Context: an optimization exercise on an open-source flow, tuned for small area and a short achievable clock period. The choices shown serve that exercise and are no tape-out recipe. At most, simulation tests tie the RTL to the original design; equivalence was not proved. The series may have gaps, and a smaller design here may also do less where the tests do not look. No functional check of the RTL was part of run 9. No activity file was given, so power comes from the tool's default toggle rates.

==> flow/design.v, too long to show whole: its modules and the start of the top module <==
// module F_Mul: 1168 lines
module F_Mul #(
    parameter DATA_W = 32
    )
   (
   input clk,
   input rst,
   input running,
   input [DATA_W-1:0] in0,
   input [DATA_W-1:0] in1,
   (* versat_latency = 4 *) output [DATA_W-1:0] out0
   );
  // ...
==> flow/flow/run.sh <==
#!/bin/bash
# Standard ORFS flow with one extra step between synthesis and floorplan:
# flow/invpush.py re-polarises full adders in the synthesised netlist to drop
# the inverters Yosys' extract_fa leaves between them (registers untouched).
# Ports are buffered with buf_1 (resized later by repair) and timing repair
# aims for 5.5 ns of setup slack.
set -euo pipefail
R=$(pwd)/orfs/results/${FLOW_PLATFORM}/F_Mul/base
bash standard.sh "$R/1_2_yosys.v" > synth.log 2>&1
cp "$R/1_2_yosys.v" yosys_orig.v
python3 flow/invpush.py yosys_orig.v "$R/1_2_yosys.v" > invpush.log 2>&1
bash standard.sh finish SETUP_SLACK_MARGIN=5.5 BUFFER_PORTS_ARGS="-buffer_cell sky130_fd_sc_hd__buf_1" > layout.log 2>&1
==> flow/flow/invpush.py <==
#!/usr/bin/env python3
"""Re-polarise full adders in a mapped sky130 netlist to remove inverters.

A full adder is self-dual: FA(~a,~b,~c) = (~s, ~co).  Yosys' extract_fa leaves
an inverter on many adder-to-adder nets.  This pass chooses, for each fa cell,
whether it computes the true or the complemented outputs so that as few nets as
possible need an inverter, removes the inverters that only served the adder
network and adds one inverter per net that still needs the other polarity.
usage: invpush.py in.v out.v
"""
import re, sys, collections

src = open(sys.argv[1]).read()
m = re.search(r'\bmodule\s+(\S+)\s*\(', src)
body_start = src.index(';', m.end()) + 1
end = src.rindex('endmodule')
header = src[:body_start]
body = src[body_start:end]

cell_re = re.compile(r'^\s*(sky130_fd_sc_hd__\w+)\s+(\\\S+\s|\S+)\s*\((.*?)\);\s*$', re.S | re.M)
pin_re = re.compile(r'\.(\w+)\(\s*(.*?)\s*\)\s*(?:,|$)', re.S)

items = []      # ('text', str) or ('cell', [type, name, [(pin, net)]])
pos = 0
for cm in cell_re.finditer(body):
    if cm.start() > pos:
        items.append(('text', body[pos:cm.start()]))
    typ, name, pins = cm.group(1), cm.group(2).strip(), cm.group(3)
    pl = [(p, n.strip()) for p, n in pin_re.findall(pins)]
    items.append(('cell', [typ, name, pl]))
    pos = cm.end()
items.append(('text', body[pos:]))

ports = set()
for pm in re.finditer(r'^\s*(input|output)\s*(\[(\d+):(\d+)\])?\s*([^;]+);', src, re.M):
    names = [x.strip() for x in pm.group(5).split(',')]
    for nm in names:
        if pm.group(2):
            hi, lo = int(pm.group(3)), int(pm.group(4))
            for i in range(min(hi, lo), max(hi, lo) + 1):
                ports.add('%s[%d]' % (nm, i))
        ports.add(nm)

OUT = {'X', 'Y', 'Q', 'Q_N', 'SUM', 'COUT', 'HI', 'LO'}
def is_inv(t): return re.match(r'sky130_fd_sc_hd__(clk)?inv_\d+$', t) is not None
def is_buf(t): return re.match(r'sky130_fd_sc_hd__(clk)?buf_\d+$', t) is not None
def is_fa(t): return re.match(r'sky130_fd_sc_hd__fa_\d+$', t) is not None
def is_xor(t): return re.match(r'sky130_fd_sc_hd__x(n)?or2_\d+$', t) is not None

cells = [it[1] for it in items if it[0] == 'cell']
driver = {}
for ci, (t, n, pl) in enumerate(cells):
    for p, net in pl:
        if p in OUT:
            driver[net] = ci

# inverters that may be collapsed: output not a port
inv_in = {}
def collapsible(c):
    t, n, pl = c
    if not (is_inv(t) or is_buf(t)): return False
    d = dict(pl)
    return (d.get('Y', d.get('X')) not in ports)
for ci, c in enumerate(cells):
    if collapsible(c):
        d = dict(c[2])
        if is_inv(c[0]):
            inv_in[d['Y']] = (d['A'], 1)
        else:
            inv_in[d['X']] = (d['A'], 0)

def lit(net):
    par = 0
    seen = 0
    while net in inv_in and seen < 100:
        net, q = inv_in[net]; par ^= q; seen += 1
    return net, par

fas = [ci for ci, c in enumerate(cells) if is_fa(c[0]) or is_xor(c[0])]
infl = [is_fa(cells[ci][0]) for ci in fas]   # inputs flip too (full adders)
fa_idx = {ci: k for k, ci in enumerate(fas)}
phi = [0] * len(fas)
flippable = [True] * len(fas)
for k, ci in enumerate(fas):
    for p, net in cells[ci][2]:
        if p in OUT and net in ports:
            flippable[k] = False

# loads per base net: list of (cell index, pin, parity)
loads = collections.defaultdict(list)
for ci, (t, n, pl) in enumerate(cells):
    if collapsible(cells[ci]):
        continue
    for p, net in pl:
        if p in OUT: continue
        b, par = lit(net)
        loads[b].append((ci, p, par))

def base_phase(b):
    ci = driver.get(b)
    if ci is not None and ci in fa_idx:
        return phi[fa_idx[ci]]
    return 0

def need(b):
    """1 if base net b needs an inverted copy."""
    av = base_phase(b)
    for ci, p, par in loads[b]:
        req = par ^ (phi[fa_idx[ci]] if ci in fa_idx and infl[fa_idx[ci]] else 0)
        if req != av:
            return 1
    return 0

def touched(k):
    ci = fas[k]
    s = set()
    for p, net in cells[ci][2]:
        if p in OUT:
            s.add(net)
        elif infl[k]:
            s.add(lit(net)[0])
    return s

before = sum(need(b) for b in list(loads))
changed = True
it = 0
while changed and it < 50:
    changed = False; it += 1
    for k in range(len(fas)):
        if not flippable[k]: continue
        ts = touched(k)
        c0 = sum(need(b) for b in ts)
        phi[k] ^= 1
        c1 = sum(need(b) for b in ts)
        if c1 < c0:
            changed = True
        else:
            phi[k] ^= 1
import random
random.seed(1)
cur = sum(need(b) for b in list(loads))
best = cur; bestphi = list(phi)
flip_ok = [k for k in range(len(fas)) if flippable[k]]
T = 1.0
for step in range(300000):
    k = random.choice(flip_ok)
    ts = touched(k)
    c0 = sum(need(b) for b in ts)
    phi[k] ^= 1
    c1 = sum(need(b) for b in ts)
    d = c1 - c0
    if d <= 0 or random.random() < pow(2.718, -d / T):
        cur += d
        if cur < best:
            best = cur; bestphi = list(phi)
    else:
        phi[k] ^= 1
    T = max(0.02, 1.0 * (1 - step / 250000.0))
phi[:] = bestphi
after = sum(need(b) for b in list(loads))
n_old_inv = sum(1 for c in cells if collapsible(c))
sys.stderr.write("invpush: %d fa, %d flipped, collapsible inverters %d, inverted nets needed before %d after %d\n"
                 % (len(fas), sum(phi), n_old_inv, before, after))

# rebuild
newinv = {}
newwires = []
def inv_of(b):
    if b not in newinv:
        nm = '_invp%d_' % len(newinv)
        newinv[b] = nm
        newwires.append(nm)
    return newinv[b]

# nets driven by a flipped cell carry the complement now: rename them
ren = {}
for k, ci in enumerate(fas):
    if phi[k]:
        for p, net in cells[ci][2]:
            if p in OUT:
                ren[net] = '_ipn%d_' % len(ren)
                newwires.append(ren[net])
R = lambda x: ren.get(x, x)
for ci, (t, n, pl) in enumerate(cells):
    if collapsible(cells[ci]):
        continue
    newpl = []
    for p, net in pl:
        if p in OUT:
            newpl.append((p, R(net))); continue
        b, par = lit(net)
        req = par ^ (phi[fa_idx[ci]] if ci in fa_idx and infl[fa_idx[ci]] else 0)
        newpl.append((p, R(b) if req == base_phase(b) else inv_of(b)))
    cells[ci][2] = newpl
    if ci in fa_idx and phi[fa_idx[ci]] and is_xor(t):
        cells[ci][0] = t.replace('xnor2', 'XOR2').replace('xor2', 'xnor2').replace('XOR2', 'xor2')
        op = 'Y' if 'xnor2' in cells[ci][0] else 'X'
        cells[ci][2] = [(op if p in ('X', 'Y') else p, net) for p, net in cells[ci][2]]

def esc(x):
    return x + ' ' if x.startswith('\\') else x
out = [header]
out.append('\n' + ''.join('  wire %s;\n' % w for w in newwires))
k = 0
for kind, v in items:
    if kind == 'text':
        out.append(v)
    else:
        t, n, pl = v
        if collapsible(v):
            continue
        out.append('  %s %s (\n%s\n  );\n' % (t, n if not n.startswith('\\') else n + ' ', ',\n'.join('    .%s(%s)' % (p, esc(net)) for p, net in pl)))
for b, nm in newinv.items():
    out.append('  sky130_fd_sc_hd__inv_1 _invpc%s (\n    .A(%s),\n    .Y(%s)\n  );\n' % (nm[5:], esc(R(b)), nm))
out.append('endmodule\n')
open(sys.argv[2], 'w').write(''.join(out))
==> flow/standard.sh <==
#!/bin/bash
# synth_recipe.tcl (not shown) runs the flow's synth.tcl, then flattens the netlist and writes it again
# the make line also repeats each setting of config.mk as NAME=value (left out here)
make -C /OpenROAD-flow-scripts/flow DESIGN_CONFIG=/design/flow/config.mk WORK_HOME=/design/flow/orfs CLKGATE_MAP_FILE= SYNTH_SCRIPT=/design/flow/synth_recipe.tcl "${@:-finish}"
==> flow/config.mk <==
export PLATFORM = sky130hd
export DESIGN_NAME = F_Mul
export DESIGN_NICKNAME = F_Mul
export VERILOG_FILES = /design/flow/design.v
export SDC_FILE = /design/flow/constraint.sdc
export NUM_CORES = 4
export LEC_CHECK = 0
export CAP_MARGIN = 20
export CORE_MARGIN = 2
export CORE_UTILIZATION = 40
export CTS_CLUSTER_DIAMETER = 80
export CTS_CLUSTER_SIZE = 30
export SLEW_MARGIN = 20
==> flow/constraint.sdc <==
create_clock -name core_clock -period 10.0 [get_ports {clk}]
set_input_delay 2.0000 -clock core_clock [delete_from_list [all_inputs] [get_ports {clk}]]
set_output_delay 2.0000 -clock core_clock [all_outputs]
set_load 0.01 [all_outputs]
Figure 1. Routing congestion (run 1).
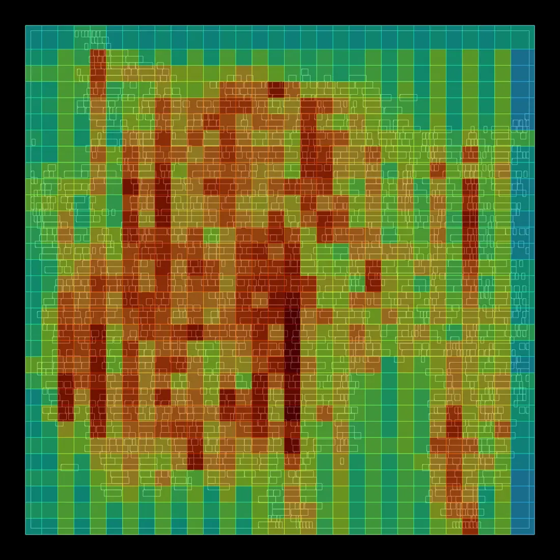
met1 usage: 30.4%
met3 GRT Util: 5.03%
final cell utilization of the core: 45.4%
routing usage on met2: 38.3%

Figure 2. Wiring heat map (run 1).
22 x 22 tiles, from dark purple (low) to yellow (high), scaled to the fullest tile. Values are wire area over tile area, all layers added.
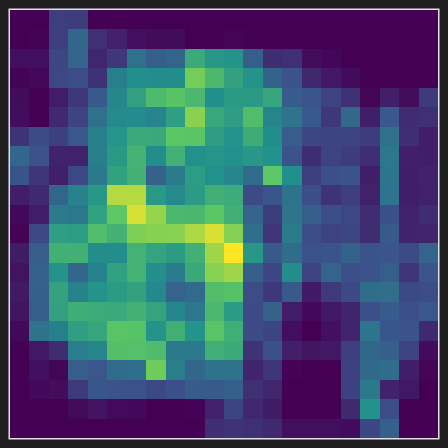
emptiest ninth of the die: top right
nearly empty tiles: 18%
densest ninth of the die: middle
mean over tiles: 0.19
tiles over half the peak: 22%

Figure 3. Zoomed window (run 1).
The bar under the picture is 5 um long. Region (99, 55) to (119, 75) um. Cells in grey, sequential cells in the stronger grey; small squares are vias.
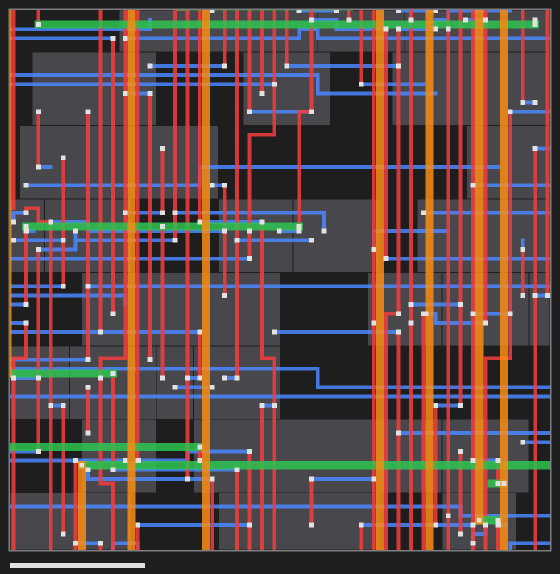
| layer | colour |
|---|---|
| met4 | orange |
| met1 | blue |
| met2 | red |
| met3 | green |
cells with their middle in the window: 24
most frequent: xnor2_1 (7), fa_1 (6), a22oi_1 (5)
sequential cells in the window: 0

==> flow_summary.rst, run 1 <==
.. list-table::
   :header-rows: 1

   * - Metric
     - Value
   * - Run status
     - no timing/DRC/antenna violations
   * - Top fanout value on the critical path
     - 32
   * - Switching fraction of total power
     - 44.0%
   * - Width of the chip
     - 217 um
   * - Achievable Freq
     - 0.226 GHz
   * - RSZ-0062 raised after global routing
     - false
   * - Worst slew margin
     - 18.5%
   * - Number of buffers created by CTS
     - 17
   * - Required time of the worst setup path
     - 8000 ps
   * - Detailed Place HPWL
     - 36400 um
   * - Core Area
     - 45100 um^2
   * - Fill count
     - 4242
   * - Type of the worst min-delay path
     - flop to flop
   * - Average wire length per cell after detail routing
     - 22.4 um
   * - Sinks on the clock net
     - 217
   * - Static leakage
     - 0.00794 uW
   * - Number of violations reported at the end of detailed-routing iteration 0
     - 1149
   * - Power density relative to cell area
     - 292 nW/um^2
   * - Number of optimization iterations in the first detailed-route pass
     - 6
   * - Post-CTS clock slew at the launch and capture registers of the worst setup and hold paths
     - 90 ps
   * - Worst EP arrival
     - 2430 ps
   * - Synthesized netlist net count
     - 2052
   * - Antenna violations before repair
     - 0
   * - Number of hold violations in the final report
     - 0
   * - Number of slew-limit violations in the final report
     - 0
   * - Overflow after GRT
     - 0
   * - Max-Cap Viols
     - 0
   * - # diodes
     - 0
   * - Maximum clock path buffer count
     - 3
   * - Top Family by Delay on Critical Path
     - buffers and inverters
   * - Die ar.
     - 47100 um^2
   * - Worst Reg2Reg Path Length in Cells
     - 11
   * - Worst-case vdd ir drop
     - 0.132 mV
   * - GPL Wtd Cong
     - 0.872
   * - Post-DRT Antenna Nets
     - 0
   * - Delay of the slowest critical-path stage
     - 150 ps
   * - Number of cell rows
     - 78
   * - # nets final
     - 2238
   * - Global-route usage over all layers
     - 23.3%
   * - Via Count
     - 13800
   * - List of cells traversed by the critical path
     - buf_8 > and2_1 > buf_1
   * - Hold bufs inserted after CTS
     - 0
   * - Count of endpoints failing setup in the final report
     - 0
   * - Pin count of the biggest net entering global routing
     - 40
   * - Critical Path Source Type
     - input port
   * - Routed wl met3
     - 5140 um
   * - Seq pwr share
     - 23.1%
   * - R2R setup slack
     - 5610 ps
   * - CP Class
     - input port to output port
   * - Number of I/O pins
     - 99
   * - CTS tree
     - done
   * - Synthesized area per cell
     - 11.2 um^2
   * - Initial core utilization
     - 40.3%
   * - Routed via count divided by cell count
     - 5.70
   * - Cell with the largest stage delay on the worst path
     - sky130_fd_sc_hd__buf_1
   * - Number of stages on the worst setup path
     - 3
   * - Crit. End Element
     - output port
   * - Min Tclk post-route
     - 4430 ps
   * - Final Cycle Share
     - 44.3%
   * - Area growth, synth to finish
     - 12.6%
   * - Topmost layer with routed signal wires
     - met4
   * - Relative contribution of the clock network to total power
     - 12.0%
   * - Tightest Pin Transition
     - 1220 ps
   * - Combinational Power Share
     - 64.9%
   * - Source-to-sink clock delay at the later pin of the worst-skew pair
     - 520 ps
   * - Pint
     - 3340 uW
   * - Most common library cell in the layout ignoring fill and taps
     - sky130_fd_sc_hd__fa_1
   * - Number of global-route vias before repair
     - 14500
   * - DRT Wirelength
     - 54000 um
   * - Final Skew
     - 12.4 ps
   * - Met2 wire len
     - 24900 um
   * - Remaining DRCs
     - 0
   * - Total buffers and inverters traversed by the critical path
     - 2
   * - Routed length on met1
     - 21800 um
   * - Total net switching power
     - 2620 uW
   * - Count of buffers inserted at the top-level ports
     - 98
   * - Share of layout cells above drive strength 1
     - 6.45%
   * - Global-route wire length before repair
     - 84700 um
   * - Final TNS setup
     - 0 ps
   * - Number of levels the H-tree was split into
     - 1
   * - Synth warnings
     - 1
   * - Height of the die
     - 217 um
   * - Worst slack after detailed placement
     - 4970 ps
   * - Post-synthesis instance area
     - 18200 um^2
   * - CTS Root Cell
     - sky130_fd_sc_hd__clkbuf_16
   * - Hold Path Stages
     - 0
   * - Commonest cells after routing, fill and taps aside
     - 270 x sky130_fd_sc_hd__fa_1, 255 x sky130_fd_sc_hd__a22oi_1, 215 x sky130_fd_sc_hd__dfxtp_1, 190 x sky130_fd_sc_hd__xnor2_1, 148 x sky130_fd_sc_hd__xor2_1
   * - Worst setup margin
     - 5570 ps
   * - Gate count after technology mapping
     - 1616
run 1: power groups by stage:
stage / logic [uW] / clock network, uW / registers, uW
2_1_floorplan: 2670 / 0 / 1420
3_3_place_gp: 3760 / 0 / 1390
3_5_place_dp: 3850 / 0 / 1400
4_1_cts: 3880 / 739 / 1380
5_1_grt: 4440 / 770 / 1410
6_report: 3870 / 713 / 1380
run 1: area by class of cell:
class	instances	area [um^2]	share of cell area, %
Multi-Input combinational cell	1333	13600	66.6
Timing Repair Buffer	167	908	4.44
Clock buffer	21	450	2.20
Clock inverter	9	119	0.581
Inverter	66	255	1.25
Tap cell	600	751	3.67
Sequential cell	217	4350	21.3
run 1: through the flow:
step | cell area (um^2) | hold WS, ps | std cells | total power [uW]
4_1_cts | 20300 | 334 | 2401 | 6000
6_report | 20500 | 334 | 2413 | 5960
3_3_place_gp | 19700 | 311 | 2371 | 5150
3_5_place_dp | 19700 | 313 | 2371 | 5250
5_1_grt | 20500 | 337 | 2413 | 6620
2_1_floorplan | 18200 | 310 | 1616 | 4090
run 1: routing by layer:
layer,GRT usage [%],up-vias
met5,0,-
met4,8.33,0
met3,5.03,148
met2,38.3,719
met1,30.4,6829
li1,-,6063
run 1: repair_timing:
action	in CTS	in global routing
endpoints found under the hold margin	0	0
gates resized for setup	7	10
setup endpoints to repair	40	17
buffers inserted	0	12
gates cloned	0	0
run 1: worst register-to-register path, cell delays in order (launching register included):
cell and delay, ps:
sky130_fd_sc_hd__dfxtp_1 320, sky130_fd_sc_hd__buf_4 360, sky130_fd_sc_hd__a22oi_1 190, sky130_fd_sc_hd__xnor2_1 240, sky130_fd_sc_hd__fa_1 490, sky130_fd_sc_hd__fa_1 470
sky130_fd_sc_hd__fa_1 520, sky130_fd_sc_hd__fa_1 520, sky130_fd_sc_hd__ha_1 320, sky130_fd_sc_hd__nand4_1 110, sky130_fd_sc_hd__or3_1 370, sky130_fd_sc_hd__o21ai_0 340
## Run 2: what changed since run 1
--- a/flow/flow/run.sh
+++ b/flow/flow/run.sh
@@ -9,4 +9,4 @@
 bash standard.sh "$R/1_2_yosys.v" > synth.log 2>&1
 cp "$R/1_2_yosys.v" yosys_orig.v
 python3 flow/invpush.py yosys_orig.v "$R/1_2_yosys.v" > invpush.log 2>&1
-bash standard.sh finish SETUP_SLACK_MARGIN=5.5 BUFFER_PORTS_ARGS="-buffer_cell sky130_fd_sc_hd__buf_1" > layout.log 2>&1
+bash standard.sh finish SETUP_SLACK_MARGIN=5.75 BUFFER_PORTS_ARGS="-buffer_cell sky130_fd_sc_hd__buf_1" > layout.log 2>&1
--- a/flow/config.mk
+++ b/flow/config.mk
@@ -8,6 +8,4 @@
 export CAP_MARGIN = 20
 export CORE_MARGIN = 2
 export CORE_UTILIZATION = 40
-export CTS_CLUSTER_DIAMETER = 80
-export CTS_CLUSTER_SIZE = 30
 export SLEW_MARGIN = 20
Figure 4. Routing congestion (run 2).
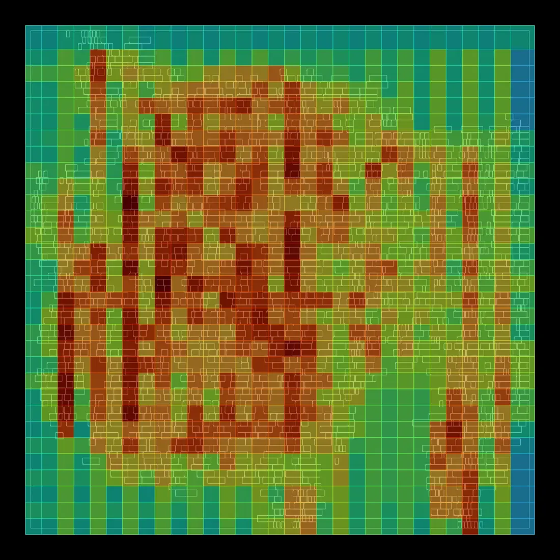
met3 GRT Util: 4.32%
highest-utilization routing layer at the global route stage: met2
routing usage on met2: 39.5%

Figure 5. Wiring heat map (run 2).
22 x 22 tiles, from dark purple (low) to yellow (high), scaled to the fullest tile. Values are wire area over tile area, all layers added.
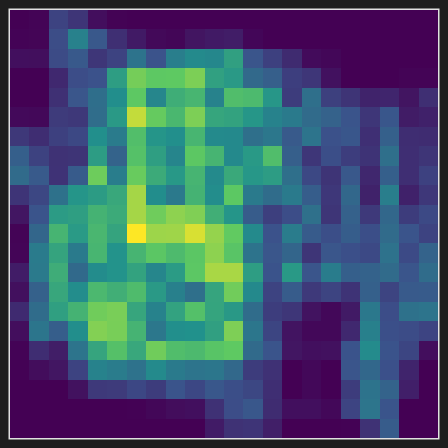
nearly empty tiles: 18%
densest ninth of the die: middle
mean over tiles: 0.20
tiles over half the peak: 24%

==> run 2 against run 1 <==
Via count up 1.7%. Sequential cell count stayed put. Critical endpoint is now out0[3]. Die area stayed put. Global-route usage up 0.49 points. Core utilization rose by 1.7 points. Clock skew fell by 0.97 ps. Critical path type unchanged. Clock power rose by 38%. Final cell count rose by 0.46%. Sequential share of layout area fell by 0.75 points. Largest cell class unchanged.
==> flow_summary.rst, run 2 <==
.. list-table::
   :header-rows: 1

   * - Metric
     - Value
   * - Run status
     - no timing/DRC/antenna violations
   * - Routed wl met3
     - 5000 um (-2.7%)
   * - Share of layout cells above drive strength 1
     - 10.7% (+4.3 points)
   * - Most common library cell in the layout ignoring fill and taps
     - sky130_fd_sc_hd__fa_1
   * - Total buffers and inverters traversed by the critical path
     - 2 (unchanged)
   * - Worst-case vdd ir drop
     - 0.143 mV (+7.7%)
   * - Count of endpoints failing setup in the final report
     - 0 (unchanged)
   * - Synth warnings
     - 1 (unchanged)
   * - # nets final
     - 2242 (+0.18%)
   * - RSZ-0062 raised after global routing
     - true
   * - # diodes
     - 0 (unchanged)
   * - Power density relative to cell area
     - 299 nW/um^2 (+2.4%)
   * - Post-DRT Antenna Nets
     - 0 (unchanged)
   * - Detailed Place HPWL
     - 36600 um (+0.48%)
   * - Source-to-sink clock delay at the later pin of the worst-skew pair
     - 550 ps (+30 ps)
   * - Storage cell area
     - 4350 um^2 (about the same)
   * - Post-CTS clock slew at the launch and capture registers of the worst setup and hold paths
     - 50 ps (-40 ps)
   * - Topmost layer with routed signal wires
     - met4
   * - Die ar.
     - 47100 um^2 (unchanged)
   * - Antenna violations before repair
     - 0 (unchanged)
   * - Height of the die
     - 217 um (unchanged)
   * - Remaining DRCs
     - 0 (unchanged)
   * - Hold bufs inserted after CTS
     - 0 (unchanged)
   * - Number of stages on the worst setup path
     - 3 (unchanged)
   * - Static leakage
     - 0.00832 uW (+4.9%)
   * - Number of optimization iterations in the first detailed-route pass
     - 6 (unchanged)
   * - Worst Reg2Reg Path Length in Cells
     - 8 (-3)
   * - Area growth, synth to finish
     - 16.8%
   * - Synthesized netlist net count
     - 2052 (unchanged)
   * - Hold Path Stages
     - 0 (unchanged)
   * - Number of hold violations in the final report
     - 0 (unchanged)
   * - Width of the chip
     - 217 um (unchanged)
   * - Number of I/O pins
     - 99 (unchanged)
   * - Core Area
     - 45100 um^2 (unchanged)
   * - Worst slew margin
     - 37.1% (+19 points)
   * - Gate count after technology mapping
     - 1616 (unchanged)
   * - Cell with the largest stage delay on the worst path
     - sky130_fd_sc_hd__and2_4
   * - Number of violations reported at the end of detailed-routing iteration 0
     - 1300 (+13%)
   * - Routed via count divided by cell count
     - 5.77 (+1.3%)
   * - Crit. End Element
     - output port
   * - Tightest Pin Transition
     - 942 ps (-278 ps)
   * - Critical Path Source Type
     - input port
   * - Post-layout power
     - 6340 uW (+6.2%)
   * - CTS tree
     - done
   * - R2R setup slack
     - 5860 ps (+250 ps)
   * - Number of placed cells counting well taps
     - 2370 (-0.042%)
   * - Min Tclk post-route
     - 4380 ps (-48.1 ps)
   * - Post-synthesis instance area
     - 18200 um^2 (unchanged)
   * - Via Count
     - 14000 (+1.7%)
   * - Number of levels the H-tree was split into
     - 1 (unchanged)
   * - Type of the worst min-delay path
     - flop to flop
   * - Average wire length per cell after detail routing
     - 22.9 um (+2.5%)
   * - DRT Wirelength
     - 55600 um (+3.0%)
   * - Global-route usage over all layers
     - 23.8% (+0.49 points)
   * - Global-route wire length before repair
     - 86500 um (+2.1%)
   * - List of cells traversed by the critical path
     - buf_12 > and2_4 > buf_6
   * - CTS Root Cell
     - sky130_fd_sc_hd__clkbuf_16
   * - Top fanout value on the critical path
     - 16 (-50%)
   * - Number of cell rows
     - 78 (unchanged)
   * - CP Class
     - input port to output port
   * - Total area of multi-input combinational cells
     - 13700 um^2 (+0.79%)
   * - Worst EP arrival
     - 2380 ps (-50 ps)
   * - Filler-free cell count of the finished design
     - 2424 (+0.46%)
   * - Synthesized area per cell
     - 11.2 um^2 (unchanged)
   * - Final Skew
     - 11.5 ps (-0.969 ps)
   * - Overflow after GRT
     - 0 (unchanged)
   * - Top Family by Delay on Critical Path
     - buffers and inverters
   * - Count of buffers inserted at the top-level ports
     - 98 (unchanged)
   * - Routed length on met1
     - 22400 um (+3.0%)
   * - Number of slew-limit violations in the final report
     - 0 (unchanged)
   * - Achievable Freq
     - 0.228 GHz (+1.1%)
   * - Required time of the worst setup path
     - 8000 ps (about the same)
   * - Max-Cap Viols
     - 0 (unchanged)
   * - GPL Wtd Cong
     - 0.872 (about the same)
   * - Final cell utilization of the core
     - 47.1% (+1.7 points)
   * - Pin count of the biggest net entering global routing
     - 47 (+18%)
   * - Final Cycle Share
     - 43.8% (-0.48 points)
   * - Final TNS setup
     - 0 ps (unchanged)
   * - Number of buffers created by CTS
     - 26 (+9)
   * - Fill count
     - 4171 (-1.7%)
   * - Initial core utilization
     - 40.3% (unchanged)
   * - Delay of the slowest critical-path stage
     - 140 ps (about the same)
   * - Commonest cells after routing, fill and taps aside
     - 270 x sky130_fd_sc_hd__fa_1, 255 x sky130_fd_sc_hd__a22oi_1, 213 x sky130_fd_sc_hd__dfxtp_1, 190 x sky130_fd_sc_hd__xnor2_1, 148 x sky130_fd_sc_hd__xor2_1
   * - Maximum clock path buffer count
     - 3 (unchanged)
   * - Number of global-route vias before repair
     - 15000 (+3.3%)
   * - Met2 wire len
     - 26100 um (+5.1%)
   * - Sinks on the clock net
     - 217 (unchanged)
Figure 6. Logic cells by family (run 2).
The bar under the picture is 50 um long.
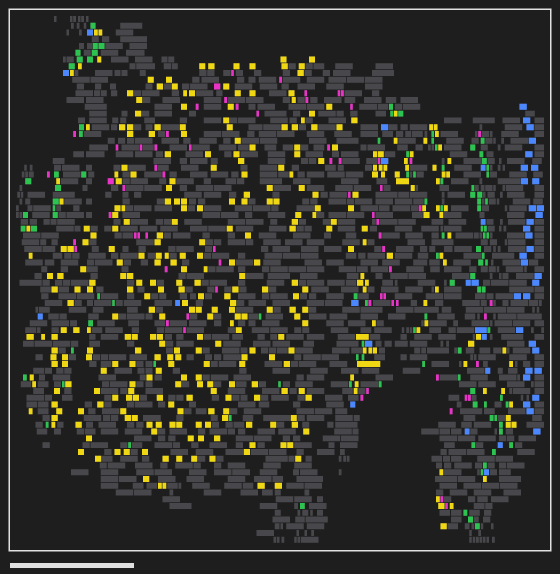
| family | colour | cells |
|---|---|---|
| AND and OR gates | blue | 51 |
| inverting AOI/OAI gates | yellow | 355 |
| NAND gates | green | 103 |
| inverters | magenta | 66 |

[run 2: worst reg2reg max path: stages (launching register included)]
cell and delay (ps):
sky130_fd_sc_hd__dfxtp_1 310, sky130_fd_sc_hd__buf_4 370, sky130_fd_sc_hd__inv_1 550, sky130_fd_sc_hd__xor2_1 330, sky130_fd_sc_hd__fa_1 520, sky130_fd_sc_hd__fa_1 520, sky130_fd_sc_hd__fa_1 460, sky130_fd_sc_hd__fa_1 550
sky130_fd_sc_hd__fa_1 410
[run 2: metrics by stage]
step,area (um^2),worst slack (ps),hold slack (ps)
after floorplan,18200,5850,310
after global placement,19700,4810,311
after detailed placement,19700,4950,312
after CTS,20900,5610,321
after global routing,21200,5610,326
final,21200,5620,323
[run 2: cell type report]
type,count,share of cell area (%)
clock buffers,36,3.62
clock inverters,10,0.708
inverters,66,1.20
multi-input cells,1333,64.7
flip-flops and latches,217,20.5
well taps,600,3.54
repair buffers,162,5.71
[run 2: report_power, final]
group | internal [uW] | switching (uW)
Sequential | 1220 | 170
Combinational | 1820 | 2150
Clock | 613 | 369
[run 2: layer usage]
layer,vias to the layer above,global-route usage [%]
li1,6082,-
met1,7000,30.8
met2,763,39.5
met3,152,4.32
met4,0,9.54
met5,-,0
[run 2: repair_timing]
item	4_1_cts	5_1_grt
gates cloned	2	0
buffers inserted	1	5
endpoints found under the setup margin	67	63
pin swaps	4	4
resized for setup	76	55
## Run 3: what changed since run 2
--- a/flow/flow/run.sh
+++ b/flow/flow/run.sh
@@ -9,4 +9,4 @@
 bash standard.sh "$R/1_2_yosys.v" > synth.log 2>&1
 cp "$R/1_2_yosys.v" yosys_orig.v
 python3 flow/invpush.py yosys_orig.v "$R/1_2_yosys.v" > invpush.log 2>&1
-bash standard.sh finish SETUP_SLACK_MARGIN=5.75 BUFFER_PORTS_ARGS="-buffer_cell sky130_fd_sc_hd__buf_1" > layout.log 2>&1
+bash standard.sh finish SETUP_SLACK_MARGIN=5.5 BUFFER_PORTS_ARGS="-buffer_cell sky130_fd_sc_hd__buf_1" > layout.log 2>&1
--- a/flow/flow/invpush.py
+++ b/flow/flow/invpush.py
@@ -45,6 +45,7 @@
 def is_inv(t): return re.match(r'sky130_fd_sc_hd__(clk)?inv_\d+$', t) is not None
 def is_buf(t): return re.match(r'sky130_fd_sc_hd__(clk)?buf_\d+$', t) is not None
 def is_fa(t): return re.match(r'sky130_fd_sc_hd__fa_\d+$', t) is not None
+def is_ha(t): return re.match(r'sky130_fd_sc_hd__ha_1$', t) is not None
 def is_xor(t): return re.match(r'sky130_fd_sc_hd__x(n)?or2_\d+$', t) is not None
 
 cells = [it[1] for it in items if it[0] == 'cell']
@@ -76,8 +77,9 @@
         net, q = inv_in[net]; par ^= q; seen += 1
     return net, par
 
-fas = [ci for ci, c in enumerate(cells) if is_fa(c[0]) or is_xor(c[0])]
-infl = [is_fa(cells[ci][0]) for ci in fas]   # inputs flip too (full adders)
+fas = [ci for ci, c in enumerate(cells) if is_fa(c[0]) or is_xor(c[0]) or is_ha(c[0])]
+infl = [is_fa(cells[ci][0]) or is_ha(cells[ci][0]) for ci in fas]   # inputs flip
+outfl = [not is_ha(cells[ci][0]) for ci in fas]                     # outputs flip
 fa_idx = {ci: k for k, ci in enumerate(fas)}
 phi = [0] * len(fas)
 flippable = [True] * len(fas)
@@ -98,7 +100,7 @@
 
 def base_phase(b):
     ci = driver.get(b)
-    if ci is not None and ci in fa_idx:
+    if ci is not None and ci in fa_idx and outfl[fa_idx[ci]]:
         return phi[fa_idx[ci]]
     return 0
 
@@ -116,7 +118,7 @@
     s = set()
     for p, net in cells[ci][2]:
         if p in OUT:
-            s.add(net)
+            if outfl[k]: s.add(net)
         elif infl[k]:
             s.add(lit(net)[0])
     return s
@@ -175,7 +177,7 @@
 # nets driven by a flipped cell carry the complement now: rename them
 ren = {}
 for k, ci in enumerate(fas):
-    if phi[k]:
+    if phi[k] and outfl[k]:
         for p, net in cells[ci][2]:
             if p in OUT:
                 ren[net] = '_ipn%d_' % len(ren)
@@ -209,6 +211,11 @@
         t, n, pl = v
         if collapsible(v):
             continue
+        if is_ha(t) and cells.index(v) in fa_idx and phi[fa_idx[cells.index(v)]]:
+            d = dict(pl)
+            out.append('  sky130_fd_sc_hd__xor2_1 %s (\n    .A(%s),\n    .B(%s),\n    .X(%s)\n  );\n' % (n + '_hx' if not n.startswith('\\') else n + '_hx ', esc(d['A']), esc(d['B']), esc(d['SUM'])))
+            out.append('  sky130_fd_sc_hd__nor2_1 %s (\n    .A(%s),\n    .B(%s),\n    .Y(%s)\n  );\n' % (n + '_hn' if not n.startswith('\\') else n + '_hn ', esc(d['A']), esc(d['B']), esc(d['COUT'])))
+            continue
         out.append('  %s %s (\n%s\n  );\n' % (t, n if not n.startswith('\\') else n + ' ', ',\n'.join('    .%s(%s)' % (p, esc(net)) for p, net in pl)))
 for b, nm in newinv.items():
     out.append('  sky130_fd_sc_hd__inv_1 _invpc%s (\n    .A(%s),\n    .Y(%s)\n  );\n' % (nm[5:], esc(R(b)), nm))
--- a/flow/config.mk
+++ b/flow/config.mk
@@ -8,4 +8,6 @@
 export CAP_MARGIN = 20
 export CORE_MARGIN = 2
 export CORE_UTILIZATION = 40
+export CTS_CLUSTER_DIAMETER = 80
+export CTS_CLUSTER_SIZE = 30
 export SLEW_MARGIN = 20
Figure 7. Zoomed window (run 3).
The bar under the picture is 5 um long. Region (98, 55) to (118, 75) um. Cells in grey, sequential cells in the stronger grey; small squares are vias.
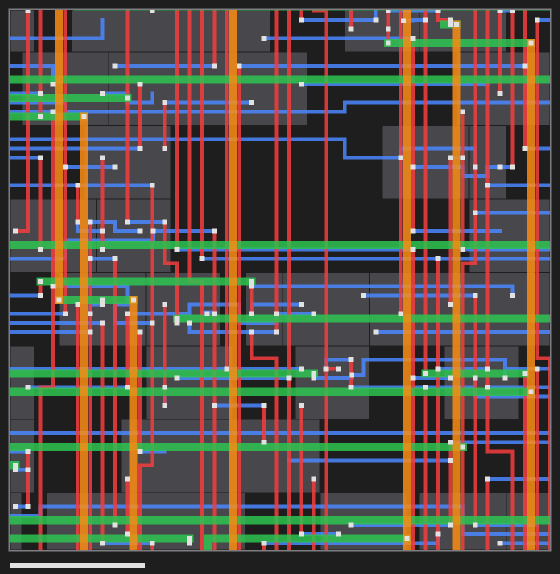
| layer | colour |
|---|---|
| met1 | blue |
| met3 | green |
| met4 | orange |
| met2 | red |
cells with their middle in the window: 21
sequential cells in the window: 0
most frequent: a22oi_1 (5), xor2_1 (5), fa_1 (5)

Figure 8. Wiring heat map (run 3).
22 x 22 tiles, from dark purple (low) to yellow (high), scaled to the fullest tile. Values are wire area over tile area, all layers added.
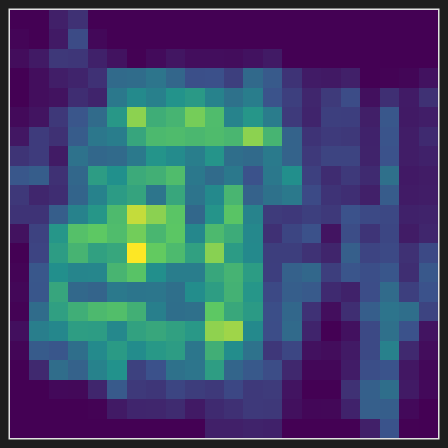
mean over tiles: 0.20
fullest tile: 0.77
nearly empty tiles: 18%
emptiest ninth of the die: top right

==> run 3 against run 2 <==
Routed wire length fell by 1.6%. Hold slack improved by 11 ps. Highest routed layer unchanged. Via count shrank 0.69%. Final cell count down 0.54%. Clock skew increased by 30 ps. Power shrank 4.7%. Setup slack got worse by 47 ps.
==> flow_summary.rst, run 3 <==
.. list-table::
   :header-rows: 1

   * - Metric
     - Value
   * - Area growth, synth to finish
     - 12.2%
   * - CP Class
     - input port to output port
   * - Run status
     - no timing/DRC/antenna violations
   * - Achievable Freq
     - 0.226 GHz (-1.1%)
   * - Switching fraction of total power
     - 44.8% (+2.3 points)
   * - Die ar.
     - 47000 um^2 (-0.20%)
   * - Power density relative to cell area
     - 297 nW/um^2 (-0.60%)
   * - GPL Wtd Cong
     - 0.886 (+1.5%)
   * - Worst setup margin
     - 5570 ps (-46.8 ps)
   * - Synthesized netlist net count
     - 2042 (-0.49%)
   * - Number of placed cells counting well taps
     - 2383 (+0.55%)
   * - Height of the die
     - 217 um (-0.10%)
   * - Total net switching power
     - 2700 uW (+0.50%)
   * - Pin count of the biggest net entering global routing
     - 48 (+2.1%)
   * - Number of buffers created by CTS
     - 16 (-38%)
   * - Commonest cells after routing, fill and taps aside
     - 270 x sky130_fd_sc_hd__fa_1, 255 x sky130_fd_sc_hd__a22oi_1, 215 x sky130_fd_sc_hd__dfxtp_1, 188 x sky130_fd_sc_hd__xor2_1, 173 x sky130_fd_sc_hd__xnor2_1
   * - Type of the worst min-delay path
     - flop to flop
   * - Antenna violations before repair
     - 0 (unchanged)
   * - Share of layout cells above drive strength 1
     - 5.80% (-4.9 points)
   * - Most common library cell in the layout ignoring fill and taps
     - sky130_fd_sc_hd__fa_1
   * - Total area of multi-input combinational cells
     - 13600 um^2 (-0.69%)
   * - Relative contribution of the clock network to total power
     - 11.4% (-4.1 points)
   * - Number of slew-limit violations in the final report
     - 0 (unchanged)
   * - Global-route wire length before repair
     - 85700 um (-0.95%)
   * - Number of violations reported at the end of detailed-routing iteration 0
     - 1332 (+2.5%)
   * - Post-synthesis instance area
     - 18100 um^2 (-0.21%)
   * - Detailed Place HPWL
     - 36800 um (+0.69%)
   * - Worst slack after detailed placement
     - 4860 ps (-82.0 ps)
   * - Worst EP arrival
     - 2430 ps (+50 ps)
   * - Cell with the largest stage delay on the worst path
     - sky130_fd_sc_hd__and2_1
   * - # nets final
     - 2215 (-1.2%)
   * - Number of I/O pins
     - 99 (unchanged)
   * - Final Skew
     - 41.8 ps (+30.4 ps)
   * - Pint
     - 3330 uW (-8.6%)
   * - Total buffers and inverters traversed by the critical path
     - 2 (unchanged)
   * - Filler-free cell count of the finished design
     - 2411 (-0.54%)
   * - Source-to-sink clock delay at the later pin of the worst-skew pair
     - 530 ps (-20 ps)
   * - Hold Path Stages
     - 0 (unchanged)
   * - # diodes
     - 0 (unchanged)
   * - Worst-case vdd ir drop
     - 0.141 mV (-1.1%)
   * - Maximum clock path buffer count
     - 3 (unchanged)
   * - Number of levels the H-tree was split into
     - 1 (unchanged)
   * - Number of optimization iterations in the first detailed-route pass
     - 7 (+1)
   * - Synthesized area per cell
     - 11.1 um^2 (-1.0%)
   * - Final Cycle Share
     - 44.3% (+0.47 points)
   * - Hold bufs inserted after CTS
     - 0 (unchanged)
   * - Top fanout value on the critical path
     - 32 (+16)
   * - Number of hold violations in the final report
     - 0 (unchanged)
   * - Top Family by Delay on Critical Path
     - buffers and inverters
   * - Combinational Power Share
     - 65.7% (+3.1 points)
   * - Fill count
     - 4320 (+3.6%)
   * - Count of buffers inserted at the top-level ports
     - 98 (unchanged)
   * - Post-Route Hold Slack
     - 333 ps (+10.5 ps)
   * - Worst slew margin
     - 18.4% (-19 points)
   * - Min Tclk post-route
     - 4430 ps (+46.8 ps)
   * - Max-Cap Viols
     - 0 (unchanged)
   * - Width of the chip
     - 217 um (-0.10%)
   * - Number of stages on the worst setup path
     - 3 (unchanged)
   * - Count of endpoints failing setup in the final report
     - 0 (unchanged)
   * - Required time of the worst setup path
     - 8000 ps (about the same)
   * - RSZ-0062 raised after global routing
     - false
Figure 9. Routing congestion (run 3).
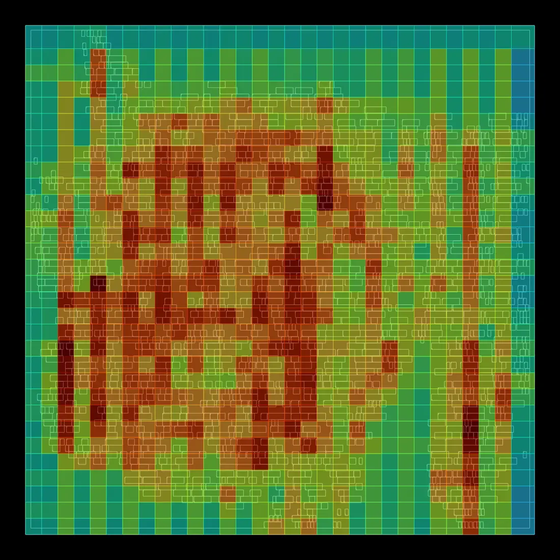
met3 GRT Util: 5.06%
met1 usage: 30.3%
final cell utilization of the core: 45.1%
global-route usage over all layers: 23.6%
routing usage on met2: 38.4%

run 3: cell types whose count changed in the layout (fill, tap and decap cells not counted), moves of 17 or more:
cell / change
sky130_fd_sc_hd__buf_1: +30
sky130_fd_sc_hd__and2_4: -32
sky130_fd_sc_hd__ha_1: -23
sky130_fd_sc_hd__xnor2_1: -17
sky130_fd_sc_hd__buf_6: -33
sky130_fd_sc_hd__nor2_1: +24
sky130_fd_sc_hd__xor2_1: +40
sky130_fd_sc_hd__and2_1: +32
run 3: area by class of cell:
class / count / area share (%)
tap: 600 / 3.69
clock buffer: 18 / 2.16
clock inverter: 9 / 0.621
inverter: 56 / 1.05
sequential: 217 / 21.4
timing repair buffer: 155 / 4.04
multi-input combinational: 1356 / 67.1
run 3: per-layer routing:
metal | share of wire (%) | track usage (%) | wire length, um | vias to the layer above
met5 | 0 | 0 | 0 | -
met4 | 4.6 | 10.3 | 2490 | 0
met3 | 9.6 | 5.06 | 5270 | 179
met2 | 46 | 38.4 | 24900 | 732
met1 | 40 | 30.3 | 22000 | 6926
li1 | - | - | - | 6063
run 3: worst register-to-register path, cell delays in order (launching register included):
cell,delay (ps)
sky130_fd_sc_hd__dfxtp_1,1100
sky130_fd_sc_hd__a22oi_1,200
sky130_fd_sc_hd__xor2_1,220
sky130_fd_sc_hd__fa_1,610
sky130_fd_sc_hd__fa_1,460
sky130_fd_sc_hd__fa_1,500
sky130_fd_sc_hd__ha_1,320
sky130_fd_sc_hd__nand4_1,120
sky130_fd_sc_hd__or3_1,400
sky130_fd_sc_hd__o21ai_1,300
run 3: what timing repair did:
item	CTS	global route
hold endpoints to repair	0	0
endpoints found under the setup margin	62	19
gates resized for setup	8	9
buffers inserted	1	0
run 3: per-stage QoR:
step / instance area (um^2) / total power (uW)
CTS: 20300 / 6060
global route: 20300 / 6680
finish: 20300 / 6040
global placement: 19700 / 5220
floorplan: 18100 / 4090
detailed placement: 19700 / 5340
run 3: power groups by stage:
stage | registers, uW | clock network (uW) | logic, uW
floorplan | 1420 | 0 | 2670
global route | 1410 | 739 | 4530
CTS | 1380 | 710 | 3970
detailed placement | 1400 | 0 | 3940
global placement | 1390 | 0 | 3830
finish | 1380 | 690 | 3960
## Run 4: what changed since run 3
--- a/flow/config.mk
+++ b/flow/config.mk
@@ -10,4 +10,5 @@
 export CORE_UTILIZATION = 40
 export CTS_CLUSTER_DIAMETER = 80
 export CTS_CLUSTER_SIZE = 30
+export GPL_TIMING_DRIVEN = 0
 export SLEW_MARGIN = 20
Figure 10. Wiring heat map (run 4).
22 x 22 tiles, from dark purple (low) to yellow (high), scaled to the fullest tile. Values are wire area over tile area, all layers added.
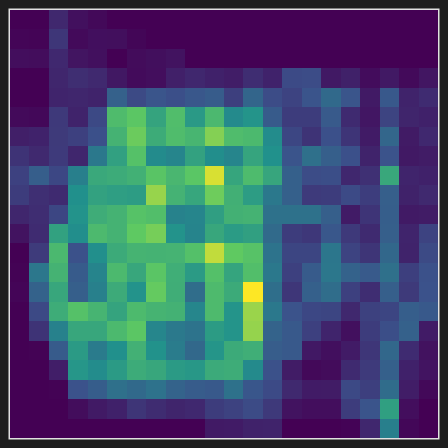
densest ninth of the die: middle
fullest tile: 0.71
emptiest ninth of the die: top right
nearly empty tiles: 18%
tiles over half the peak: 24%
mean over tiles: 0.19

Figure 11. Zoomed window (run 4).
The bar under the picture is 5 um long. Region (98, 55) to (118, 75) um. Cells in grey, sequential cells in the stronger grey; small squares are vias.
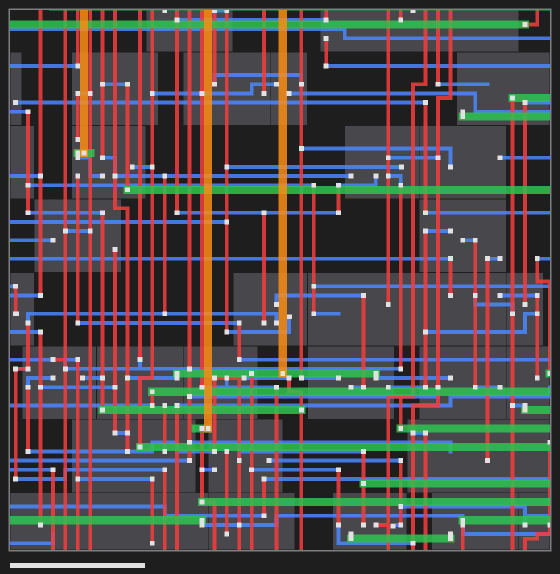
| layer | colour |
|---|---|
| met4 | orange |
| met1 | blue |
| met2 | red |
| met3 | green |
sequential cells in the window: 0
cells with their middle in the window: 26
most frequent: a22oi_1 (7), xor2_1 (7)

==> run 4 against run 3 <==
Largest power group unchanged. Still clean on timing, DRC and antenna. Non-clock buffer count fell by 29. First-iteration DRC count rose by 5.0%. Core utilization fell by 0.26 points. Critical path type unchanged. Setup slack improved by 1.1 ps. Combinational power fell by 4%.
==> flow_summary.rst, run 4 <==
.. list-table::
   :header-rows: 1

   * - Metric
     - Value
   * - Run status
     - no timing/DRC/antenna violations
   * - Critical Path Source Type
     - input port
   * - Static leakage
     - 0.00764 uW
   * - Final Skew
     - 41.0 ps (-0.846 ps)
   * - Antenna violations before repair
     - 1 (+1)
   * - Synthesized area per cell
     - 11.1 um^2 (unchanged)
   * - CTS Root Cell
     - sky130_fd_sc_hd__clkbuf_16
   * - Type of the worst min-delay path
     - flop to flop
   * - Post-synthesis instance area
     - 18100 um^2 (unchanged)
   * - Average wire length per cell after detail routing
     - 22.9 um
   * - Tightest Pin Transition
     - 1230 ps
   * - Number of optimization iterations in the first detailed-route pass
     - 6 (-1)
   * - Most common library cell in the layout ignoring fill and taps
     - sky130_fd_sc_hd__fa_1
   * - Number of violations reported at the end of detailed-routing iteration 0
     - 1398 (+5.0%)
   * - Width of the chip
     - 217 um (unchanged)
   * - Height of the die
     - 217 um (unchanged)
   * - Remaining DRCs
     - 0
   * - Via Count
     - 13800
   * - Source-to-sink clock delay at the later pin of the worst-skew pair
     - 530 ps (about the same)
   * - Hold Path Stages
     - 0 (unchanged)
   * - Global-route wire length before repair
     - 85200 um (-0.55%)
   * - Worst-case vdd ir drop
     - 0.161 mV (+14%)
   * - Synthesized netlist net count
     - 2042 (unchanged)
   * - Detailed Place HPWL
     - 36000 um (-2.1%)
   * - Sinks on the clock net
     - 217
   * - Top fanout value on the critical path
     - 32 (unchanged)
   * - Area growth, synth to finish
     - 11.5%
   * - Worst EP arrival
     - 2430 ps (about the same)
   * - Commonest cells after routing, fill and taps aside
     - 270 x sky130_fd_sc_hd__fa_1, 255 x sky130_fd_sc_hd__a22oi_1, 188 x sky130_fd_sc_hd__xor2_1, 173 x sky130_fd_sc_hd__xnor2_1, 162 x sky130_fd_sc_hd__dfxtp_1
   * - Die ar.
     - 47000 um^2 (unchanged)
   * - Final Cycle Share
     - 44.3% (about the same)
   * - Count of endpoints failing setup in the final report
     - 0 (unchanged)
   * - List of cells traversed by the critical path
     - buf_8 > and2_1 > buf_1
   * - Final standard cell area without fillers
     - 20200 um^2 (-0.58%)
   * - Synth warnings
     - 1
   * - RSZ-0062 raised after global routing
     - true
   * - Required time of the worst setup path
     - 8000 ps (about the same)
   * - Number of I/O pins
     - 99 (unchanged)
   * - CTS tree
     - done
   * - Overflow after GRT
     - 0
   * - Gate count after technology mapping
     - 1629
   * - # nets final
     - 2184 (-1.4%)
   * - Post-CTS clock slew at the launch and capture registers of the worst setup and hold paths
     - 100 ps
   * - Count of buffers inserted at the top-level ports
     - 98 (unchanged)
   * - Post-DRT Antenna Nets
     - 0
   * - Maximum clock path buffer count
     - 3 (unchanged)
   * - Worst Reg2Reg Path Length in Cells
     - 10
   * - Routed via count divided by cell count
     - 5.79
   * - Number of slew-limit violations in the final report
     - 0 (unchanged)
   * - Initial core utilization
     - 40.2%
   * - Max-Cap Viols
     - 0 (unchanged)
   * - Crit. End Element
     - output port
   * - CP Class
     - input port to output port
   * - Worst slew margin
     - 17.9% (-0.56 points)
   * - Number of cell rows
     - 78
   * - Area after detailed placement
     - 19400 um^2 (-1.5%)
   * - R2R setup slack
     - 5580 ps
   * - Achievable Freq
     - 0.226 GHz (about the same)
   * - GPL Wtd Cong
     - 0.865 (-2.3%)
   * - Number of levels the H-tree was split into
     - 1 (unchanged)
   * - Final TNS setup
     - 0 ps
   * - Number of buffers created by CTS
     - 14 (-2)
   * - Number of hold violations in the final report
     - 0 (unchanged)
   * - Min Tclk post-route
     - 4430 ps (-1.08 ps)
   * - Share of layout cells above drive strength 1
     - 7.37% (+1.6 points)
   * - Pin count of the biggest net entering global routing
     - 35 (-27%)
   * - Cell with the largest stage delay on the worst path
     - sky130_fd_sc_hd__buf_8
   * - Core Area
     - 45100 um^2
   * - Number of global-route vias before repair
     - 14600
   * - Delay of the slowest critical-path stage
     - 140 ps
   * - Global-route usage over all layers
     - 23.6% (about the same)
   * - DRT Wirelength
     - 54400 um
   * - Power density relative to cell area
     - 297 nW/um^2 (+0.12%)
Figure 12. Logic cells by family (run 4).
The bar under the picture is 50 um long.
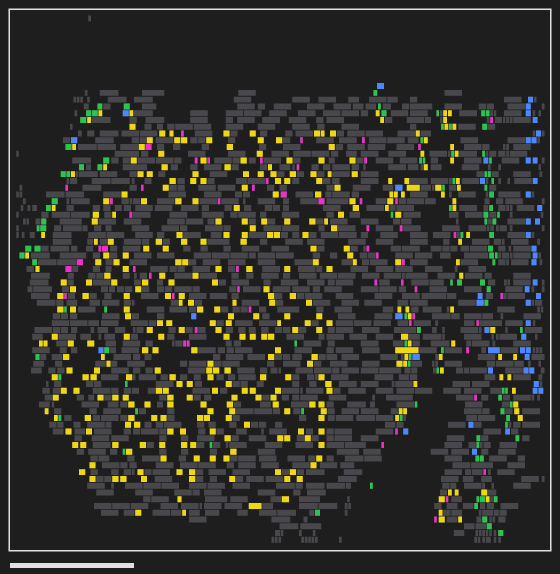
| family | colour | cells |
|---|---|---|
| AND and OR gates | blue | 51 |
| NAND gates | green | 103 |
| inverting AOI/OAI gates | yellow | 355 |
| inverters | magenta | 56 |

run 4: layer usage:
layer	share of wire, %	up-vias	global-route usage (%)
li1	-	6008	-
met1	41	6841	31.0
met2	46	784	37.6
met3	9.4	140	4.70
met4	4.3	0	10.8
met5	0	-	0
run 4: repair_timing:
| action | in CTS | in global routing |
|---|---|---|
| endpoints found under the setup margin | 69 | 59 |
| buffers inserted | 6 | 19 |
| endpoints found under the hold margin | 0 | 0 |
| hold buffers | 0 | 0 |
| pin swaps | 0 | 0 |
| gates resized for setup | 18 | 19 |
run 4: cell type report:
| class | instances | area (um^2) |
|---|---|---|
| clock inverter | 8 | 145 |
| fill | 4279 | 24900 |
| clock buffer | 15 | 375 |
| tap | 600 | 751 |
| timing repair buffer | 126 | 652 |
| sequential | 217 | 4420 |
| antenna | 1 | 2.50 |
| multi-input combinational | 1356 | 13600 |
| inverter | 56 | 233 |
run 4: critical path, delay by kind of cell:
family / cells / cell delay [ps]
buf+inv: 2 / 280
simple gates: 1 / 140
run 4: through the flow:
stage          hold slack, ps  power, uW  utilization (%)  std cells  setup WS, ps
2_1_floorplan             310       4090                -       1629          5570
3_5_place_dp              318       5320             43.0       2330          4800
4_1_cts                   341       6030             44.3       2359          5360
6_report                  337       6010             44.8       2379          5570
5_1_grt                   346       6640             44.8       2378          5470
3_3_place_gp              314       5190             42.7       2327          4530
run 4: where the power goes:
group	total, uW	switching [uW]	internal (uW)	leakage (uW)
Clock	664	342	322	0.000246
Combinational	3810	2020	1790	0.00557
Sequential	1530	316	1220	0.00182
## Run 5: what changed since run 4
--- a/flow/config.mk
+++ b/flow/config.mk
@@ -11,4 +11,5 @@
 export CTS_CLUSTER_DIAMETER = 80
 export CTS_CLUSTER_SIZE = 30
 export GPL_TIMING_DRIVEN = 0
+export PLACE_DENSITY = 0.75
 export SLEW_MARGIN = 20
Figure 13. Logic cells by family (run 5).
The bar under the picture is 50 um long.
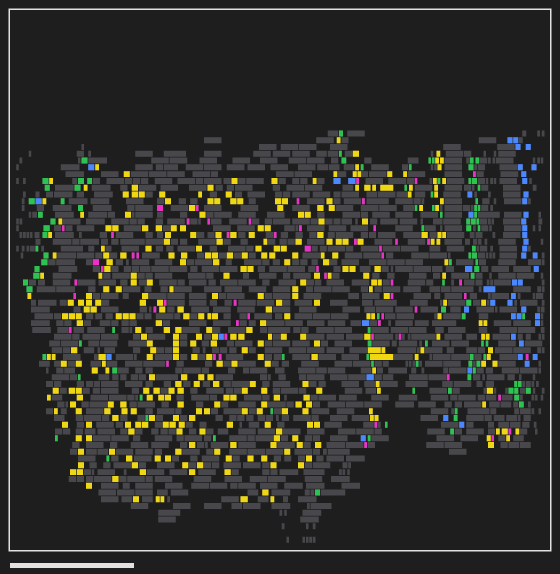
| family | colour | cells |
|---|---|---|
| NAND gates | green | 103 |
| AND and OR gates | blue | 51 |
| inverters | magenta | 56 |
| inverting AOI/OAI gates | yellow | 355 |

Figure 14. Routing congestion (run 5).
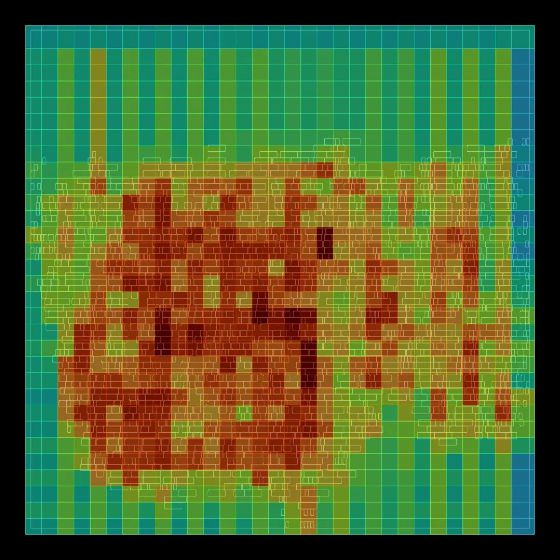
met1 usage: 28.8%
met3 GRT Util: 6.60%
global-route usage over all layers: 22.5%

==> run 5 against run 4 <==
Setup slack lost 52 ps. Still clean on timing, DRC and antenna. Area after synthesis is the same. Final cell count shrank 0.59%.
==> flow_summary.rst, run 5 <==
.. list-table::
   :header-rows: 1

   * - Metric
     - Value
   * - Average wire length per cell after detail routing
     - 22.2 um (-3.0%)
   * - DRT Wirelength
     - 52400 um (-3.6%)
   * - CP Class
     - flop to flop
   * - Count of buffers inserted at the top-level ports
     - 98 (unchanged)
   * - Number of hold violations in the final report
     - 0 (unchanged)
   * - Worst slack after detailed placement
     - 4900 ps (+107 ps)
   * - Number of optimization iterations in the first detailed-route pass
     - 6 (unchanged)
   * - Critical Path Source Type
     - flop
   * - Power density relative to cell area
     - 291 nW/um^2 (-1.9%)
   * - Max-Cap Viols
     - 0 (unchanged)
   * - CTS tree
     - done
   * - Pin count of the biggest net entering global routing
     - 39 (+11%)
   * - Area after detailed placement
     - 19400 um^2 (about the same)
   * - Remaining DRCs
     - 0 (unchanged)
   * - Synth warnings
     - 1 (unchanged)
   * - Source-to-sink clock delay at the later pin of the worst-skew pair
     - 520 ps (about the same)
   * - Worst EP arrival
     - 4860 ps (+2430 ps)
   * - Maximum clock path buffer count
     - 3 (unchanged)
   * - Hold bufs inserted after CTS
     - 0 (unchanged)
   * - Routed via count divided by cell count
     - 5.92 (+2.2%)
   * - Width of the chip
     - 217 um (unchanged)
   * - Number of buffers created by CTS
     - 12 (-2)
   * - RSZ-0062 raised after global routing
     - true
   * - Number of I/O pins
     - 99 (unchanged)
   * - Tightest Pin Transition
     - 1280 ps (+46.8 ps)
   * - Post-CTS clock slew at the launch and capture registers of the worst setup and hold paths
     - 100 ps (about the same)
   * - Static leakage
     - 0.00758 uW (-0.81%)
   * - Most common library cell in the layout ignoring fill and taps
     - sky130_fd_sc_hd__fa_1
   * - Detailed Place HPWL
     - 35200 um (-2.2%)
   * - # diodes
     - 0 (-1)
   * - Post-DRT Antenna Nets
     - 0 (unchanged)
   * - List of cells traversed by the critical path
     - a22oi_1 > xnor2_1 > ha_1 > fa_1 > fa_1 > fa_1 > ha_1 > nand4_1 > or3_1 > o21ai_0
   * - Post-Route Hold Slack
     - 337 ps (+0.0300 ps)
   * - Antenna violations before repair
     - 0 (-1)
   * - Final Cycle Share
     - 44.8% (+0.52 points)
   * - Final TNS setup
     - 0 ps (unchanged)
   * - Min Tclk post-route
     - 4480 ps (+52.3 ps)
   * - Final Skew
     - 35.4 ps (-5.62 ps)
   * - Height of the die
     - 217 um (unchanged)
   * - Share of layout cells above drive strength 1
     - 6.40% (-0.97 points)
   * - Synthesized netlist net count
     - 2042 (unchanged)
   * - Run status
     - no timing/DRC/antenna violations
   * - Global-route wire length before repair
     - 82900 um (-2.7%)
   * - Overflow after GRT
     - 0 (unchanged)
   * - Cell with the largest stage delay on the worst path
     - sky130_fd_sc_hd__dfxtp_1
   * - Delay of the slowest critical-path stage
     - 1090 ps (+950 ps)
   * - Worst Reg2Reg Path Length in Cells
     - 10 (unchanged)
   * - Synthesized area per cell
     - 11.1 um^2 (unchanged)
   * - Initial core utilization
     - 40.2% (unchanged)
   * - Final cell utilization of the core
     - 44.4% (-0.47 points)
   * - Via Count
     - 14000 (+1.6%)
   * - Number of slew-limit violations in the final report
     - 0 (unchanged)
   * - Crit-path most repeated cell
     - sky130_fd_sc_hd__fa_1
   * - Achievable Freq
     - 0.223 GHz (-1.2%)
   * - Hold Path Stages
     - 0 (unchanged)
   * - Worst slew margin
     - 14.7% (-3.1 points)
   * - Commonest cells after routing, fill and taps aside
     - 270 x sky130_fd_sc_hd__fa_1, 255 x sky130_fd_sc_hd__a22oi_1, 188 x sky130_fd_sc_hd__xor2_1, 173 x sky130_fd_sc_hd__xnor2_1, 167 x sky130_fd_sc_hd__dfxtp_1
   * - Final standard cell area without fillers
     - 20000 um^2 (-1.0%)
   * - # nets final
     - 2173 (-0.50%)
   * - R2R setup slack
     - 5520 ps (-60 ps)
   * - Core Area
     - 45100 um^2 (unchanged)
   * - Die ar.
     - 47000 um^2 (unchanged)
   * - Number of violations reported at the end of detailed-routing iteration 0
     - 1578 (+13%)
   * - CTS Root Cell
     - sky130_fd_sc_hd__clkbuf_16
   * - Required time of the worst setup path
     - 10390 ps (+2390 ps)
   * - Worst setup margin
     - 5520 ps (-52.3 ps)
   * - Area growth, synth to finish
     - 10.4%
   * - Number of levels the H-tree was split into
     - 1 (unchanged)
   * - GPL Wtd Cong
     - 0.909 (+5.1%)
   * - Crit. End Element
     - flop
   * - Type of the worst min-delay path
     - flop to flop
   * - Post-synthesis instance area
     - 18100 um^2 (unchanged)
   * - Sinks on the clock net
     - 217 (unchanged)
   * - Worst-case vdd ir drop
     - 0.131 mV (-18%)
   * - Number of global-route vias before repair
     - 15000 (+2.7%)
   * - Number of cell rows
     - 78 (unchanged)
   * - Top fanout value on the critical path
     - 24 (-25%)
   * - Gate count after technology mapping
     - 1629 (unchanged)
   * - Count of endpoints failing setup in the final report
     - 0 (unchanged)
Figure 15. Zoomed window (run 5).
The bar under the picture is 5 um long. Region (98, 55) to (118, 75) um. Cells in grey, sequential cells in the stronger grey; small squares are vias.
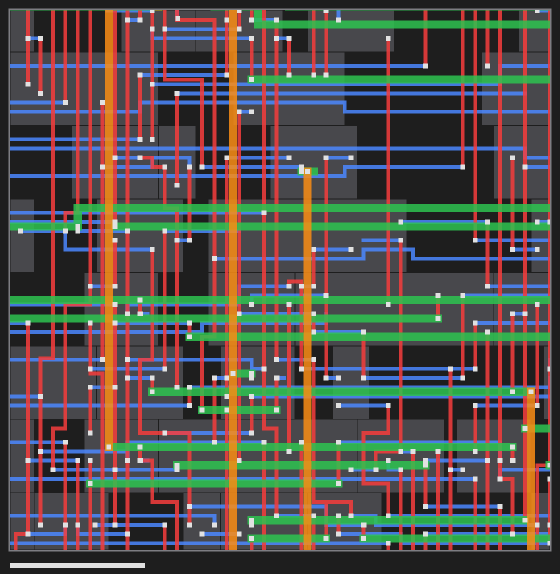
| layer | colour |
|---|---|
| met4 | orange |
| met1 | blue |
| met2 | red |
| met3 | green |
sequential cells in the window: 0
most frequent: xor2_1 (8), a22oi_1 (7), fa_1 (4)
cells with their middle in the window: 26

[run 5: cell count changes in the layout (fill, tap and decap cells not counted), moves of 2 or more]
| cell | delta |
|---|---|
| sky130_fd_sc_hd__clkinv_8 | -2 |
| sky130_fd_sc_hd__inv_1 | +3 |
| sky130_fd_sc_hd__dfxtp_1 | +5 |
| sky130_fd_sc_hd__clkinvlp_4 | -3 |
| sky130_fd_sc_hd__clkbuf_2 | +6 |
| sky130_fd_sc_hd__buf_1 | -6 |
| sky130_fd_sc_hd__dfxtp_2 | -4 |
| sky130_fd_sc_hd__clkbuf_16 | -2 |
| sky130_fd_sc_hd__buf_4 | -10 |
[run 5: routing by layer]
layer	wire [um]	share of wire, %	up-vias	GRT usage (%)
met3	6680	13	233	6.60
met5	0	0	-	0.208
met2	22800	44	1029	35.1
met1	20100	38	6754	28.8
met4	2820	5.4	0	10.0
li1	-	-	5984	-
[run 5: area by class of cell]
class,count,area (um^2)
Fill cell,4197,25100
Multi-Input combinational cell,1356,13600
Sequential cell,217,4410
Tap cell,600,751
Timing Repair Buffer,117,604
Clock buffer,14,329
Inverter,56,221
Clock inverter,5,57.6
[run 5: what timing repair did]
item	4_1_cts	5_1_grt
setup endpoints to repair	71	38
cloned	0	0
setup buffers	0	15
resized for setup	15	21
[run 5: report_power, final]
| group | total, uW | leakage, uW | internal (uW) | switching (uW) |
|---|---|---|---|---|
| combinational | 3740 | 0.00557 | 1750 | 1990 |
| clock | 556 | 0.000187 | 250 | 306 |
| sequential | 1540 | 0.00182 | 1220 | 319 |
[run 5: stage by stage]
stage	instances	power (uW)
after floorplan	1629	4090
after global placement	2327	5030
after detailed placement	2331	5220
after CTS	2350	5790
after global routing	2365	6420
final	2365	5830
[run 5: critical path, delay by kind of cell (launching register included)]
family	cells	cell delay (ps)
fa+ha+maj	5	2090
flops	1	1090
compound gates	2	510
simple gates	2	460
xor+xnor	1	180
## Run 6: what changed since run 5
--- a/flow/config.mk
+++ b/flow/config.mk
@@ -8,8 +8,7 @@
 export CAP_MARGIN = 20
 export CORE_MARGIN = 2
 export CORE_UTILIZATION = 40
-export CTS_CLUSTER_DIAMETER = 80
-export CTS_CLUSTER_SIZE = 30
+export CTS_CLUSTER_DIAMETER = 60
+export CTS_CLUSTER_SIZE = 35
 export GPL_TIMING_DRIVEN = 0
-export PLACE_DENSITY = 0.75
 export SLEW_MARGIN = 20
Figure 16. Logic cells by family (run 6).
The bar under the picture is 50 um long.
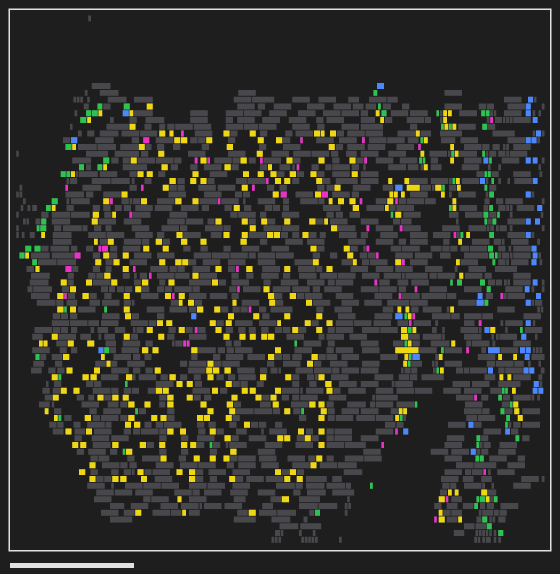
| family | colour | cells |
|---|---|---|
| inverting AOI/OAI gates | yellow | 355 |
| AND and OR gates | blue | 51 |
| inverters | magenta | 56 |
| NAND gates | green | 103 |

Figure 17. Power grid (run 6).
The bar under the picture is 50 um long. Pins as bars on the die edge. Tap cells in grey.
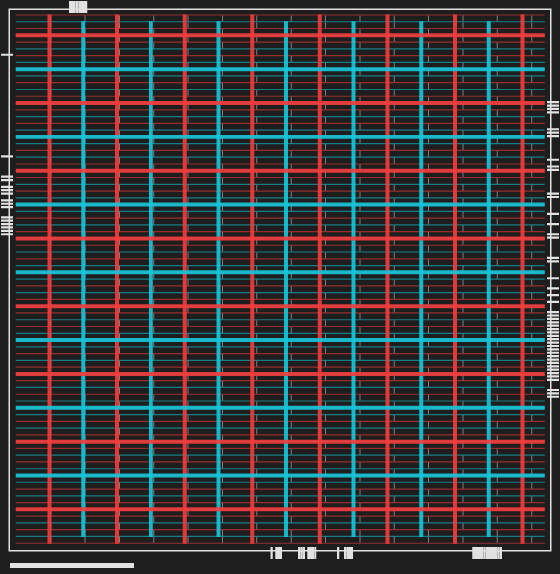
| net | colour |
|---|---|
| VSS | red |
| VDD | cyan |
met4 straps: 15
met5 straps: 15
signal pins: 99
tap cells: 600
rows: 78

==> run 6 against run 5 <==
Synthesized cell count unchanged. Sequential cell count did not move. First-iteration DRC count decreased by 8.0%. Sequential power about the same. Die area stayed put. Combinational power rose by 2%. Final area rose by 1.8%. Critical path type is now input port to output port. Critical endpoint is now out0[8]. Highest routed layer unchanged.
==> flow_summary.rst, run 6 <==
.. list-table::
   :header-rows: 1

   * - Metric
     - Value
   * - Initial core utilization
     - 40.2% (unchanged)
   * - RSZ-0062 raised after global routing
     - true
   * - Type of the worst min-delay path
     - flop to flop
   * - CTS tree
     - done
   * - Worst slew margin
     - 20.7% (+6.0 points)
   * - Share of layout cells above drive strength 1
     - 7.93% (+1.5 points)
   * - Number of levels the H-tree was split into
     - 1 (unchanged)
   * - Worst slack after detailed placement
     - 4800 ps (-107 ps)
   * - Achievable Freq
     - 0.226 GHz (+1.2%)
   * - Number of cell rows
     - 78 (unchanged)
   * - Gate count after technology mapping
     - 1629 (unchanged)
   * - Max-Cap Viols
     - 0 (unchanged)
   * - Tightest Pin Transition
     - 1190 ps (-89.9 ps)
   * - Synthesized netlist net count
     - 2042 (unchanged)
   * - Post-synthesis instance area
     - 18100 um^2 (unchanged)
   * - Sinks on the clock net
     - 217 (unchanged)
   * - Cell with the largest stage delay on the worst path
     - sky130_fd_sc_hd__buf_8
   * - Remaining DRCs
     - 0 (unchanged)
   * - Number of optimization iterations in the first detailed-route pass
     - 5 (-1)
   * - List of cells traversed by the critical path
     - buf_8 > and2_1 > buf_1
   * - Worst EP arrival
     - 2430 ps (-2430 ps)
   * - Via Count
     - 13900 (-0.67%)
   * - R2R setup slack
     - 5650 ps (+130 ps)
   * - Pin count of the biggest net entering global routing
     - 35 (-10%)
   * - Delay of the slowest critical-path stage
     - 140 ps (-950 ps)
   * - Synthesized area per cell
     - 11.1 um^2 (unchanged)
   * - Number of violations reported at the end of detailed-routing iteration 0
     - 1452 (-8.0%)
   * - Power density relative to cell area
     - 301 nW/um^2 (+3.4%)
   * - Top Family by Delay on Critical Path
     - buffers and inverters
   * - Global-route usage over all layers
     - 23.6% (+1.1 points)
   * - Die ar.
     - 47000 um^2 (unchanged)
   * - Number of slew-limit violations in the final report
     - 0 (unchanged)
   * - Required time of the worst setup path
     - 8000 ps (-2390 ps)
   * - # nets final
     - 2190 (+0.78%)
   * - Global-route wire length before repair
     - 85500 um (+3.1%)
   * - CP Class
     - input port to output port
   * - Average wire length per cell after detail routing
     - 22.8 um (+2.9%)
   * - Height of the die
     - 217 um (unchanged)
   * - Number of buffers created by CTS
     - 20 (+8)
   * - Source-to-sink clock delay at the later pin of the worst-skew pair
     - 540 ps (+20 ps)
   * - Number of hold violations in the final report
     - 0 (unchanged)
   * - Top fanout value on the critical path
     - 32 (+33%)
   * - Maximum clock path buffer count
     - 3 (unchanged)
   * - Post-DRT Antenna Nets
     - 0 (unchanged)
   * - Area growth, synth to finish
     - 12.4%
   * - Core Area
     - 45100 um^2 (unchanged)
   * - Worst-case vdd ir drop
     - 0.157 mV (+20%)
   * - Count of endpoints failing setup in the final report
     - 0 (unchanged)
   * - Final standard cell area without fillers
     - 20400 um^2 (+1.8%)
   * - Synth warnings
     - 1 (unchanged)
   * - Total buffers and inverters traversed by the critical path
     - 2 (+2)
   * - Antenna violations before repair
     - 1 (+1)
   * - Detailed Place HPWL
     - 36000 um (+2.2%)
   * - Static leakage
     - 0.00772 uW (+1.9%)
   * - Number of stages on the worst setup path
     - 3 (-7)
   * - Final Cycle Share
     - 44.3% (-0.52 points)
   * - Commonest cells after routing, fill and taps aside
     - 270 x sky130_fd_sc_hd__fa_1, 255 x sky130_fd_sc_hd__a22oi_1, 189 x sky130_fd_sc_hd__xor2_1, 173 x sky130_fd_sc_hd__xnor2_1, 162 x sky130_fd_sc_hd__dfxtp_1
   * - Hold Path Stages
     - 0 (unchanged)
   * - Worst setup margin
     - 5570 ps (+52.2 ps)
   * - Crit. End Element
     - output port
   * - Overflow after GRT
     - 0 (unchanged)
   * - Count of buffers inserted at the top-level ports
     - 98 (unchanged)
   * - DRT Wirelength
     - 54600 um (+4.0%)
   * - Routed via count divided by cell count
     - 5.81 (-1.8%)
   * - Run status
     - no timing/DRC/antenna violations
   * - CTS Root Cell
     - sky130_fd_sc_hd__clkbuf_16
   * - Post-CTS clock slew at the launch and capture registers of the worst setup and hold paths
     - 90 ps (about the same)
   * - Number of global-route vias before repair
     - 14700 (-2.2%)
   * - Min Tclk post-route
     - 4430 ps (-52.2 ps)
   * - Width of the chip
     - 217 um (unchanged)
   * - Final TNS setup
     - 0 ps (unchanged)
   * - Critical Path Source Type
     - input port
   * - Number of I/O pins
     - 99 (unchanged)
   * - GPL Wtd Cong
     - 0.865 (-4.9%)
   * - Most common library cell in the layout ignoring fill and taps
     - sky130_fd_sc_hd__fa_1
   * - Area after detailed placement
     - 19400 um^2 (about the same)
   * - Worst Reg2Reg Path Length in Cells
     - 9 (-1)
   * - Final Skew
     - 13.7 ps (-21.6 ps)
Figure 18. Routing congestion (run 6).
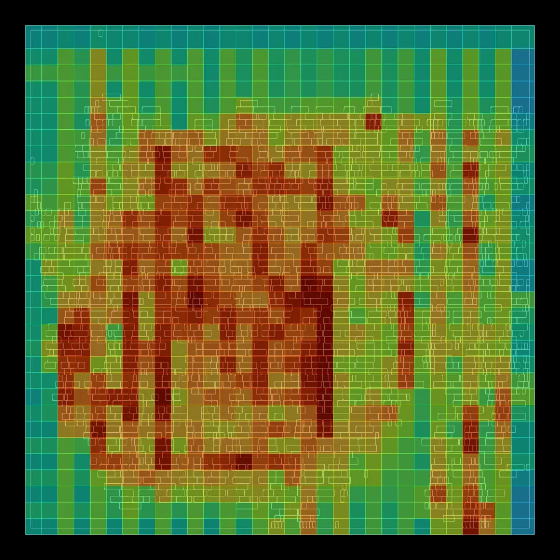
final cell utilization of the core: 45.2%
met3 GRT Util: 4.86%
met1 usage: 31.0%

run 6: final cells by class:
| cell class | count | area, um^2 |
|---|---|---|
| Clock inverter | 15 | 173 |
| Antenna cell | 1 | 2.50 |
| Tap cell | 600 | 751 |
| Timing Repair Buffer | 126 | 652 |
| Fill cell | 4250 | 24700 |
| Sequential cell | 217 | 4420 |
| Inverter | 56 | 233 |
| Clock buffer | 21 | 514 |
| Multi-Input combinational cell | 1356 | 13600 |
run 6: worst reg2reg max path: stages, from the launching register on:
cell                      delay, ps
sky130_fd_sc_hd__dfxtp_2        710
sky130_fd_sc_hd__inv_1          570
sky130_fd_sc_hd__xor2_1         380
sky130_fd_sc_hd__fa_1           490
sky130_fd_sc_hd__fa_1           520
sky130_fd_sc_hd__fa_1           510
sky130_fd_sc_hd__ha_1           290
sky130_fd_sc_hd__nand4_1         60
sky130_fd_sc_hd__or3_1          360
sky130_fd_sc_hd__o21ai_0        320
run 6: power breakdown:
part / internal [uW] / switching (uW)
Clock: 399 / 384
Combinational: 1790 / 2030
Sequential: 1220 / 317
run 6: per-layer routing:
layer  routed length [um]  global-route usage, %
met1                22200                   31.0
met2                24700                   37.9
met3                 5230                   4.86
met4                 2440                   9.98
met5                    0                      0
run 6: per-stage QoR:
stage / power (uW) / cells / hold WS (ps) / util [%]
6_report: 6140 / 2392 / 329 / 45.2
5_1_grt: 6760 / 2391 / 340 / 45.2
4_1_cts: 6140 / 2376 / 331 / 44.8
3_5_place_dp: 5320 / 2330 / 318 / 43.0
3_3_place_gp: 5190 / 2327 / 314 / 42.7
2_1_floorplan: 4090 / 1629 / 310 / -
run 6: timing repair:
action / CTS / global route
setup endpoints to repair: 69 / 55
hold buffers: 0 / 0
cloned: 0 / 0
resized for setup: 19 / 17
setup buffers: 10 / 15
pin swaps: 0 / 0
## Run 7: what changed since run 6
--- a/flow/flow/run.sh
+++ b/flow/flow/run.sh
@@ -9,4 +9,4 @@
 bash standard.sh "$R/1_2_yosys.v" > synth.log 2>&1
 cp "$R/1_2_yosys.v" yosys_orig.v
 python3 flow/invpush.py yosys_orig.v "$R/1_2_yosys.v" > invpush.log 2>&1
-bash standard.sh finish SETUP_SLACK_MARGIN=5.5 BUFFER_PORTS_ARGS="-buffer_cell sky130_fd_sc_hd__buf_1" > layout.log 2>&1
+bash standard.sh finish SETUP_SLACK_MARGIN=5.4 BUFFER_PORTS_ARGS="-buffer_cell sky130_fd_sc_hd__buf_1" > layout.log 2>&1
--- a/flow/config.mk
+++ b/flow/config.mk
@@ -8,7 +8,7 @@
 export CAP_MARGIN = 20
 export CORE_MARGIN = 2
 export CORE_UTILIZATION = 40
-export CTS_CLUSTER_DIAMETER = 60
-export CTS_CLUSTER_SIZE = 35
+export CTS_CLUSTER_DIAMETER = 80
+export CTS_CLUSTER_SIZE = 30
 export GPL_TIMING_DRIVEN = 0
 export SLEW_MARGIN = 20
Figure 19. Routing congestion (run 7).
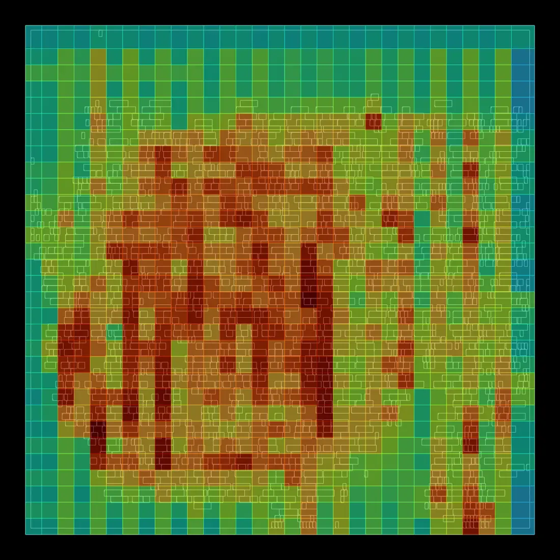
final cell utilization of the core: 44.5%
met3 GRT Util: 4.70%
average wire length per cell after detail routing: 23.0 um
global-route usage over all layers: 23.6%
routing usage on met2: 37.6%

Figure 20. Zoomed window (run 7).
The bar under the picture is 5 um long. Region (98, 55) to (118, 75) um. Cells in grey, sequential cells in the stronger grey; small squares are vias.
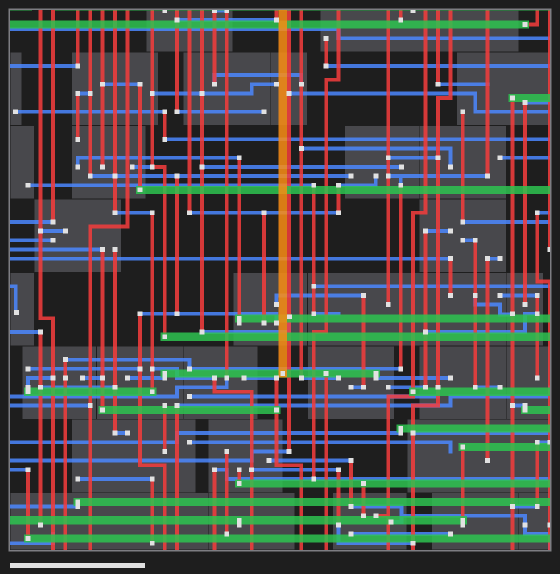
| layer | colour |
|---|---|
| met1 | blue |
| met3 | green |
| met2 | red |
| met4 | orange |
cells with their middle in the window: 26
most frequent: a22oi_1 (7), xor2_1 (7)
sequential cells in the window: 0

==> run 7 against run 6 <==
Fmax is 4.4% lower. Synthesized cell count did not move. Die area unchanged. Register-to-register slack worse by 280 ps. Sequential cell count stayed put. Final cell count fell by 1.0%. Sequential power about the same. Power down 2.1%. Area after synthesis did not move. Critical path type is now flop to flop.
==> flow_summary.rst, run 7 <==
.. list-table::
   :header-rows: 1

   * - Metric
     - Value
   * - Critical Path Source Type
     - flop
   * - Number of stages on the worst setup path
     - 9 (+6)
   * - GPL Wtd Cong
     - 0.865 (unchanged)
   * - Number of cell rows
     - 78 (unchanged)
   * - RSZ-0062 raised after global routing
     - true
   * - Max-Cap Viols
     - 0 (unchanged)
   * - Number of slew-limit violations in the final report
     - 0 (unchanged)
   * - List of cells traversed by the critical path
     - inv_1 > xor2_1 > fa_1 > fa_1 > fa_1 > ha_1 > nand4_1 > or3_1 > o21ai_0
   * - Synthesized netlist net count
     - 2042 (unchanged)
   * - Count of endpoints failing setup in the final report
     - 0 (unchanged)
   * - R2R setup slack
     - 5370 ps (-280 ps)
   * - Maximum clock path buffer count
     - 3 (unchanged)
   * - Number of buffers created by CTS
     - 14 (-30%)
   * - Relative contribution of the clock network to total power
     - 11.1% (-1.6 points)
   * - Required time of the worst setup path
     - 10390 ps (+2390 ps)
   * - Worst setup margin
     - 5370 ps (-204 ps)
   * - Number of I/O pins
     - 99 (unchanged)
   * - Achievable Freq
     - 0.216 GHz (-4.4%)
   * - Post-synthesis instance area
     - 18100 um^2 (unchanged)
   * - Via Count
     - 13800 (-1.1%)
   * - CTS Root Cell
     - sky130_fd_sc_hd__clkbuf_16
   * - Number of optimization iterations in the first detailed-route pass
     - 6 (+1)
   * - Final standard cell area without fillers
     - 20100 um^2 (-1.4%)
   * - Global-route wire length before repair
     - 85200 um (-0.32%)
   * - Remaining DRCs
     - 0 (unchanged)
   * - Tightest Pin Transition
     - 1240 ps (+50.4 ps)
   * - Hold bufs inserted after CTS
     - 0 (unchanged)
   * - CP Class
     - flop to flop
   * - Crit. End Element
     - flop
   * - Commonest cells after routing, fill and taps aside
     - 270 x sky130_fd_sc_hd__fa_1, 255 x sky130_fd_sc_hd__a22oi_1, 189 x sky130_fd_sc_hd__xor2_1, 173 x sky130_fd_sc_hd__xnor2_1, 165 x sky130_fd_sc_hd__dfxtp_1
   * - Die ar.
     - 47000 um^2 (unchanged)
   * - Number of levels the H-tree was split into
     - 1 (unchanged)
   * - Pin count of the biggest net entering global routing
     - 35 (unchanged)
   * - Sinks on the clock net
     - 217 (unchanged)
   * - Combinational Power Share
     - 63.5% (+1.2 points)
   * - Post-layout power
     - 6010 uW (-2.1%)
   * - Top fanout value on the critical path
     - 14 (-56%)
   * - Total net switching power
     - 2680 uW (-1.7%)
   * - Area growth, synth to finish
     - 10.8%
   * - CTS tree
     - done
   * - Min Tclk post-route
     - 4630 ps (+204 ps)
   * - Worst slack after detailed placement
     - 4800 ps (unchanged)
   * - Number of violations reported at the end of detailed-routing iteration 0
     - 1268 (-13%)
   * - Share of layout cells above drive strength 1
     - 6.23% (-1.7 points)
   * - Synth warnings
     - 1 (unchanged)
   * - Power density relative to cell area
     - 299 nW/um^2 (-0.71%)
   * - Final Cycle Share
     - 46.3% (+2.0 points)
   * - Seq pwr share
     - 25.5% (+0.5 points)
   * - Count of buffers inserted at the top-level ports
     - 98 (unchanged)
   * - # nets final
     - 2173 (-0.78%)
   * - Worst Reg2Reg Path Length in Cells
     - 9 (unchanged)
   * - Hold Path Stages
     - 0 (unchanged)
   * - Worst EP arrival
     - 5020 ps (+2590 ps)
   * - Synthesized area per cell
     - 11.1 um^2 (unchanged)
   * - Static leakage
     - 0.00759 uW (-1.8%)
   * - Top Family by Delay on Critical Path
     - adder cells
   * - Most common library cell in the layout ignoring fill and taps
     - sky130_fd_sc_hd__fa_1
   * - Worst-case vdd ir drop
     - 0.158 mV (+0.77%)
   * - Worst slew margin
     - 17.4% (-3.4 points)
   * - Overflow after GRT
     - 0 (unchanged)
   * - Post-Route Hold Slack
     - 337 ps (+7.21 ps)
   * - Antenna violations before repair
     - 1 (unchanged)
   * - Initial core utilization
     - 40.2% (unchanged)
   * - Routed via count divided by cell count
     - 5.81 (about the same)
   * - DRT Wirelength
     - 54500 um (-0.18%)
   * - Final TNS setup
     - 0 ps (unchanged)
   * - Source-to-sink clock delay at the later pin of the worst-skew pair
     - 530 ps (about the same)
   * - Gate count after technology mapping
     - 1629 (unchanged)
   * - Number of global-route vias before repair
     - 14600 (-0.43%)
   * - Height of the die
     - 217 um (unchanged)
   * - Post-CTS clock slew at the launch and capture registers of the worst setup and hold paths
     - 100 ps (about the same)
   * - Post-DRT Antenna Nets
     - 0 (unchanged)
   * - Fill count
     - 4281 (+0.73%)
   * - Width of the chip
     - 217 um (unchanged)
   * - Switching fraction of total power
     - 44.7% (+0.18 points)
   * - Cell with the largest stage delay on the worst path
     - sky130_fd_sc_hd__dfxtp_2
   * - Run status
     - no timing/DRC/antenna violations
   * - Pint
     - 3330 uW (-2.4%)
   * - Delay of the slowest critical-path stage
     - 770 ps (+630 ps)
   * - Type of the worst min-delay path
     - flop to flop
   * - Final Skew
     - 41.8 ps (+28.0 ps)
   * - Number of hold violations in the final report
     - 0 (unchanged)
   * - Area after detailed placement
     - 19400 um^2 (unchanged)
   * - Core Area
     - 45100 um^2 (unchanged)
   * - Total buffers and inverters traversed by the critical path
     - 1 (-1)
   * - Detailed Place HPWL
     - 36000 um (unchanged)
   * - Crit-path most repeated cell
     - sky130_fd_sc_hd__fa_1
Figure 21. Logic cells by family (run 7).
The bar under the picture is 50 um long.
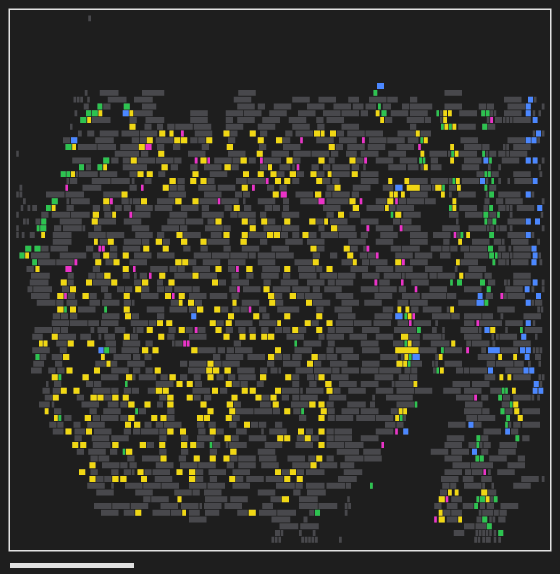
| family | colour | cells |
|---|---|---|
| NAND gates | green | 103 |
| inverting AOI/OAI gates | yellow | 355 |
| inverters | magenta | 56 |
| AND and OR gates | blue | 51 |

==> run 7: cell type report <==
type / count / area [um^2] / area share (%)
clock inverters: 8 / 145 / 0.723
multi-input cells: 1356 / 13600 / 67.8
repair buffers: 115 / 559 / 2.78
clock buffers: 15 / 375 / 1.87
well taps: 600 / 751 / 3.74
diodes: 1 / 2.50 / 0.0125
flip-flops and latches: 217 / 4410 / 22.0
inverters: 56 / 225 / 1.12
==> run 7: metal layers <==
metal	vias up	part of all wire (%)	GRT usage [%]
met5	-	0	0
met4	0	4.3	10.8
met3	143	9.7	4.70
met2	801	45	37.6
met1	6826	41	31.0
li1	5988	-	-
==> run 7: per-stage QoR <==
step | cells | utilization (%)
floorplan | 1629 | -
global placement | 2327 | 42.7
detailed placement | 2330 | 43.0
CTS | 2359 | 44.3
global route | 2367 | 44.5
finish | 2368 | 44.5
==> run 7: timing repair <==
| item | in CTS | in global routing |
|---|---|---|
| buffers inserted | 6 | 8 |
| cloned | 0 | 0 |
| resized for setup | 13 | 8 |
| endpoints found under the setup margin | 67 | 6 |
==> run 7: power by group through the flow <==
stage	Combinational [uW]	Sequential [uW]	Clock [uW]
2_1_floorplan	2670	1420	0
3_3_place_gp	3660	1540	0
3_5_place_dp	3780	1540	0
4_1_cts	3820	1520	690
5_1_grt	4360	1550	716
6_report	3820	1530	665
==> run 7: worst register-to-register path, stage by stage (launching register included) <==
cell and delay, ps:
sky130_fd_sc_hd__dfxtp_2 770, sky130_fd_sc_hd__inv_1 680, sky130_fd_sc_hd__xor2_1 370, sky130_fd_sc_hd__fa_1 630
sky130_fd_sc_hd__fa_1 460, sky130_fd_sc_hd__fa_1 500, sky130_fd_sc_hd__ha_1 320, sky130_fd_sc_hd__nand4_1 90
sky130_fd_sc_hd__or3_1 360, sky130_fd_sc_hd__o21ai_0 330
## Run 8: what changed since run 7
--- a/flow/flow/run.sh
+++ b/flow/flow/run.sh
@@ -9,4 +9,4 @@
 bash standard.sh "$R/1_2_yosys.v" > synth.log 2>&1
 cp "$R/1_2_yosys.v" yosys_orig.v
 python3 flow/invpush.py yosys_orig.v "$R/1_2_yosys.v" > invpush.log 2>&1
-bash standard.sh finish SETUP_SLACK_MARGIN=5.4 BUFFER_PORTS_ARGS="-buffer_cell sky130_fd_sc_hd__buf_1" > layout.log 2>&1
+bash standard.sh finish SETUP_SLACK_MARGIN=5.6 BUFFER_PORTS_ARGS="-buffer_cell sky130_fd_sc_hd__buf_1" > layout.log 2>&1
Figure 22. Logic cells by family (run 8).
The bar under the picture is 50 um long.
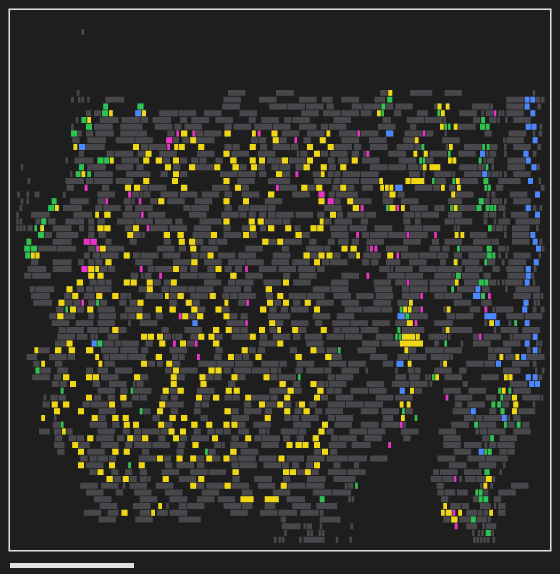
| family | colour | cells |
|---|---|---|
| inverters | magenta | 56 |
| NAND gates | green | 103 |
| inverting AOI/OAI gates | yellow | 355 |
| AND and OR gates | blue | 51 |

Figure 23. Routing congestion (run 8).
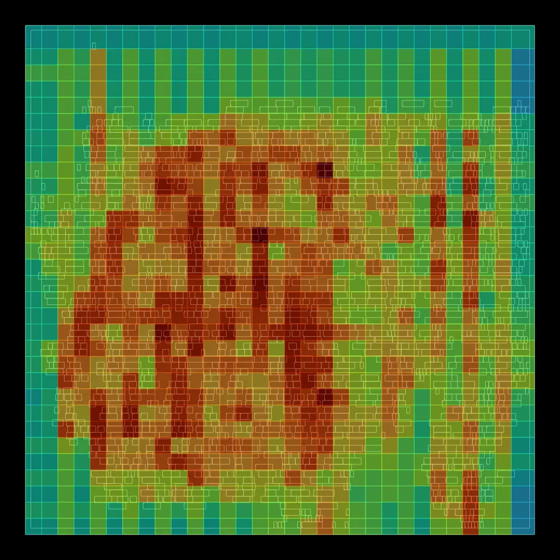
average wire length per cell after detail routing: 23.1 um
routing usage on met2: 39.1%
met1 usage: 31.3%
global-route usage over all layers: 23.9%

==> run 8 against run 7 <==
Still clean. Routed wire length up 1.1%. Hold slack worse by 2.3 ps. Clock skew down 8.6 ps. Synthesized cell count unchanged. Combinational power about the same. Clock power up 2%. Critical endpoint is now out0[14].
==> flow_summary.rst, run 8 <==
.. list-table::
   :header-rows: 1

   * - Metric
     - Value
   * - Global-route wire length before repair
     - 86700 um (+1.7%)
   * - Worst EP arrival
     - 2380 ps (-2640 ps)
   * - Post-DRT Antenna Nets
     - 0 (unchanged)
   * - Post-Route Hold Slack
     - 334 ps (-2.32 ps)
   * - DRT Wirelength
     - 55100 um (+1.1%)
   * - Routed via count divided by cell count
     - 5.80 (-0.20%)
   * - Worst setup margin
     - 5620 ps (+246 ps)
   * - Power density relative to cell area
     - 297 nW/um^2 (-0.91%)
   * - Post-synthesis instance area
     - 18100 um^2 (unchanged)
   * - Hold bufs inserted after CTS
     - 0 (unchanged)
   * - CTS Root Cell
     - sky130_fd_sc_hd__clkbuf_16
   * - Number of hold violations in the final report
     - 0 (unchanged)
   * - Cell with the largest stage delay on the worst path
     - sky130_fd_sc_hd__and2_1
   * - Achievable Freq
     - 0.228 GHz (+5.6%)
   * - Number of global-route vias before repair
     - 14700 (+0.60%)
   * - Worst slew margin
     - 23.7% (+6.3 points)
   * - Min Tclk post-route
     - 4380 ps (-246 ps)
   * - Height of the die
     - 217 um (unchanged)
   * - Hold Path Stages
     - 0 (unchanged)
   * - Number of violations reported at the end of detailed-routing iteration 0
     - 1416 (+12%)
   * - Delay of the slowest critical-path stage
     - 140 ps (-630 ps)
   * - Gate count after technology mapping
     - 1629 (unchanged)
   * - Tightest Pin Transition
     - 1140 ps (-94.2 ps)
   * - Required time of the worst setup path
     - 8000 ps (-2390 ps)
   * - Number of slew-limit violations in the final report
     - 0 (unchanged)
   * - Maximum clock path buffer count
     - 3 (unchanged)
   * - Static leakage
     - 0.00775 uW (+2.1%)
   * - Most common library cell in the layout ignoring fill and taps
     - sky130_fd_sc_hd__fa_1
   * - Die ar.
     - 47000 um^2 (unchanged)
   * - Number of optimization iterations in the first detailed-route pass
     - 7 (+1)
   * - Type of the worst min-delay path
     - flop to flop
   * - Width of the chip
     - 217 um (unchanged)
   * - Number of stages on the worst setup path
     - 3 (-6)
   * - Antenna violations before repair
     - 1 (unchanged)
   * - Final Skew
     - 33.1 ps (-8.61 ps)
   * - Core Area
     - 45100 um^2 (unchanged)
   * - Sinks on the clock net
     - 217 (unchanged)
   * - Via Count
     - 13800 (+0.64%)
   * - Max-Cap Viols
     - 0 (unchanged)
   * - Top fanout value on the critical path
     - 8 (-6)
   * - Worst slack after detailed placement
     - 4800 ps (-0.780 ps)
   * - Area growth, synth to finish
     - 12.3%
   * - GPL Wtd Cong
     - 0.882 (+2.0%)
   * - Count of endpoints failing setup in the final report
     - 0 (unchanged)
   * - Number of I/O pins
     - 99 (unchanged)
   * - Synth warnings
     - 1 (unchanged)
   * - List of cells traversed by the critical path
     - buf_16 > and2_1 > buf_2
   * - Final Cycle Share
     - 43.8% (-2.5 points)
   * - Commonest cells after routing, fill and taps aside
     - 270 x sky130_fd_sc_hd__fa_1, 255 x sky130_fd_sc_hd__a22oi_1, 188 x sky130_fd_sc_hd__xor2_1, 173 x sky130_fd_sc_hd__xnor2_1, 162 x sky130_fd_sc_hd__dfxtp_1
   * - Count of buffers inserted at the top-level ports
     - 98 (unchanged)
   * - Detailed Place HPWL
     - 35900 um (-0.38%)
   * - Synthesized area per cell
     - 11.1 um^2 (unchanged)
   * - CTS tree
     - done
   * - RSZ-0062 raised after global routing
     - true
   * - Share of layout cells above drive strength 1
     - 8.61% (+2.4 points)
   * - Run status
     - no timing/DRC/antenna violations
   * - Final TNS setup
     - 0 ps (unchanged)
   * - # nets final
     - 2192 (+0.87%)
   * - R2R setup slack
     - 5630 ps (+260 ps)
   * - Number of levels the H-tree was split into
     - 1 (unchanged)
   * - Total buffers and inverters traversed by the critical path
     - 2 (+1)
   * - Critical Path Source Type
     - input port
   * - Worst-case vdd ir drop
     - 0.134 mV (-16%)
   * - Top Family by Delay on Critical Path
     - buffers and inverters
   * - Initial core utilization
     - 40.2% (unchanged)
   * - # diodes
     - 0 (-1)
   * - Crit. End Element
     - output port
   * - CP Class
     - input port to output port
   * - Pin count of the biggest net entering global routing
     - 30 (-14%)
   * - Synthesized netlist net count
     - 2042 (unchanged)
   * - Overflow after GRT
     - 0 (unchanged)
   * - Post-CTS clock slew at the launch and capture registers of the worst setup and hold paths
     - 100 ps (about the same)
   * - Remaining DRCs
     - 0 (unchanged)
   * - Worst Reg2Reg Path Length in Cells
     - 10 (+1)
   * - Number of buffers created by CTS
     - 15 (+1)
Figure 24. Wiring heat map (run 8).
22 x 22 tiles, from dark purple (low) to yellow (high), scaled to the fullest tile. Values are wire area over tile area, all layers added.
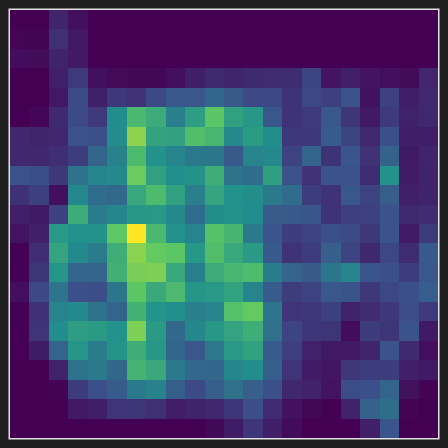
emptiest ninth of the die: top right
nearly empty tiles: 21%
fullest tile: 0.80
mean over tiles: 0.20
densest ninth of the die: middle
tiles over half the peak: 17%

==> run 8: per-stage QoR <==
step	utilization (%)	area [um^2]	power [uW]	std cells
4_1_cts	44.7	20200	6040	2370
6_report	45.2	20400	6040	2388
3_3_place_gp	42.7	19300	5170	2327
5_1_grt	45.2	20400	6720	2388
2_1_floorplan	-	18100	4090	1629
3_5_place_dp	42.9	19400	5270	2329
==> run 8: final cells by class <==
type / count / area, um^2
fillers: 4235 / 24700
multi-input cells: 1358 / 13700
flip-flops and latches: 217 / 4420
well taps: 600 / 751
repair buffers: 131 / 733
clock buffers: 16 / 389
inverters: 56 / 233
clock inverters: 10 / 138
==> run 8: layer usage <==
metal / vias up / routed length (um) / track usage [%]
met2: 742 / 25500 / 39.1
met5: - / 13 / 0
met4: 2 / 2150 / 9.63
met3: 136 / 5090 / 4.47
met1: 6947 / 22300 / 31.3
li1: 6019 / - / -
==> run 8: what timing repair did <==
action,in CTS,in global routing
endpoints found under the setup margin,114,55
pin swaps,3,3
gates cloned,4,0
buffers inserted,11,18
gates resized for setup,30,24
==> run 8: power breakdown <==
part	switching (uW)	total, uW	internal [uW]
Sequential	318	1530	1220
Combinational	2020	3830	1810
Clock	345	675	330
## Run 9: what changed since run 8
--- a/flow/design.v
+++ b/flow/design.v
@@ -993,22 +993,22 @@
    wire tc590 = (ts499 & pp11_24) | (ts499 & tc498) | (pp11_24 & tc498);
    wire ts591 = 1'b1 ^ tc500;
    wire tc592 = 1'b1 & tc500;
-   wire [14:0] low_sum = {1'b0, {tc522, tc520, tc518, tc516, tc514, tc512, tc510, tc508, tc506, tc504, tc502, ts501, pp0_1, neg0}} + {1'b0, {ts523, ts521, ts519, ts517, ts515, ts513, ts511, ts509, ts507, ts505, ts503, pp1_0, 1'b0, pp0_0}};
+   wire [17:0] low_sum = {1'b0, {tc528, tc526, tc524, tc522, tc520, tc518, tc516, tc514, tc512, tc510, tc508, tc506, tc504, tc502, ts501, pp0_1, neg0}} + {1'b0, {ts529, ts527, ts525, ts523, ts521, ts519, ts517, ts515, ts513, ts511, ts509, ts507, ts505, ts503, pp1_0, 1'b0, pp0_0}};
    reg        s2, z2, n2, k2, c2;
    reg [7:0]  e2;
-   reg [33:0] x2, y2;
+   reg [30:0] x2, y2;
    always @(posedge clk) begin
       s2 <= s1;
       z2 <= z1;
       e2 <= e1;
       n2 <= ~rst & v1;
       k2 <= ~rst;
-      c2 <= low_sum[14];
-      x2 <= {tc590, tc588, tc586, tc584, tc582, tc580, tc578, tc576, tc574, tc572, tc570, tc568, tc566, tc564, tc562, tc560, tc558, tc556, tc554, tc552, tc550, tc548, tc546, tc544, tc542, tc540, tc538, tc536, tc534, tc532, tc530, tc528, tc526, tc524};
-      y2 <= {ts591, ts589, ts587, ts585, ts583, ts581, ts579, ts577, ts575, ts573, ts571, ts569, ts567, ts565, ts563, ts561, ts559, ts557, ts555, ts553, ts551, ts549, ts547, ts545, ts543, ts541, ts539, ts537, ts535, ts533, ts531, ts529, ts527, ts525};
+      c2 <= low_sum[17];
+      x2 <= {tc590, tc588, tc586, tc584, tc582, tc580, tc578, tc576, tc574, tc572, tc570, tc568, tc566, tc564, tc562, tc560, tc558, tc556, tc554, tc552, tc550, tc548, tc546, tc544, tc542, tc540, tc538, tc536, tc534, tc532, tc530};
+      y2 <= {ts591, ts589, ts587, ts585, ts583, ts581, ts579, ts577, ts575, ts573, ts571, ts569, ts567, ts565, ts563, ts561, ts559, ts557, ts555, ts553, ts551, ts549, ts547, ts545, ts543, ts541, ts539, ts537, ts535, ts533, ts531};
    end
-   wire [33:0] cpa_p = x2 ^ y2;
-   wire [33:0] cpa_g = x2 & y2;
+   wire [30:0] cpa_p = x2 ^ y2;
+   wire [30:0] cpa_g = x2 & y2;
    wire cpa_g0c = cpa_g[0] | (cpa_p[0] & c2);
    wire cpa_G1 = cpa_g[1] | (cpa_p[1] & cpa_g0c);
    wire cpa_P1 = cpa_p[1] & cpa_p[0];
@@ -1040,98 +1040,82 @@
    wire cpa_P14 = cpa_p[27] & cpa_p[26];
    wire cpa_G15 = cpa_g[29] | (cpa_p[29] & cpa_g[28]);
    wire cpa_P15 = cpa_p[29] & cpa_p[28];
-   wire cpa_G16 = cpa_g[31] | (cpa_p[31] & cpa_g[30]);
-   wire cpa_P16 = cpa_p[31] & cpa_p[30];
-   wire cpa_G17 = cpa_g[33] | (cpa_p[33] & cpa_g[32]);
-   wire cpa_P17 = cpa_p[33] & cpa_p[32];
-   wire cpa_G18 = cpa_G2 | (cpa_P2 & cpa_G1);
-   wire cpa_P18 = cpa_P2 & cpa_P1;
-   wire cpa_G19 = cpa_G4 | (cpa_P4 & cpa_G3);
-   wire cpa_P19 = cpa_P4 & cpa_P3;
-   wire cpa_G20 = cpa_G6 | (cpa_P6 & cpa_G5);
-   wire cpa_P20 = cpa_P6 & cpa_P5;
-   wire cpa_G21 = cpa_G8 | (cpa_P8 & cpa_G7);
-   wire cpa_P21 = cpa_P8 & cpa_P7;
-   wire cpa_G22 = cpa_G10 | (cpa_P10 & cpa_G9);
-   wire cpa_P22 = cpa_P10 & cpa_P9;
-   wire cpa_G23 = cpa_G12 | (cpa_P12 & cpa_G11);
-   wire cpa_P23 = cpa_P12 & cpa_P11;
-   wire cpa_G24 = cpa_G14 | (cpa_P14 & cpa_G13);
-   wire cpa_P24 = cpa_P14 & cpa_P13;
-   wire cpa_G25 = cpa_G16 | (cpa_P16 & cpa_G15);
-   wire cpa_P25 = cpa_P16 & cpa_P15;
-   wire cpa_G26 = cpa_G19 | (cpa_P19 & cpa_G18);
-   wire cpa_P26 = cpa_P19 & cpa_P18;
-   wire cpa_G27 = cpa_G21 | (cpa_P21 & cpa_G20);
-   wire cpa_P27 = cpa_P21 & cpa_P20;
-   wire cpa_G28 = cpa_G23 | (cpa_P23 & cpa_G22);
-   wire cpa_P28 = cpa_P23 & cpa_P22;
-   wire cpa_G29 = cpa_G25 | (cpa_P25 & cpa_G24);
-   wire cpa_P29 = cpa_P25 & cpa_P24;
-   wire cpa_G30 = cpa_G27 | (cpa_P27 & cpa_G26);
-   wire cpa_P30 = cpa_P27 & cpa_P26;
-   wire cpa_G31 = cpa_G29 | (cpa_P29 & cpa_G28);
-   wire cpa_P31 = cpa_P29 & cpa_P28;
-   wire cpa_G32 = cpa_G31 | (cpa_P31 & cpa_G30);
-   wire cpa_P32 = cpa_P31 & cpa_P30;
-   wire cpa_G33 = cpa_G28 | (cpa_P28 & cpa_G30);
-   wire cpa_P33 = cpa_P28 & cpa_P30;
-   wire cpa_G34 = cpa_G20 | (cpa_P20 & cpa_G26);
-   wire cpa_P34 = cpa_P20 & cpa_P26;
-   wire cpa_G35 = cpa_G22 | (cpa_P22 & cpa_G30);
-   wire cpa_P35 = cpa_P22 & cpa_P30;
-   wire cpa_G36 = cpa_G24 | (cpa_P24 & cpa_G33);
-   wire cpa_P36 = cpa_P24 & cpa_P33;
-   wire cpa_G37 = cpa_G3 | (cpa_P3 & cpa_G18);
-   wire cpa_P37 = cpa_P3 & cpa_P18;
-   wire cpa_G38 = cpa_G5 | (cpa_P5 & cpa_G26);
-   wire cpa_P38 = cpa_P5 & cpa_P26;
-   wire cpa_G39 = cpa_G7 | (cpa_P7 & cpa_G34);
-   wire cpa_P39 = cpa_P7 & cpa_P34;
-   wire cpa_G40 = cpa_G9 | (cpa_P9 & cpa_G30);
-   wire cpa_P40 = cpa_P9 & cpa_P30;
-   wire cpa_G41 = cpa_G11 | (cpa_P11 & cpa_G35);
-   wire cpa_P41 = cpa_P11 & cpa_P35;
-   wire cpa_G42 = cpa_G13 | (cpa_P13 & cpa_G33);
-   wire cpa_P42 = cpa_P13 & cpa_P33;
-   wire cpa_G43 = cpa_G15 | (cpa_P15 & cpa_G36);
-   wire cpa_P43 = cpa_P15 & cpa_P36;
-   wire cpa_G44 = cpa_G17 | (cpa_P17 & cpa_G32);
-   wire cpa_P44 = cpa_P17 & cpa_P32;
-   wire cpa_G45 = cpa_g[2] | (cpa_p[2] & cpa_G1);
-   wire cpa_P45 = cpa_p[2] & cpa_P1;
-   wire cpa_G46 = cpa_g[4] | (cpa_p[4] & cpa_G18);
-   wire cpa_P46 = cpa_p[4] & cpa_P18;
-   wire cpa_G47 = cpa_g[6] | (cpa_p[6] & cpa_G37);
-   wire cpa_P47 = cpa_p[6] & cpa_P37;
-   wire cpa_G48 = cpa_g[8] | (cpa_p[8] & cpa_G26);
-   wire cpa_P48 = cpa_p[8] & cpa_P26;
-   wire cpa_G49 = cpa_g[10] | (cpa_p[10] & cpa_G38);
-   wire cpa_P49 = cpa_p[10] & cpa_P38;
-   wire cpa_G50 = cpa_g[12] | (cpa_p[12] & cpa_G34);
-   wire cpa_P50 = cpa_p[12] & cpa_P34;
-   wire cpa_G51 = cpa_g[14] | (cpa_p[14] & cpa_G39);
-   wire cpa_P51 = cpa_p[14] & cpa_P39;
-   wire cpa_G52 = cpa_g[16] | (cpa_p[16] & cpa_G30);
-   wire cpa_P52 = cpa_p[16] & cpa_P30;
-   wire cpa_G53 = cpa_g[18] | (cpa_p[18] & cpa_G40);
-   wire cpa_P53 = cpa_p[18] & cpa_P40;
-   wire cpa_G54 = cpa_g[20] | (cpa_p[20] & cpa_G35);
-   wire cpa_P54 = cpa_p[20] & cpa_P35;
-   wire cpa_G55 = cpa_g[22] | (cpa_p[22] & cpa_G41);
-   wire cpa_P55 = cpa_p[22] & cpa_P41;
-   wire cpa_G56 = cpa_g[24] | (cpa_p[24] & cpa_G33);
-   wire cpa_P56 = cpa_p[24] & cpa_P33;
-   wire cpa_G57 = cpa_g[26] | (cpa_p[26] & cpa_G42);
-   wire cpa_P57 = cpa_p[26] & cpa_P42;
-   wire cpa_G58 = cpa_g[28] | (cpa_p[28] & cpa_G36);
-   wire cpa_P58 = cpa_p[28] & cpa_P36;
-   wire cpa_G59 = cpa_g[30] | (cpa_p[30] & cpa_G43);
-   wire cpa_P59 = cpa_p[30] & cpa_P43;
-   wire cpa_G60 = cpa_g[32] | (cpa_p[32] & cpa_G32);
-   wire cpa_P60 = cpa_p[32] & cpa_P32;
-   wire [33:0] cpa_s = cpa_p ^ {cpa_G60, cpa_G32, cpa_G59, cpa_G43, cpa_G58, cpa_G36, cpa_G57, cpa_G42, cpa_G56, cpa_G33, cpa_G55, cpa_G41, cpa_G54, cpa_G35, cpa_G53, cpa_G40, cpa_G52, cpa_G30, cpa_G51, cpa_G39, cpa_G50, cpa_G34, cpa_G49, cpa_G38, cpa_G48, cpa_G26, cpa_G47, cpa_G37, cpa_G46, cpa_G18, cpa_G45, cpa_G1, cpa_g0c, c2};
-   wire [27:0] T = cpa_s[33 -: 28];
+   wire cpa_G16 = cpa_G2 | (cpa_P2 & cpa_G1);
+   wire cpa_P16 = cpa_P2 & cpa_P1;
+   wire cpa_G17 = cpa_G4 | (cpa_P4 & cpa_G3);
+   wire cpa_P17 = cpa_P4 & cpa_P3;
+   wire cpa_G18 = cpa_G6 | (cpa_P6 & cpa_G5);
+   wire cpa_P18 = cpa_P6 & cpa_P5;
+   wire cpa_G19 = cpa_G8 | (cpa_P8 & cpa_G7);
+   wire cpa_P19 = cpa_P8 & cpa_P7;
+   wire cpa_G20 = cpa_G10 | (cpa_P10 & cpa_G9);
+   wire cpa_P20 = cpa_P10 & cpa_P9;
+   wire cpa_G21 = cpa_G12 | (cpa_P12 & cpa_G11);
+   wire cpa_P21 = cpa_P12 & cpa_P11;
+   wire cpa_G22 = cpa_G14 | (cpa_P14 & cpa_G13);
+   wire cpa_P22 = cpa_P14 & cpa_P13;
+   wire cpa_G23 = cpa_G17 | (cpa_P17 & cpa_G16);
+   wire cpa_P23 = cpa_P17 & cpa_P16;
+   wire cpa_G24 = cpa_G19 | (cpa_P19 & cpa_G18);
+   wire cpa_P24 = cpa_P19 & cpa_P18;
+   wire cpa_G25 = cpa_G21 | (cpa_P21 & cpa_G20);
+   wire cpa_P25 = cpa_P21 & cpa_P20;
+   wire cpa_G26 = cpa_G24 | (cpa_P24 & cpa_G23);
+   wire cpa_P26 = cpa_P24 & cpa_P23;
+   wire cpa_G27 = cpa_G25 | (cpa_P25 & cpa_G26);
+   wire cpa_P27 = cpa_P25 & cpa_P26;
+   wire cpa_G28 = cpa_G18 | (cpa_P18 & cpa_G23);
+   wire cpa_P28 = cpa_P18 & cpa_P23;
+   wire cpa_G29 = cpa_G20 | (cpa_P20 & cpa_G26);
+   wire cpa_P29 = cpa_P20 & cpa_P26;
+   wire cpa_G30 = cpa_G22 | (cpa_P22 & cpa_G27);
+   wire cpa_P30 = cpa_P22 & cpa_P27;
+   wire cpa_G31 = cpa_G3 | (cpa_P3 & cpa_G16);
+   wire cpa_P31 = cpa_P3 & cpa_P16;
+   wire cpa_G32 = cpa_G5 | (cpa_P5 & cpa_G23);
+   wire cpa_P32 = cpa_P5 & cpa_P23;
+   wire cpa_G33 = cpa_G7 | (cpa_P7 & cpa_G28);
+   wire cpa_P33 = cpa_P7 & cpa_P28;
+   wire cpa_G34 = cpa_G9 | (cpa_P9 & cpa_G26);
+   wire cpa_P34 = cpa_P9 & cpa_P26;
+   wire cpa_G35 = cpa_G11 | (cpa_P11 & cpa_G29);
+   wire cpa_P35 = cpa_P11 & cpa_P29;
+   wire cpa_G36 = cpa_G13 | (cpa_P13 & cpa_G27);
+   wire cpa_P36 = cpa_P13 & cpa_P27;
+   wire cpa_G37 = cpa_G15 | (cpa_P15 & cpa_G30);
+   wire cpa_P37 = cpa_P15 & cpa_P30;
+   wire cpa_G38 = cpa_g[2] | (cpa_p[2] & cpa_G1);
+   wire cpa_P38 = cpa_p[2] & cpa_P1;
+   wire cpa_G39 = cpa_g[4] | (cpa_p[4] & cpa_G16);
+   wire cpa_P39 = cpa_p[4] & cpa_P16;
+   wire cpa_G40 = cpa_g[6] | (cpa_p[6] & cpa_G31);
+   wire cpa_P40 = cpa_p[6] & cpa_P31;
+   wire cpa_G41 = cpa_g[8] | (cpa_p[8] & cpa_G23);
+   wire cpa_P41 = cpa_p[8] & cpa_P23;
+   wire cpa_G42 = cpa_g[10] | (cpa_p[10] & cpa_G32);
+   wire cpa_P42 = cpa_p[10] & cpa_P32;
+   wire cpa_G43 = cpa_g[12] | (cpa_p[12] & cpa_G28);
+   wire cpa_P43 = cpa_p[12] & cpa_P28;
+   wire cpa_G44 = cpa_g[14] | (cpa_p[14] & cpa_G33);
+   wire cpa_P44 = cpa_p[14] & cpa_P33;
+   wire cpa_G45 = cpa_g[16] | (cpa_p[16] & cpa_G26);
+   wire cpa_P45 = cpa_p[16] & cpa_P26;
+   wire cpa_G46 = cpa_g[18] | (cpa_p[18] & cpa_G34);
+   wire cpa_P46 = cpa_p[18] & cpa_P34;
+   wire cpa_G47 = cpa_g[20] | (cpa_p[20] & cpa_G29);
+   wire cpa_P47 = cpa_p[20] & cpa_P29;
+   wire cpa_G48 = cpa_g[22] | (cpa_p[22] & cpa_G35);
+   wire cpa_P48 = cpa_p[22] & cpa_P35;
+   wire cpa_G49 = cpa_g[24] | (cpa_p[24] & cpa_G27);
+   wire cpa_P49 = cpa_p[24] & cpa_P27;
+   wire cpa_G50 = cpa_g[26] | (cpa_p[26] & cpa_G36);
+   wire cpa_P50 = cpa_p[26] & cpa_P36;
+   wire cpa_G51 = cpa_g[28] | (cpa_p[28] & cpa_G30);
+   wire cpa_P51 = cpa_p[28] & cpa_P30;
+   wire cpa_G52 = cpa_g[30] | (cpa_p[30] & cpa_G37);
+   wire cpa_P52 = cpa_p[30] & cpa_P37;
+   wire [30:0] cpa_s = cpa_p ^ {cpa_G37, cpa_G51, cpa_G30, cpa_G50, cpa_G36, cpa_G49, cpa_G27, cpa_G48, cpa_G35, cpa_G47, cpa_G29, cpa_G46, cpa_G34, cpa_G45, cpa_G26, cpa_G44, cpa_G33, cpa_G43, cpa_G28, cpa_G42, cpa_G32, cpa_G41, cpa_G23, cpa_G40, cpa_G31, cpa_G39, cpa_G16, cpa_G38, cpa_G1, cpa_g0c, c2};
+   wire [27:0] T = cpa_s[30 -: 28];
    wire        hi = T[27];
    wire [23:0] m24 = hi ? T[27:4] : T[26:3];
    wire        g   = hi ? T[3] : T[2];
--- a/flow/flow/run.sh
+++ b/flow/flow/run.sh
@@ -9,4 +9,4 @@
 bash standard.sh "$R/1_2_yosys.v" > synth.log 2>&1
 cp "$R/1_2_yosys.v" yosys_orig.v
 python3 flow/invpush.py yosys_orig.v "$R/1_2_yosys.v" > invpush.log 2>&1
-bash standard.sh finish SETUP_SLACK_MARGIN=5.6 BUFFER_PORTS_ARGS="-buffer_cell sky130_fd_sc_hd__buf_1" > layout.log 2>&1
+bash standard.sh finish SETUP_SLACK_MARGIN=5.5 BUFFER_PORTS_ARGS="-buffer_cell sky130_fd_sc_hd__buf_1" > layout.log 2>&1
Figure 25. Logic cells by family (run 9).
The bar under the picture is 50 um long.
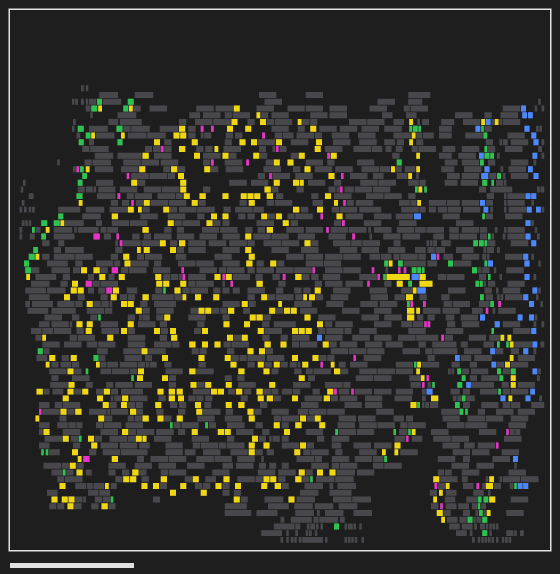
| family | colour | cells |
|---|---|---|
| inverters | magenta | 59 |
| NAND gates | green | 102 |
| inverting AOI/OAI gates | yellow | 335 |
| AND and OR gates | blue | 54 |

Figure 26. Zoomed window (run 9).
The bar under the picture is 5 um long. Region (99, 55) to (119, 75) um. Cells in grey, sequential cells in the stronger grey; small squares are vias.
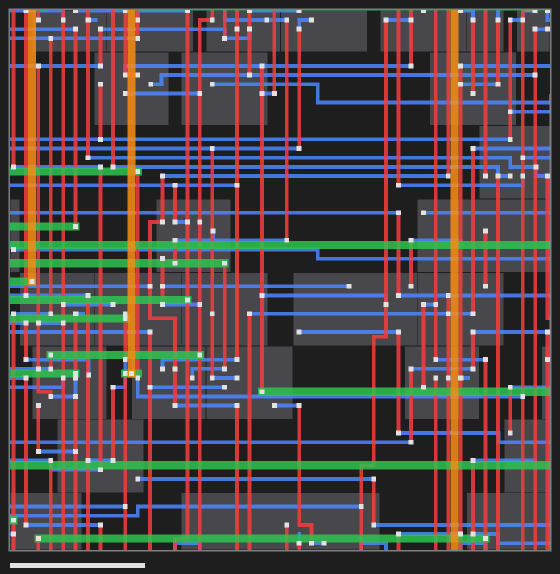
| layer | colour |
|---|---|
| met4 | orange |
| met1 | blue |
| met3 | green |
| met2 | red |
sequential cells in the window: 0
cells with their middle in the window: 25
most frequent: a22oi_1 (9), xnor2_1 (6), xor2_1 (5)

==> run 9 against run 8 <==
Area after synthesis is 0.98% higher. Largest power group unchanged. Critical path depth unchanged. Combinational power up 9.1%. Final cell count is 1.4% lower. Setup slack worse by 63 ps. Via count decreased by 1.0%. Hold slack about the same.
==> flow_summary.rst, run 9 <==
.. list-table::
   :header-rows: 1

   * - Metric
     - Value
   * - Share of layout cells above drive strength 1
     - 7.81% (-0.81 points)
   * - Detailed Place HPWL
     - 36200 um (+0.83%)
   * - Final Skew
     - 23.9 ps (-9.26 ps)
   * - Switching fraction of total power
     - 44.3% (-0.19 points)
   * - Combinational Power Share
     - 66.5% (+3.1 points)
   * - Area growth, synth to finish
     - 10.4%
   * - # nets final
     - 2163 (-1.3%)
   * - Number of optimization iterations in the first detailed-route pass
     - 6 (-1)
   * - Run status
     - no timing/DRC/antenna violations
   * - Fill count
     - 4278 (+1.0%)
   * - Post-synthesis instance area
     - 18300 um^2 (+0.98%)
   * - Die ar.
     - 47500 um^2 (+0.96%)
   * - Hold bufs inserted after CTS
     - 0 (unchanged)
   * - Count of endpoints failing setup in the final report
     - 0 (unchanged)
   * - Width of the chip
     - 218 um (+0.48%)
   * - Number of slew-limit violations in the final report
     - 0 (unchanged)
   * - Most common library cell in the layout ignoring fill and taps
     - sky130_fd_sc_hd__fa_1
   * - Sinks on the clock net
     - 211 (-2.8%)
   * - Source-to-sink clock delay at the later pin of the worst-skew pair
     - 530 ps
   * - Min Tclk post-route
     - 4450 ps (+63.5 ps)
   * - Worst-case vdd ir drop
     - 0.167 mV (+25%)
   * - Remaining DRCs
     - 0 (unchanged)
   * - Antenna violations before repair
     - 1 (unchanged)
   * - CP Class
     - input port to output port
   * - Via Count
     - 13700 (-1.0%)
   * - Maximum clock path buffer count
     - 3 (unchanged)
   * - Gate count after technology mapping
     - 1620 (-0.55%)
   * - Synthesized netlist net count
     - 2036 (-0.29%)
   * - Number of I/O pins
     - 99 (unchanged)
   * - Worst EP arrival
     - 2450 ps (+70 ps)
   * - Tightest Pin Transition
     - 1200 ps (+57.3 ps)
   * - Core Area
     - 45300 um^2 (+0.43%)
   * - Required time of the worst setup path
     - 8000 ps (about the same)
   * - Static leakage
     - 0.00769 uW (-0.73%)
   * - R2R setup slack
     - 5670 ps (+40 ps)
   * - GPL Wtd Cong
     - 0.883 (+0.12%)
   * - Final Cycle Share
     - 44.5% (+0.63 points)
   * - Post-layout power
     - 6290 uW (+4.1%)
   * - Commonest cells after routing, fill and taps aside
     - 269 x sky130_fd_sc_hd__fa_1, 257 x sky130_fd_sc_hd__a22oi_1, 187 x sky130_fd_sc_hd__xor2_1, 172 x sky130_fd_sc_hd__xnor2_1, 156 x sky130_fd_sc_hd__dfxtp_1
   * - Top fanout value on the critical path
     - 32 (+24)
   * - Worst Reg2Reg Path Length in Cells
     - 12 (+2)
   * - DRT Wirelength
     - 53600 um (-2.7%)
   * - RSZ-0062 raised after global routing
     - true
   * - Number of cell rows
     - 78
   * - Number of levels the H-tree was split into
     - 1 (unchanged)
   * - Initial core utilization
     - 40.4% (+0.22 points)
   * - Critical Path Source Type
     - input port
   * - Worst slew margin
     - 19.8% (-3.8 points)
   * - Number of hold violations in the final report
     - 0 (unchanged)
   * - Storage cell area
     - 4330 um^2 (-2.1%)
   * - Type of the worst min-delay path
     - flop to flop
   * - Routed via count divided by cell count
     - 5.82 (+0.39%)
   * - Total area of multi-input combinational cells
     - 13900 um^2 (+1.2%)
   * - Pin count of the biggest net entering global routing
     - 33 (+10%)
   * - Number of global-route vias before repair
     - 14600 (-0.61%)
   * - Power density relative to cell area
     - 311 nW/um^2 (+4.9%)
   * - Hold Path Stages
     - 0 (unchanged)
   * - Seq pwr share
     - 23.5% (-1.9 points)
   * - Total net switching power
     - 2790 uW (+3.7%)
   * - Relative contribution of the clock network to total power
     - 10.0% (-1.2 points)
   * - Crit. End Element
     - output port
   * - CTS tree
     - done
   * - CTS Root Cell
     - sky130_fd_sc_hd__clkbuf_16
   * - Max-Cap Viols
     - 0 (unchanged)
   * - Number of violations reported at the end of detailed-routing iteration 0
     - 1361 (-3.9%)
   * - Number of buffers created by CTS
     - 14 (-1)
   * - Synthesized area per cell
     - 11.3 um^2 (+1.5%)
   * - Count of buffers inserted at the top-level ports
     - 98 (unchanged)
   * - Pint
     - 3500 uW (+4.5%)
   * - Synth warnings
     - 1 (unchanged)
   * - Flip-flop count of the largest register after layout
     - 32
   * - Height of the die
     - 218 um (+0.48%)
   * - Achievable Freq
     - 0.225 GHz (-1.4%)
   * - Post-CTS clock slew at the launch and capture registers of the worst setup and hold paths
     - 100 ps (about the same)
   * - Final TNS setup
     - 0 ps (unchanged)
   * - Post-DRT Antenna Nets
     - 0 (unchanged)
   * - Overflow after GRT
     - 0 (unchanged)
   * - # diodes
     - 0 (unchanged)
   * - Global-route wire length before repair
     - 84000 um (-3.1%)
Figure 27. Routing congestion (run 9).
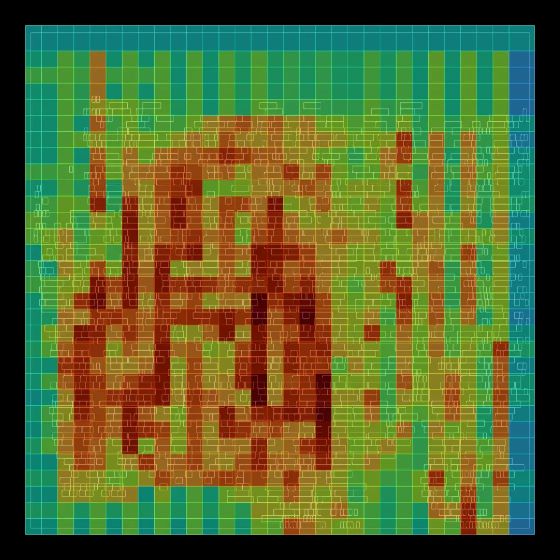
global-route usage over all layers: 23.0%
average wire length per cell after detail routing: 22.8 um

run 9: cell count changes in the layout (fill, tap and decap cells not counted), moves of 8 or more:
cell                      before  now
sky130_fd_sc_hd__dfxtp_2      51   40
sky130_fd_sc_hd__nor2_1       81   58
sky130_fd_sc_hd__dfxtp_4       4   15
sky130_fd_sc_hd__o21ai_0      33   21
sky130_fd_sc_hd__a21o_1       10   19
sky130_fd_sc_hd__buf_1        84   93
sky130_fd_sc_hd__nor3_1        5   13
sky130_fd_sc_hd__buf_4        28   10
sky130_fd_sc_hd__nand2_1      51   43
sky130_fd_sc_hd__mux2_4        0   11
sky130_fd_sc_hd__a21oi_1      47   37
run 9: worst max-delay path, stage by stage:
cell	delay [ps]
sky130_fd_sc_hd__buf_8	140
sky130_fd_sc_hd__and2_1	150
sky130_fd_sc_hd__buf_1	150
run 9: cell type report:
cell class	count	share of cell area (%)
repair buffers	111	2.64
inverters	59	1.19
flip-flops and latches	211	21.4
clock inverters	8	0.594
clock buffers	16	1.88
well taps	600	3.71
multi-input cells	1350	68.6
run 9: through the flow:
step | hold slack, ps | setup WS, ps | cell area [um^2] | util [%] | instances
after detailed placement | 314 | 4730 | 19500 | 43.2 | 2321
after global routing | 346 | 5480 | 20200 | 44.6 | 2355
after floorplan | 310 | 5570 | 18300 | - | 1620
final | 335 | 5550 | 20200 | 44.6 | 2355
after CTS | 339 | 5500 | 20200 | 44.5 | 2355
after global placement | 313 | 4290 | 19400 | 42.9 | 2318
run 9: routing by layer:
metal	share of wire, %	GRT usage [%]	vias up
met2	46	37.9	752
met5	0	0	-
met1	39	29.2	6834
met4	4.3	8.89	0
li1	-	-	5971
met3	10	5.50	151
run 9: power by group through the flow:
stage / registers [uW] / clock network, uW / logic [uW]
2_1_floorplan: 1370 / 0 / 3010
3_3_place_gp: 1490 / 0 / 4070
3_5_place_dp: 1490 / 0 / 4170
4_1_cts: 1470 / 653 / 4200
5_1_grt: 1500 / 683 / 4740
6_report: 1480 / 630 / 4180
run 9: timing repair:
action | 4_1_cts | 5_1_grt
resized for setup | 28 | 18
gates cloned | 0 | 0
setup buffers | 10 | 0
endpoints found under the setup margin | 62 | 27

static timing again, ports no longer ideal:
Ports are ideal in the flow. The routed layouts listed here were re-timed in OpenROAD.
Step 1 assumes that a clkbuf_16 drives the clock port and a buf_2 every other input.
Step 2, shift: input delay + t, output delay - t, t = (earliest + latest rising clock arrival at the registers) / 2. This alone moves slack from input paths to output paths.
Three values: ideal, step 1, step 2; two values: the first two.
run | t, ns | setup slack, ns | worst setup path at the end | pins driven straight from the clock port
run 1 | 0.574 | 5.572 / 5.519 / 5.220 | input to register | 1
run 2 | 0.598 | 5.620 / 5.414 / 5.329 | input to register | 1
run 3 | 0.568 | 5.574 / 5.516 / 5.254 | input to register | 1
run 4 | 0.565 | 5.575 / 5.523 / 5.355 | input to register | 1
run 5 | 0.549 | 5.522 / 5.500 / 5.160 | input to register | 1
run 6 | 0.587 | 5.575 / 5.523 / 5.336 | input to register | 1
run 7 | 0.565 | 5.371 / 5.371 / 5.088 | input to register | 1
run 8 | 0.575 | 5.616 / 5.409 / 5.324 | input to register | 1
run 9 | 0.573 | 5.553 / 5.502 / 5.502 | input to output | 1
After both steps setup and hold are still met in every run listed. The setup slack of run 5, which loses most, moves by -0.022 ns with the drivers and by -0.362 ns with both steps.
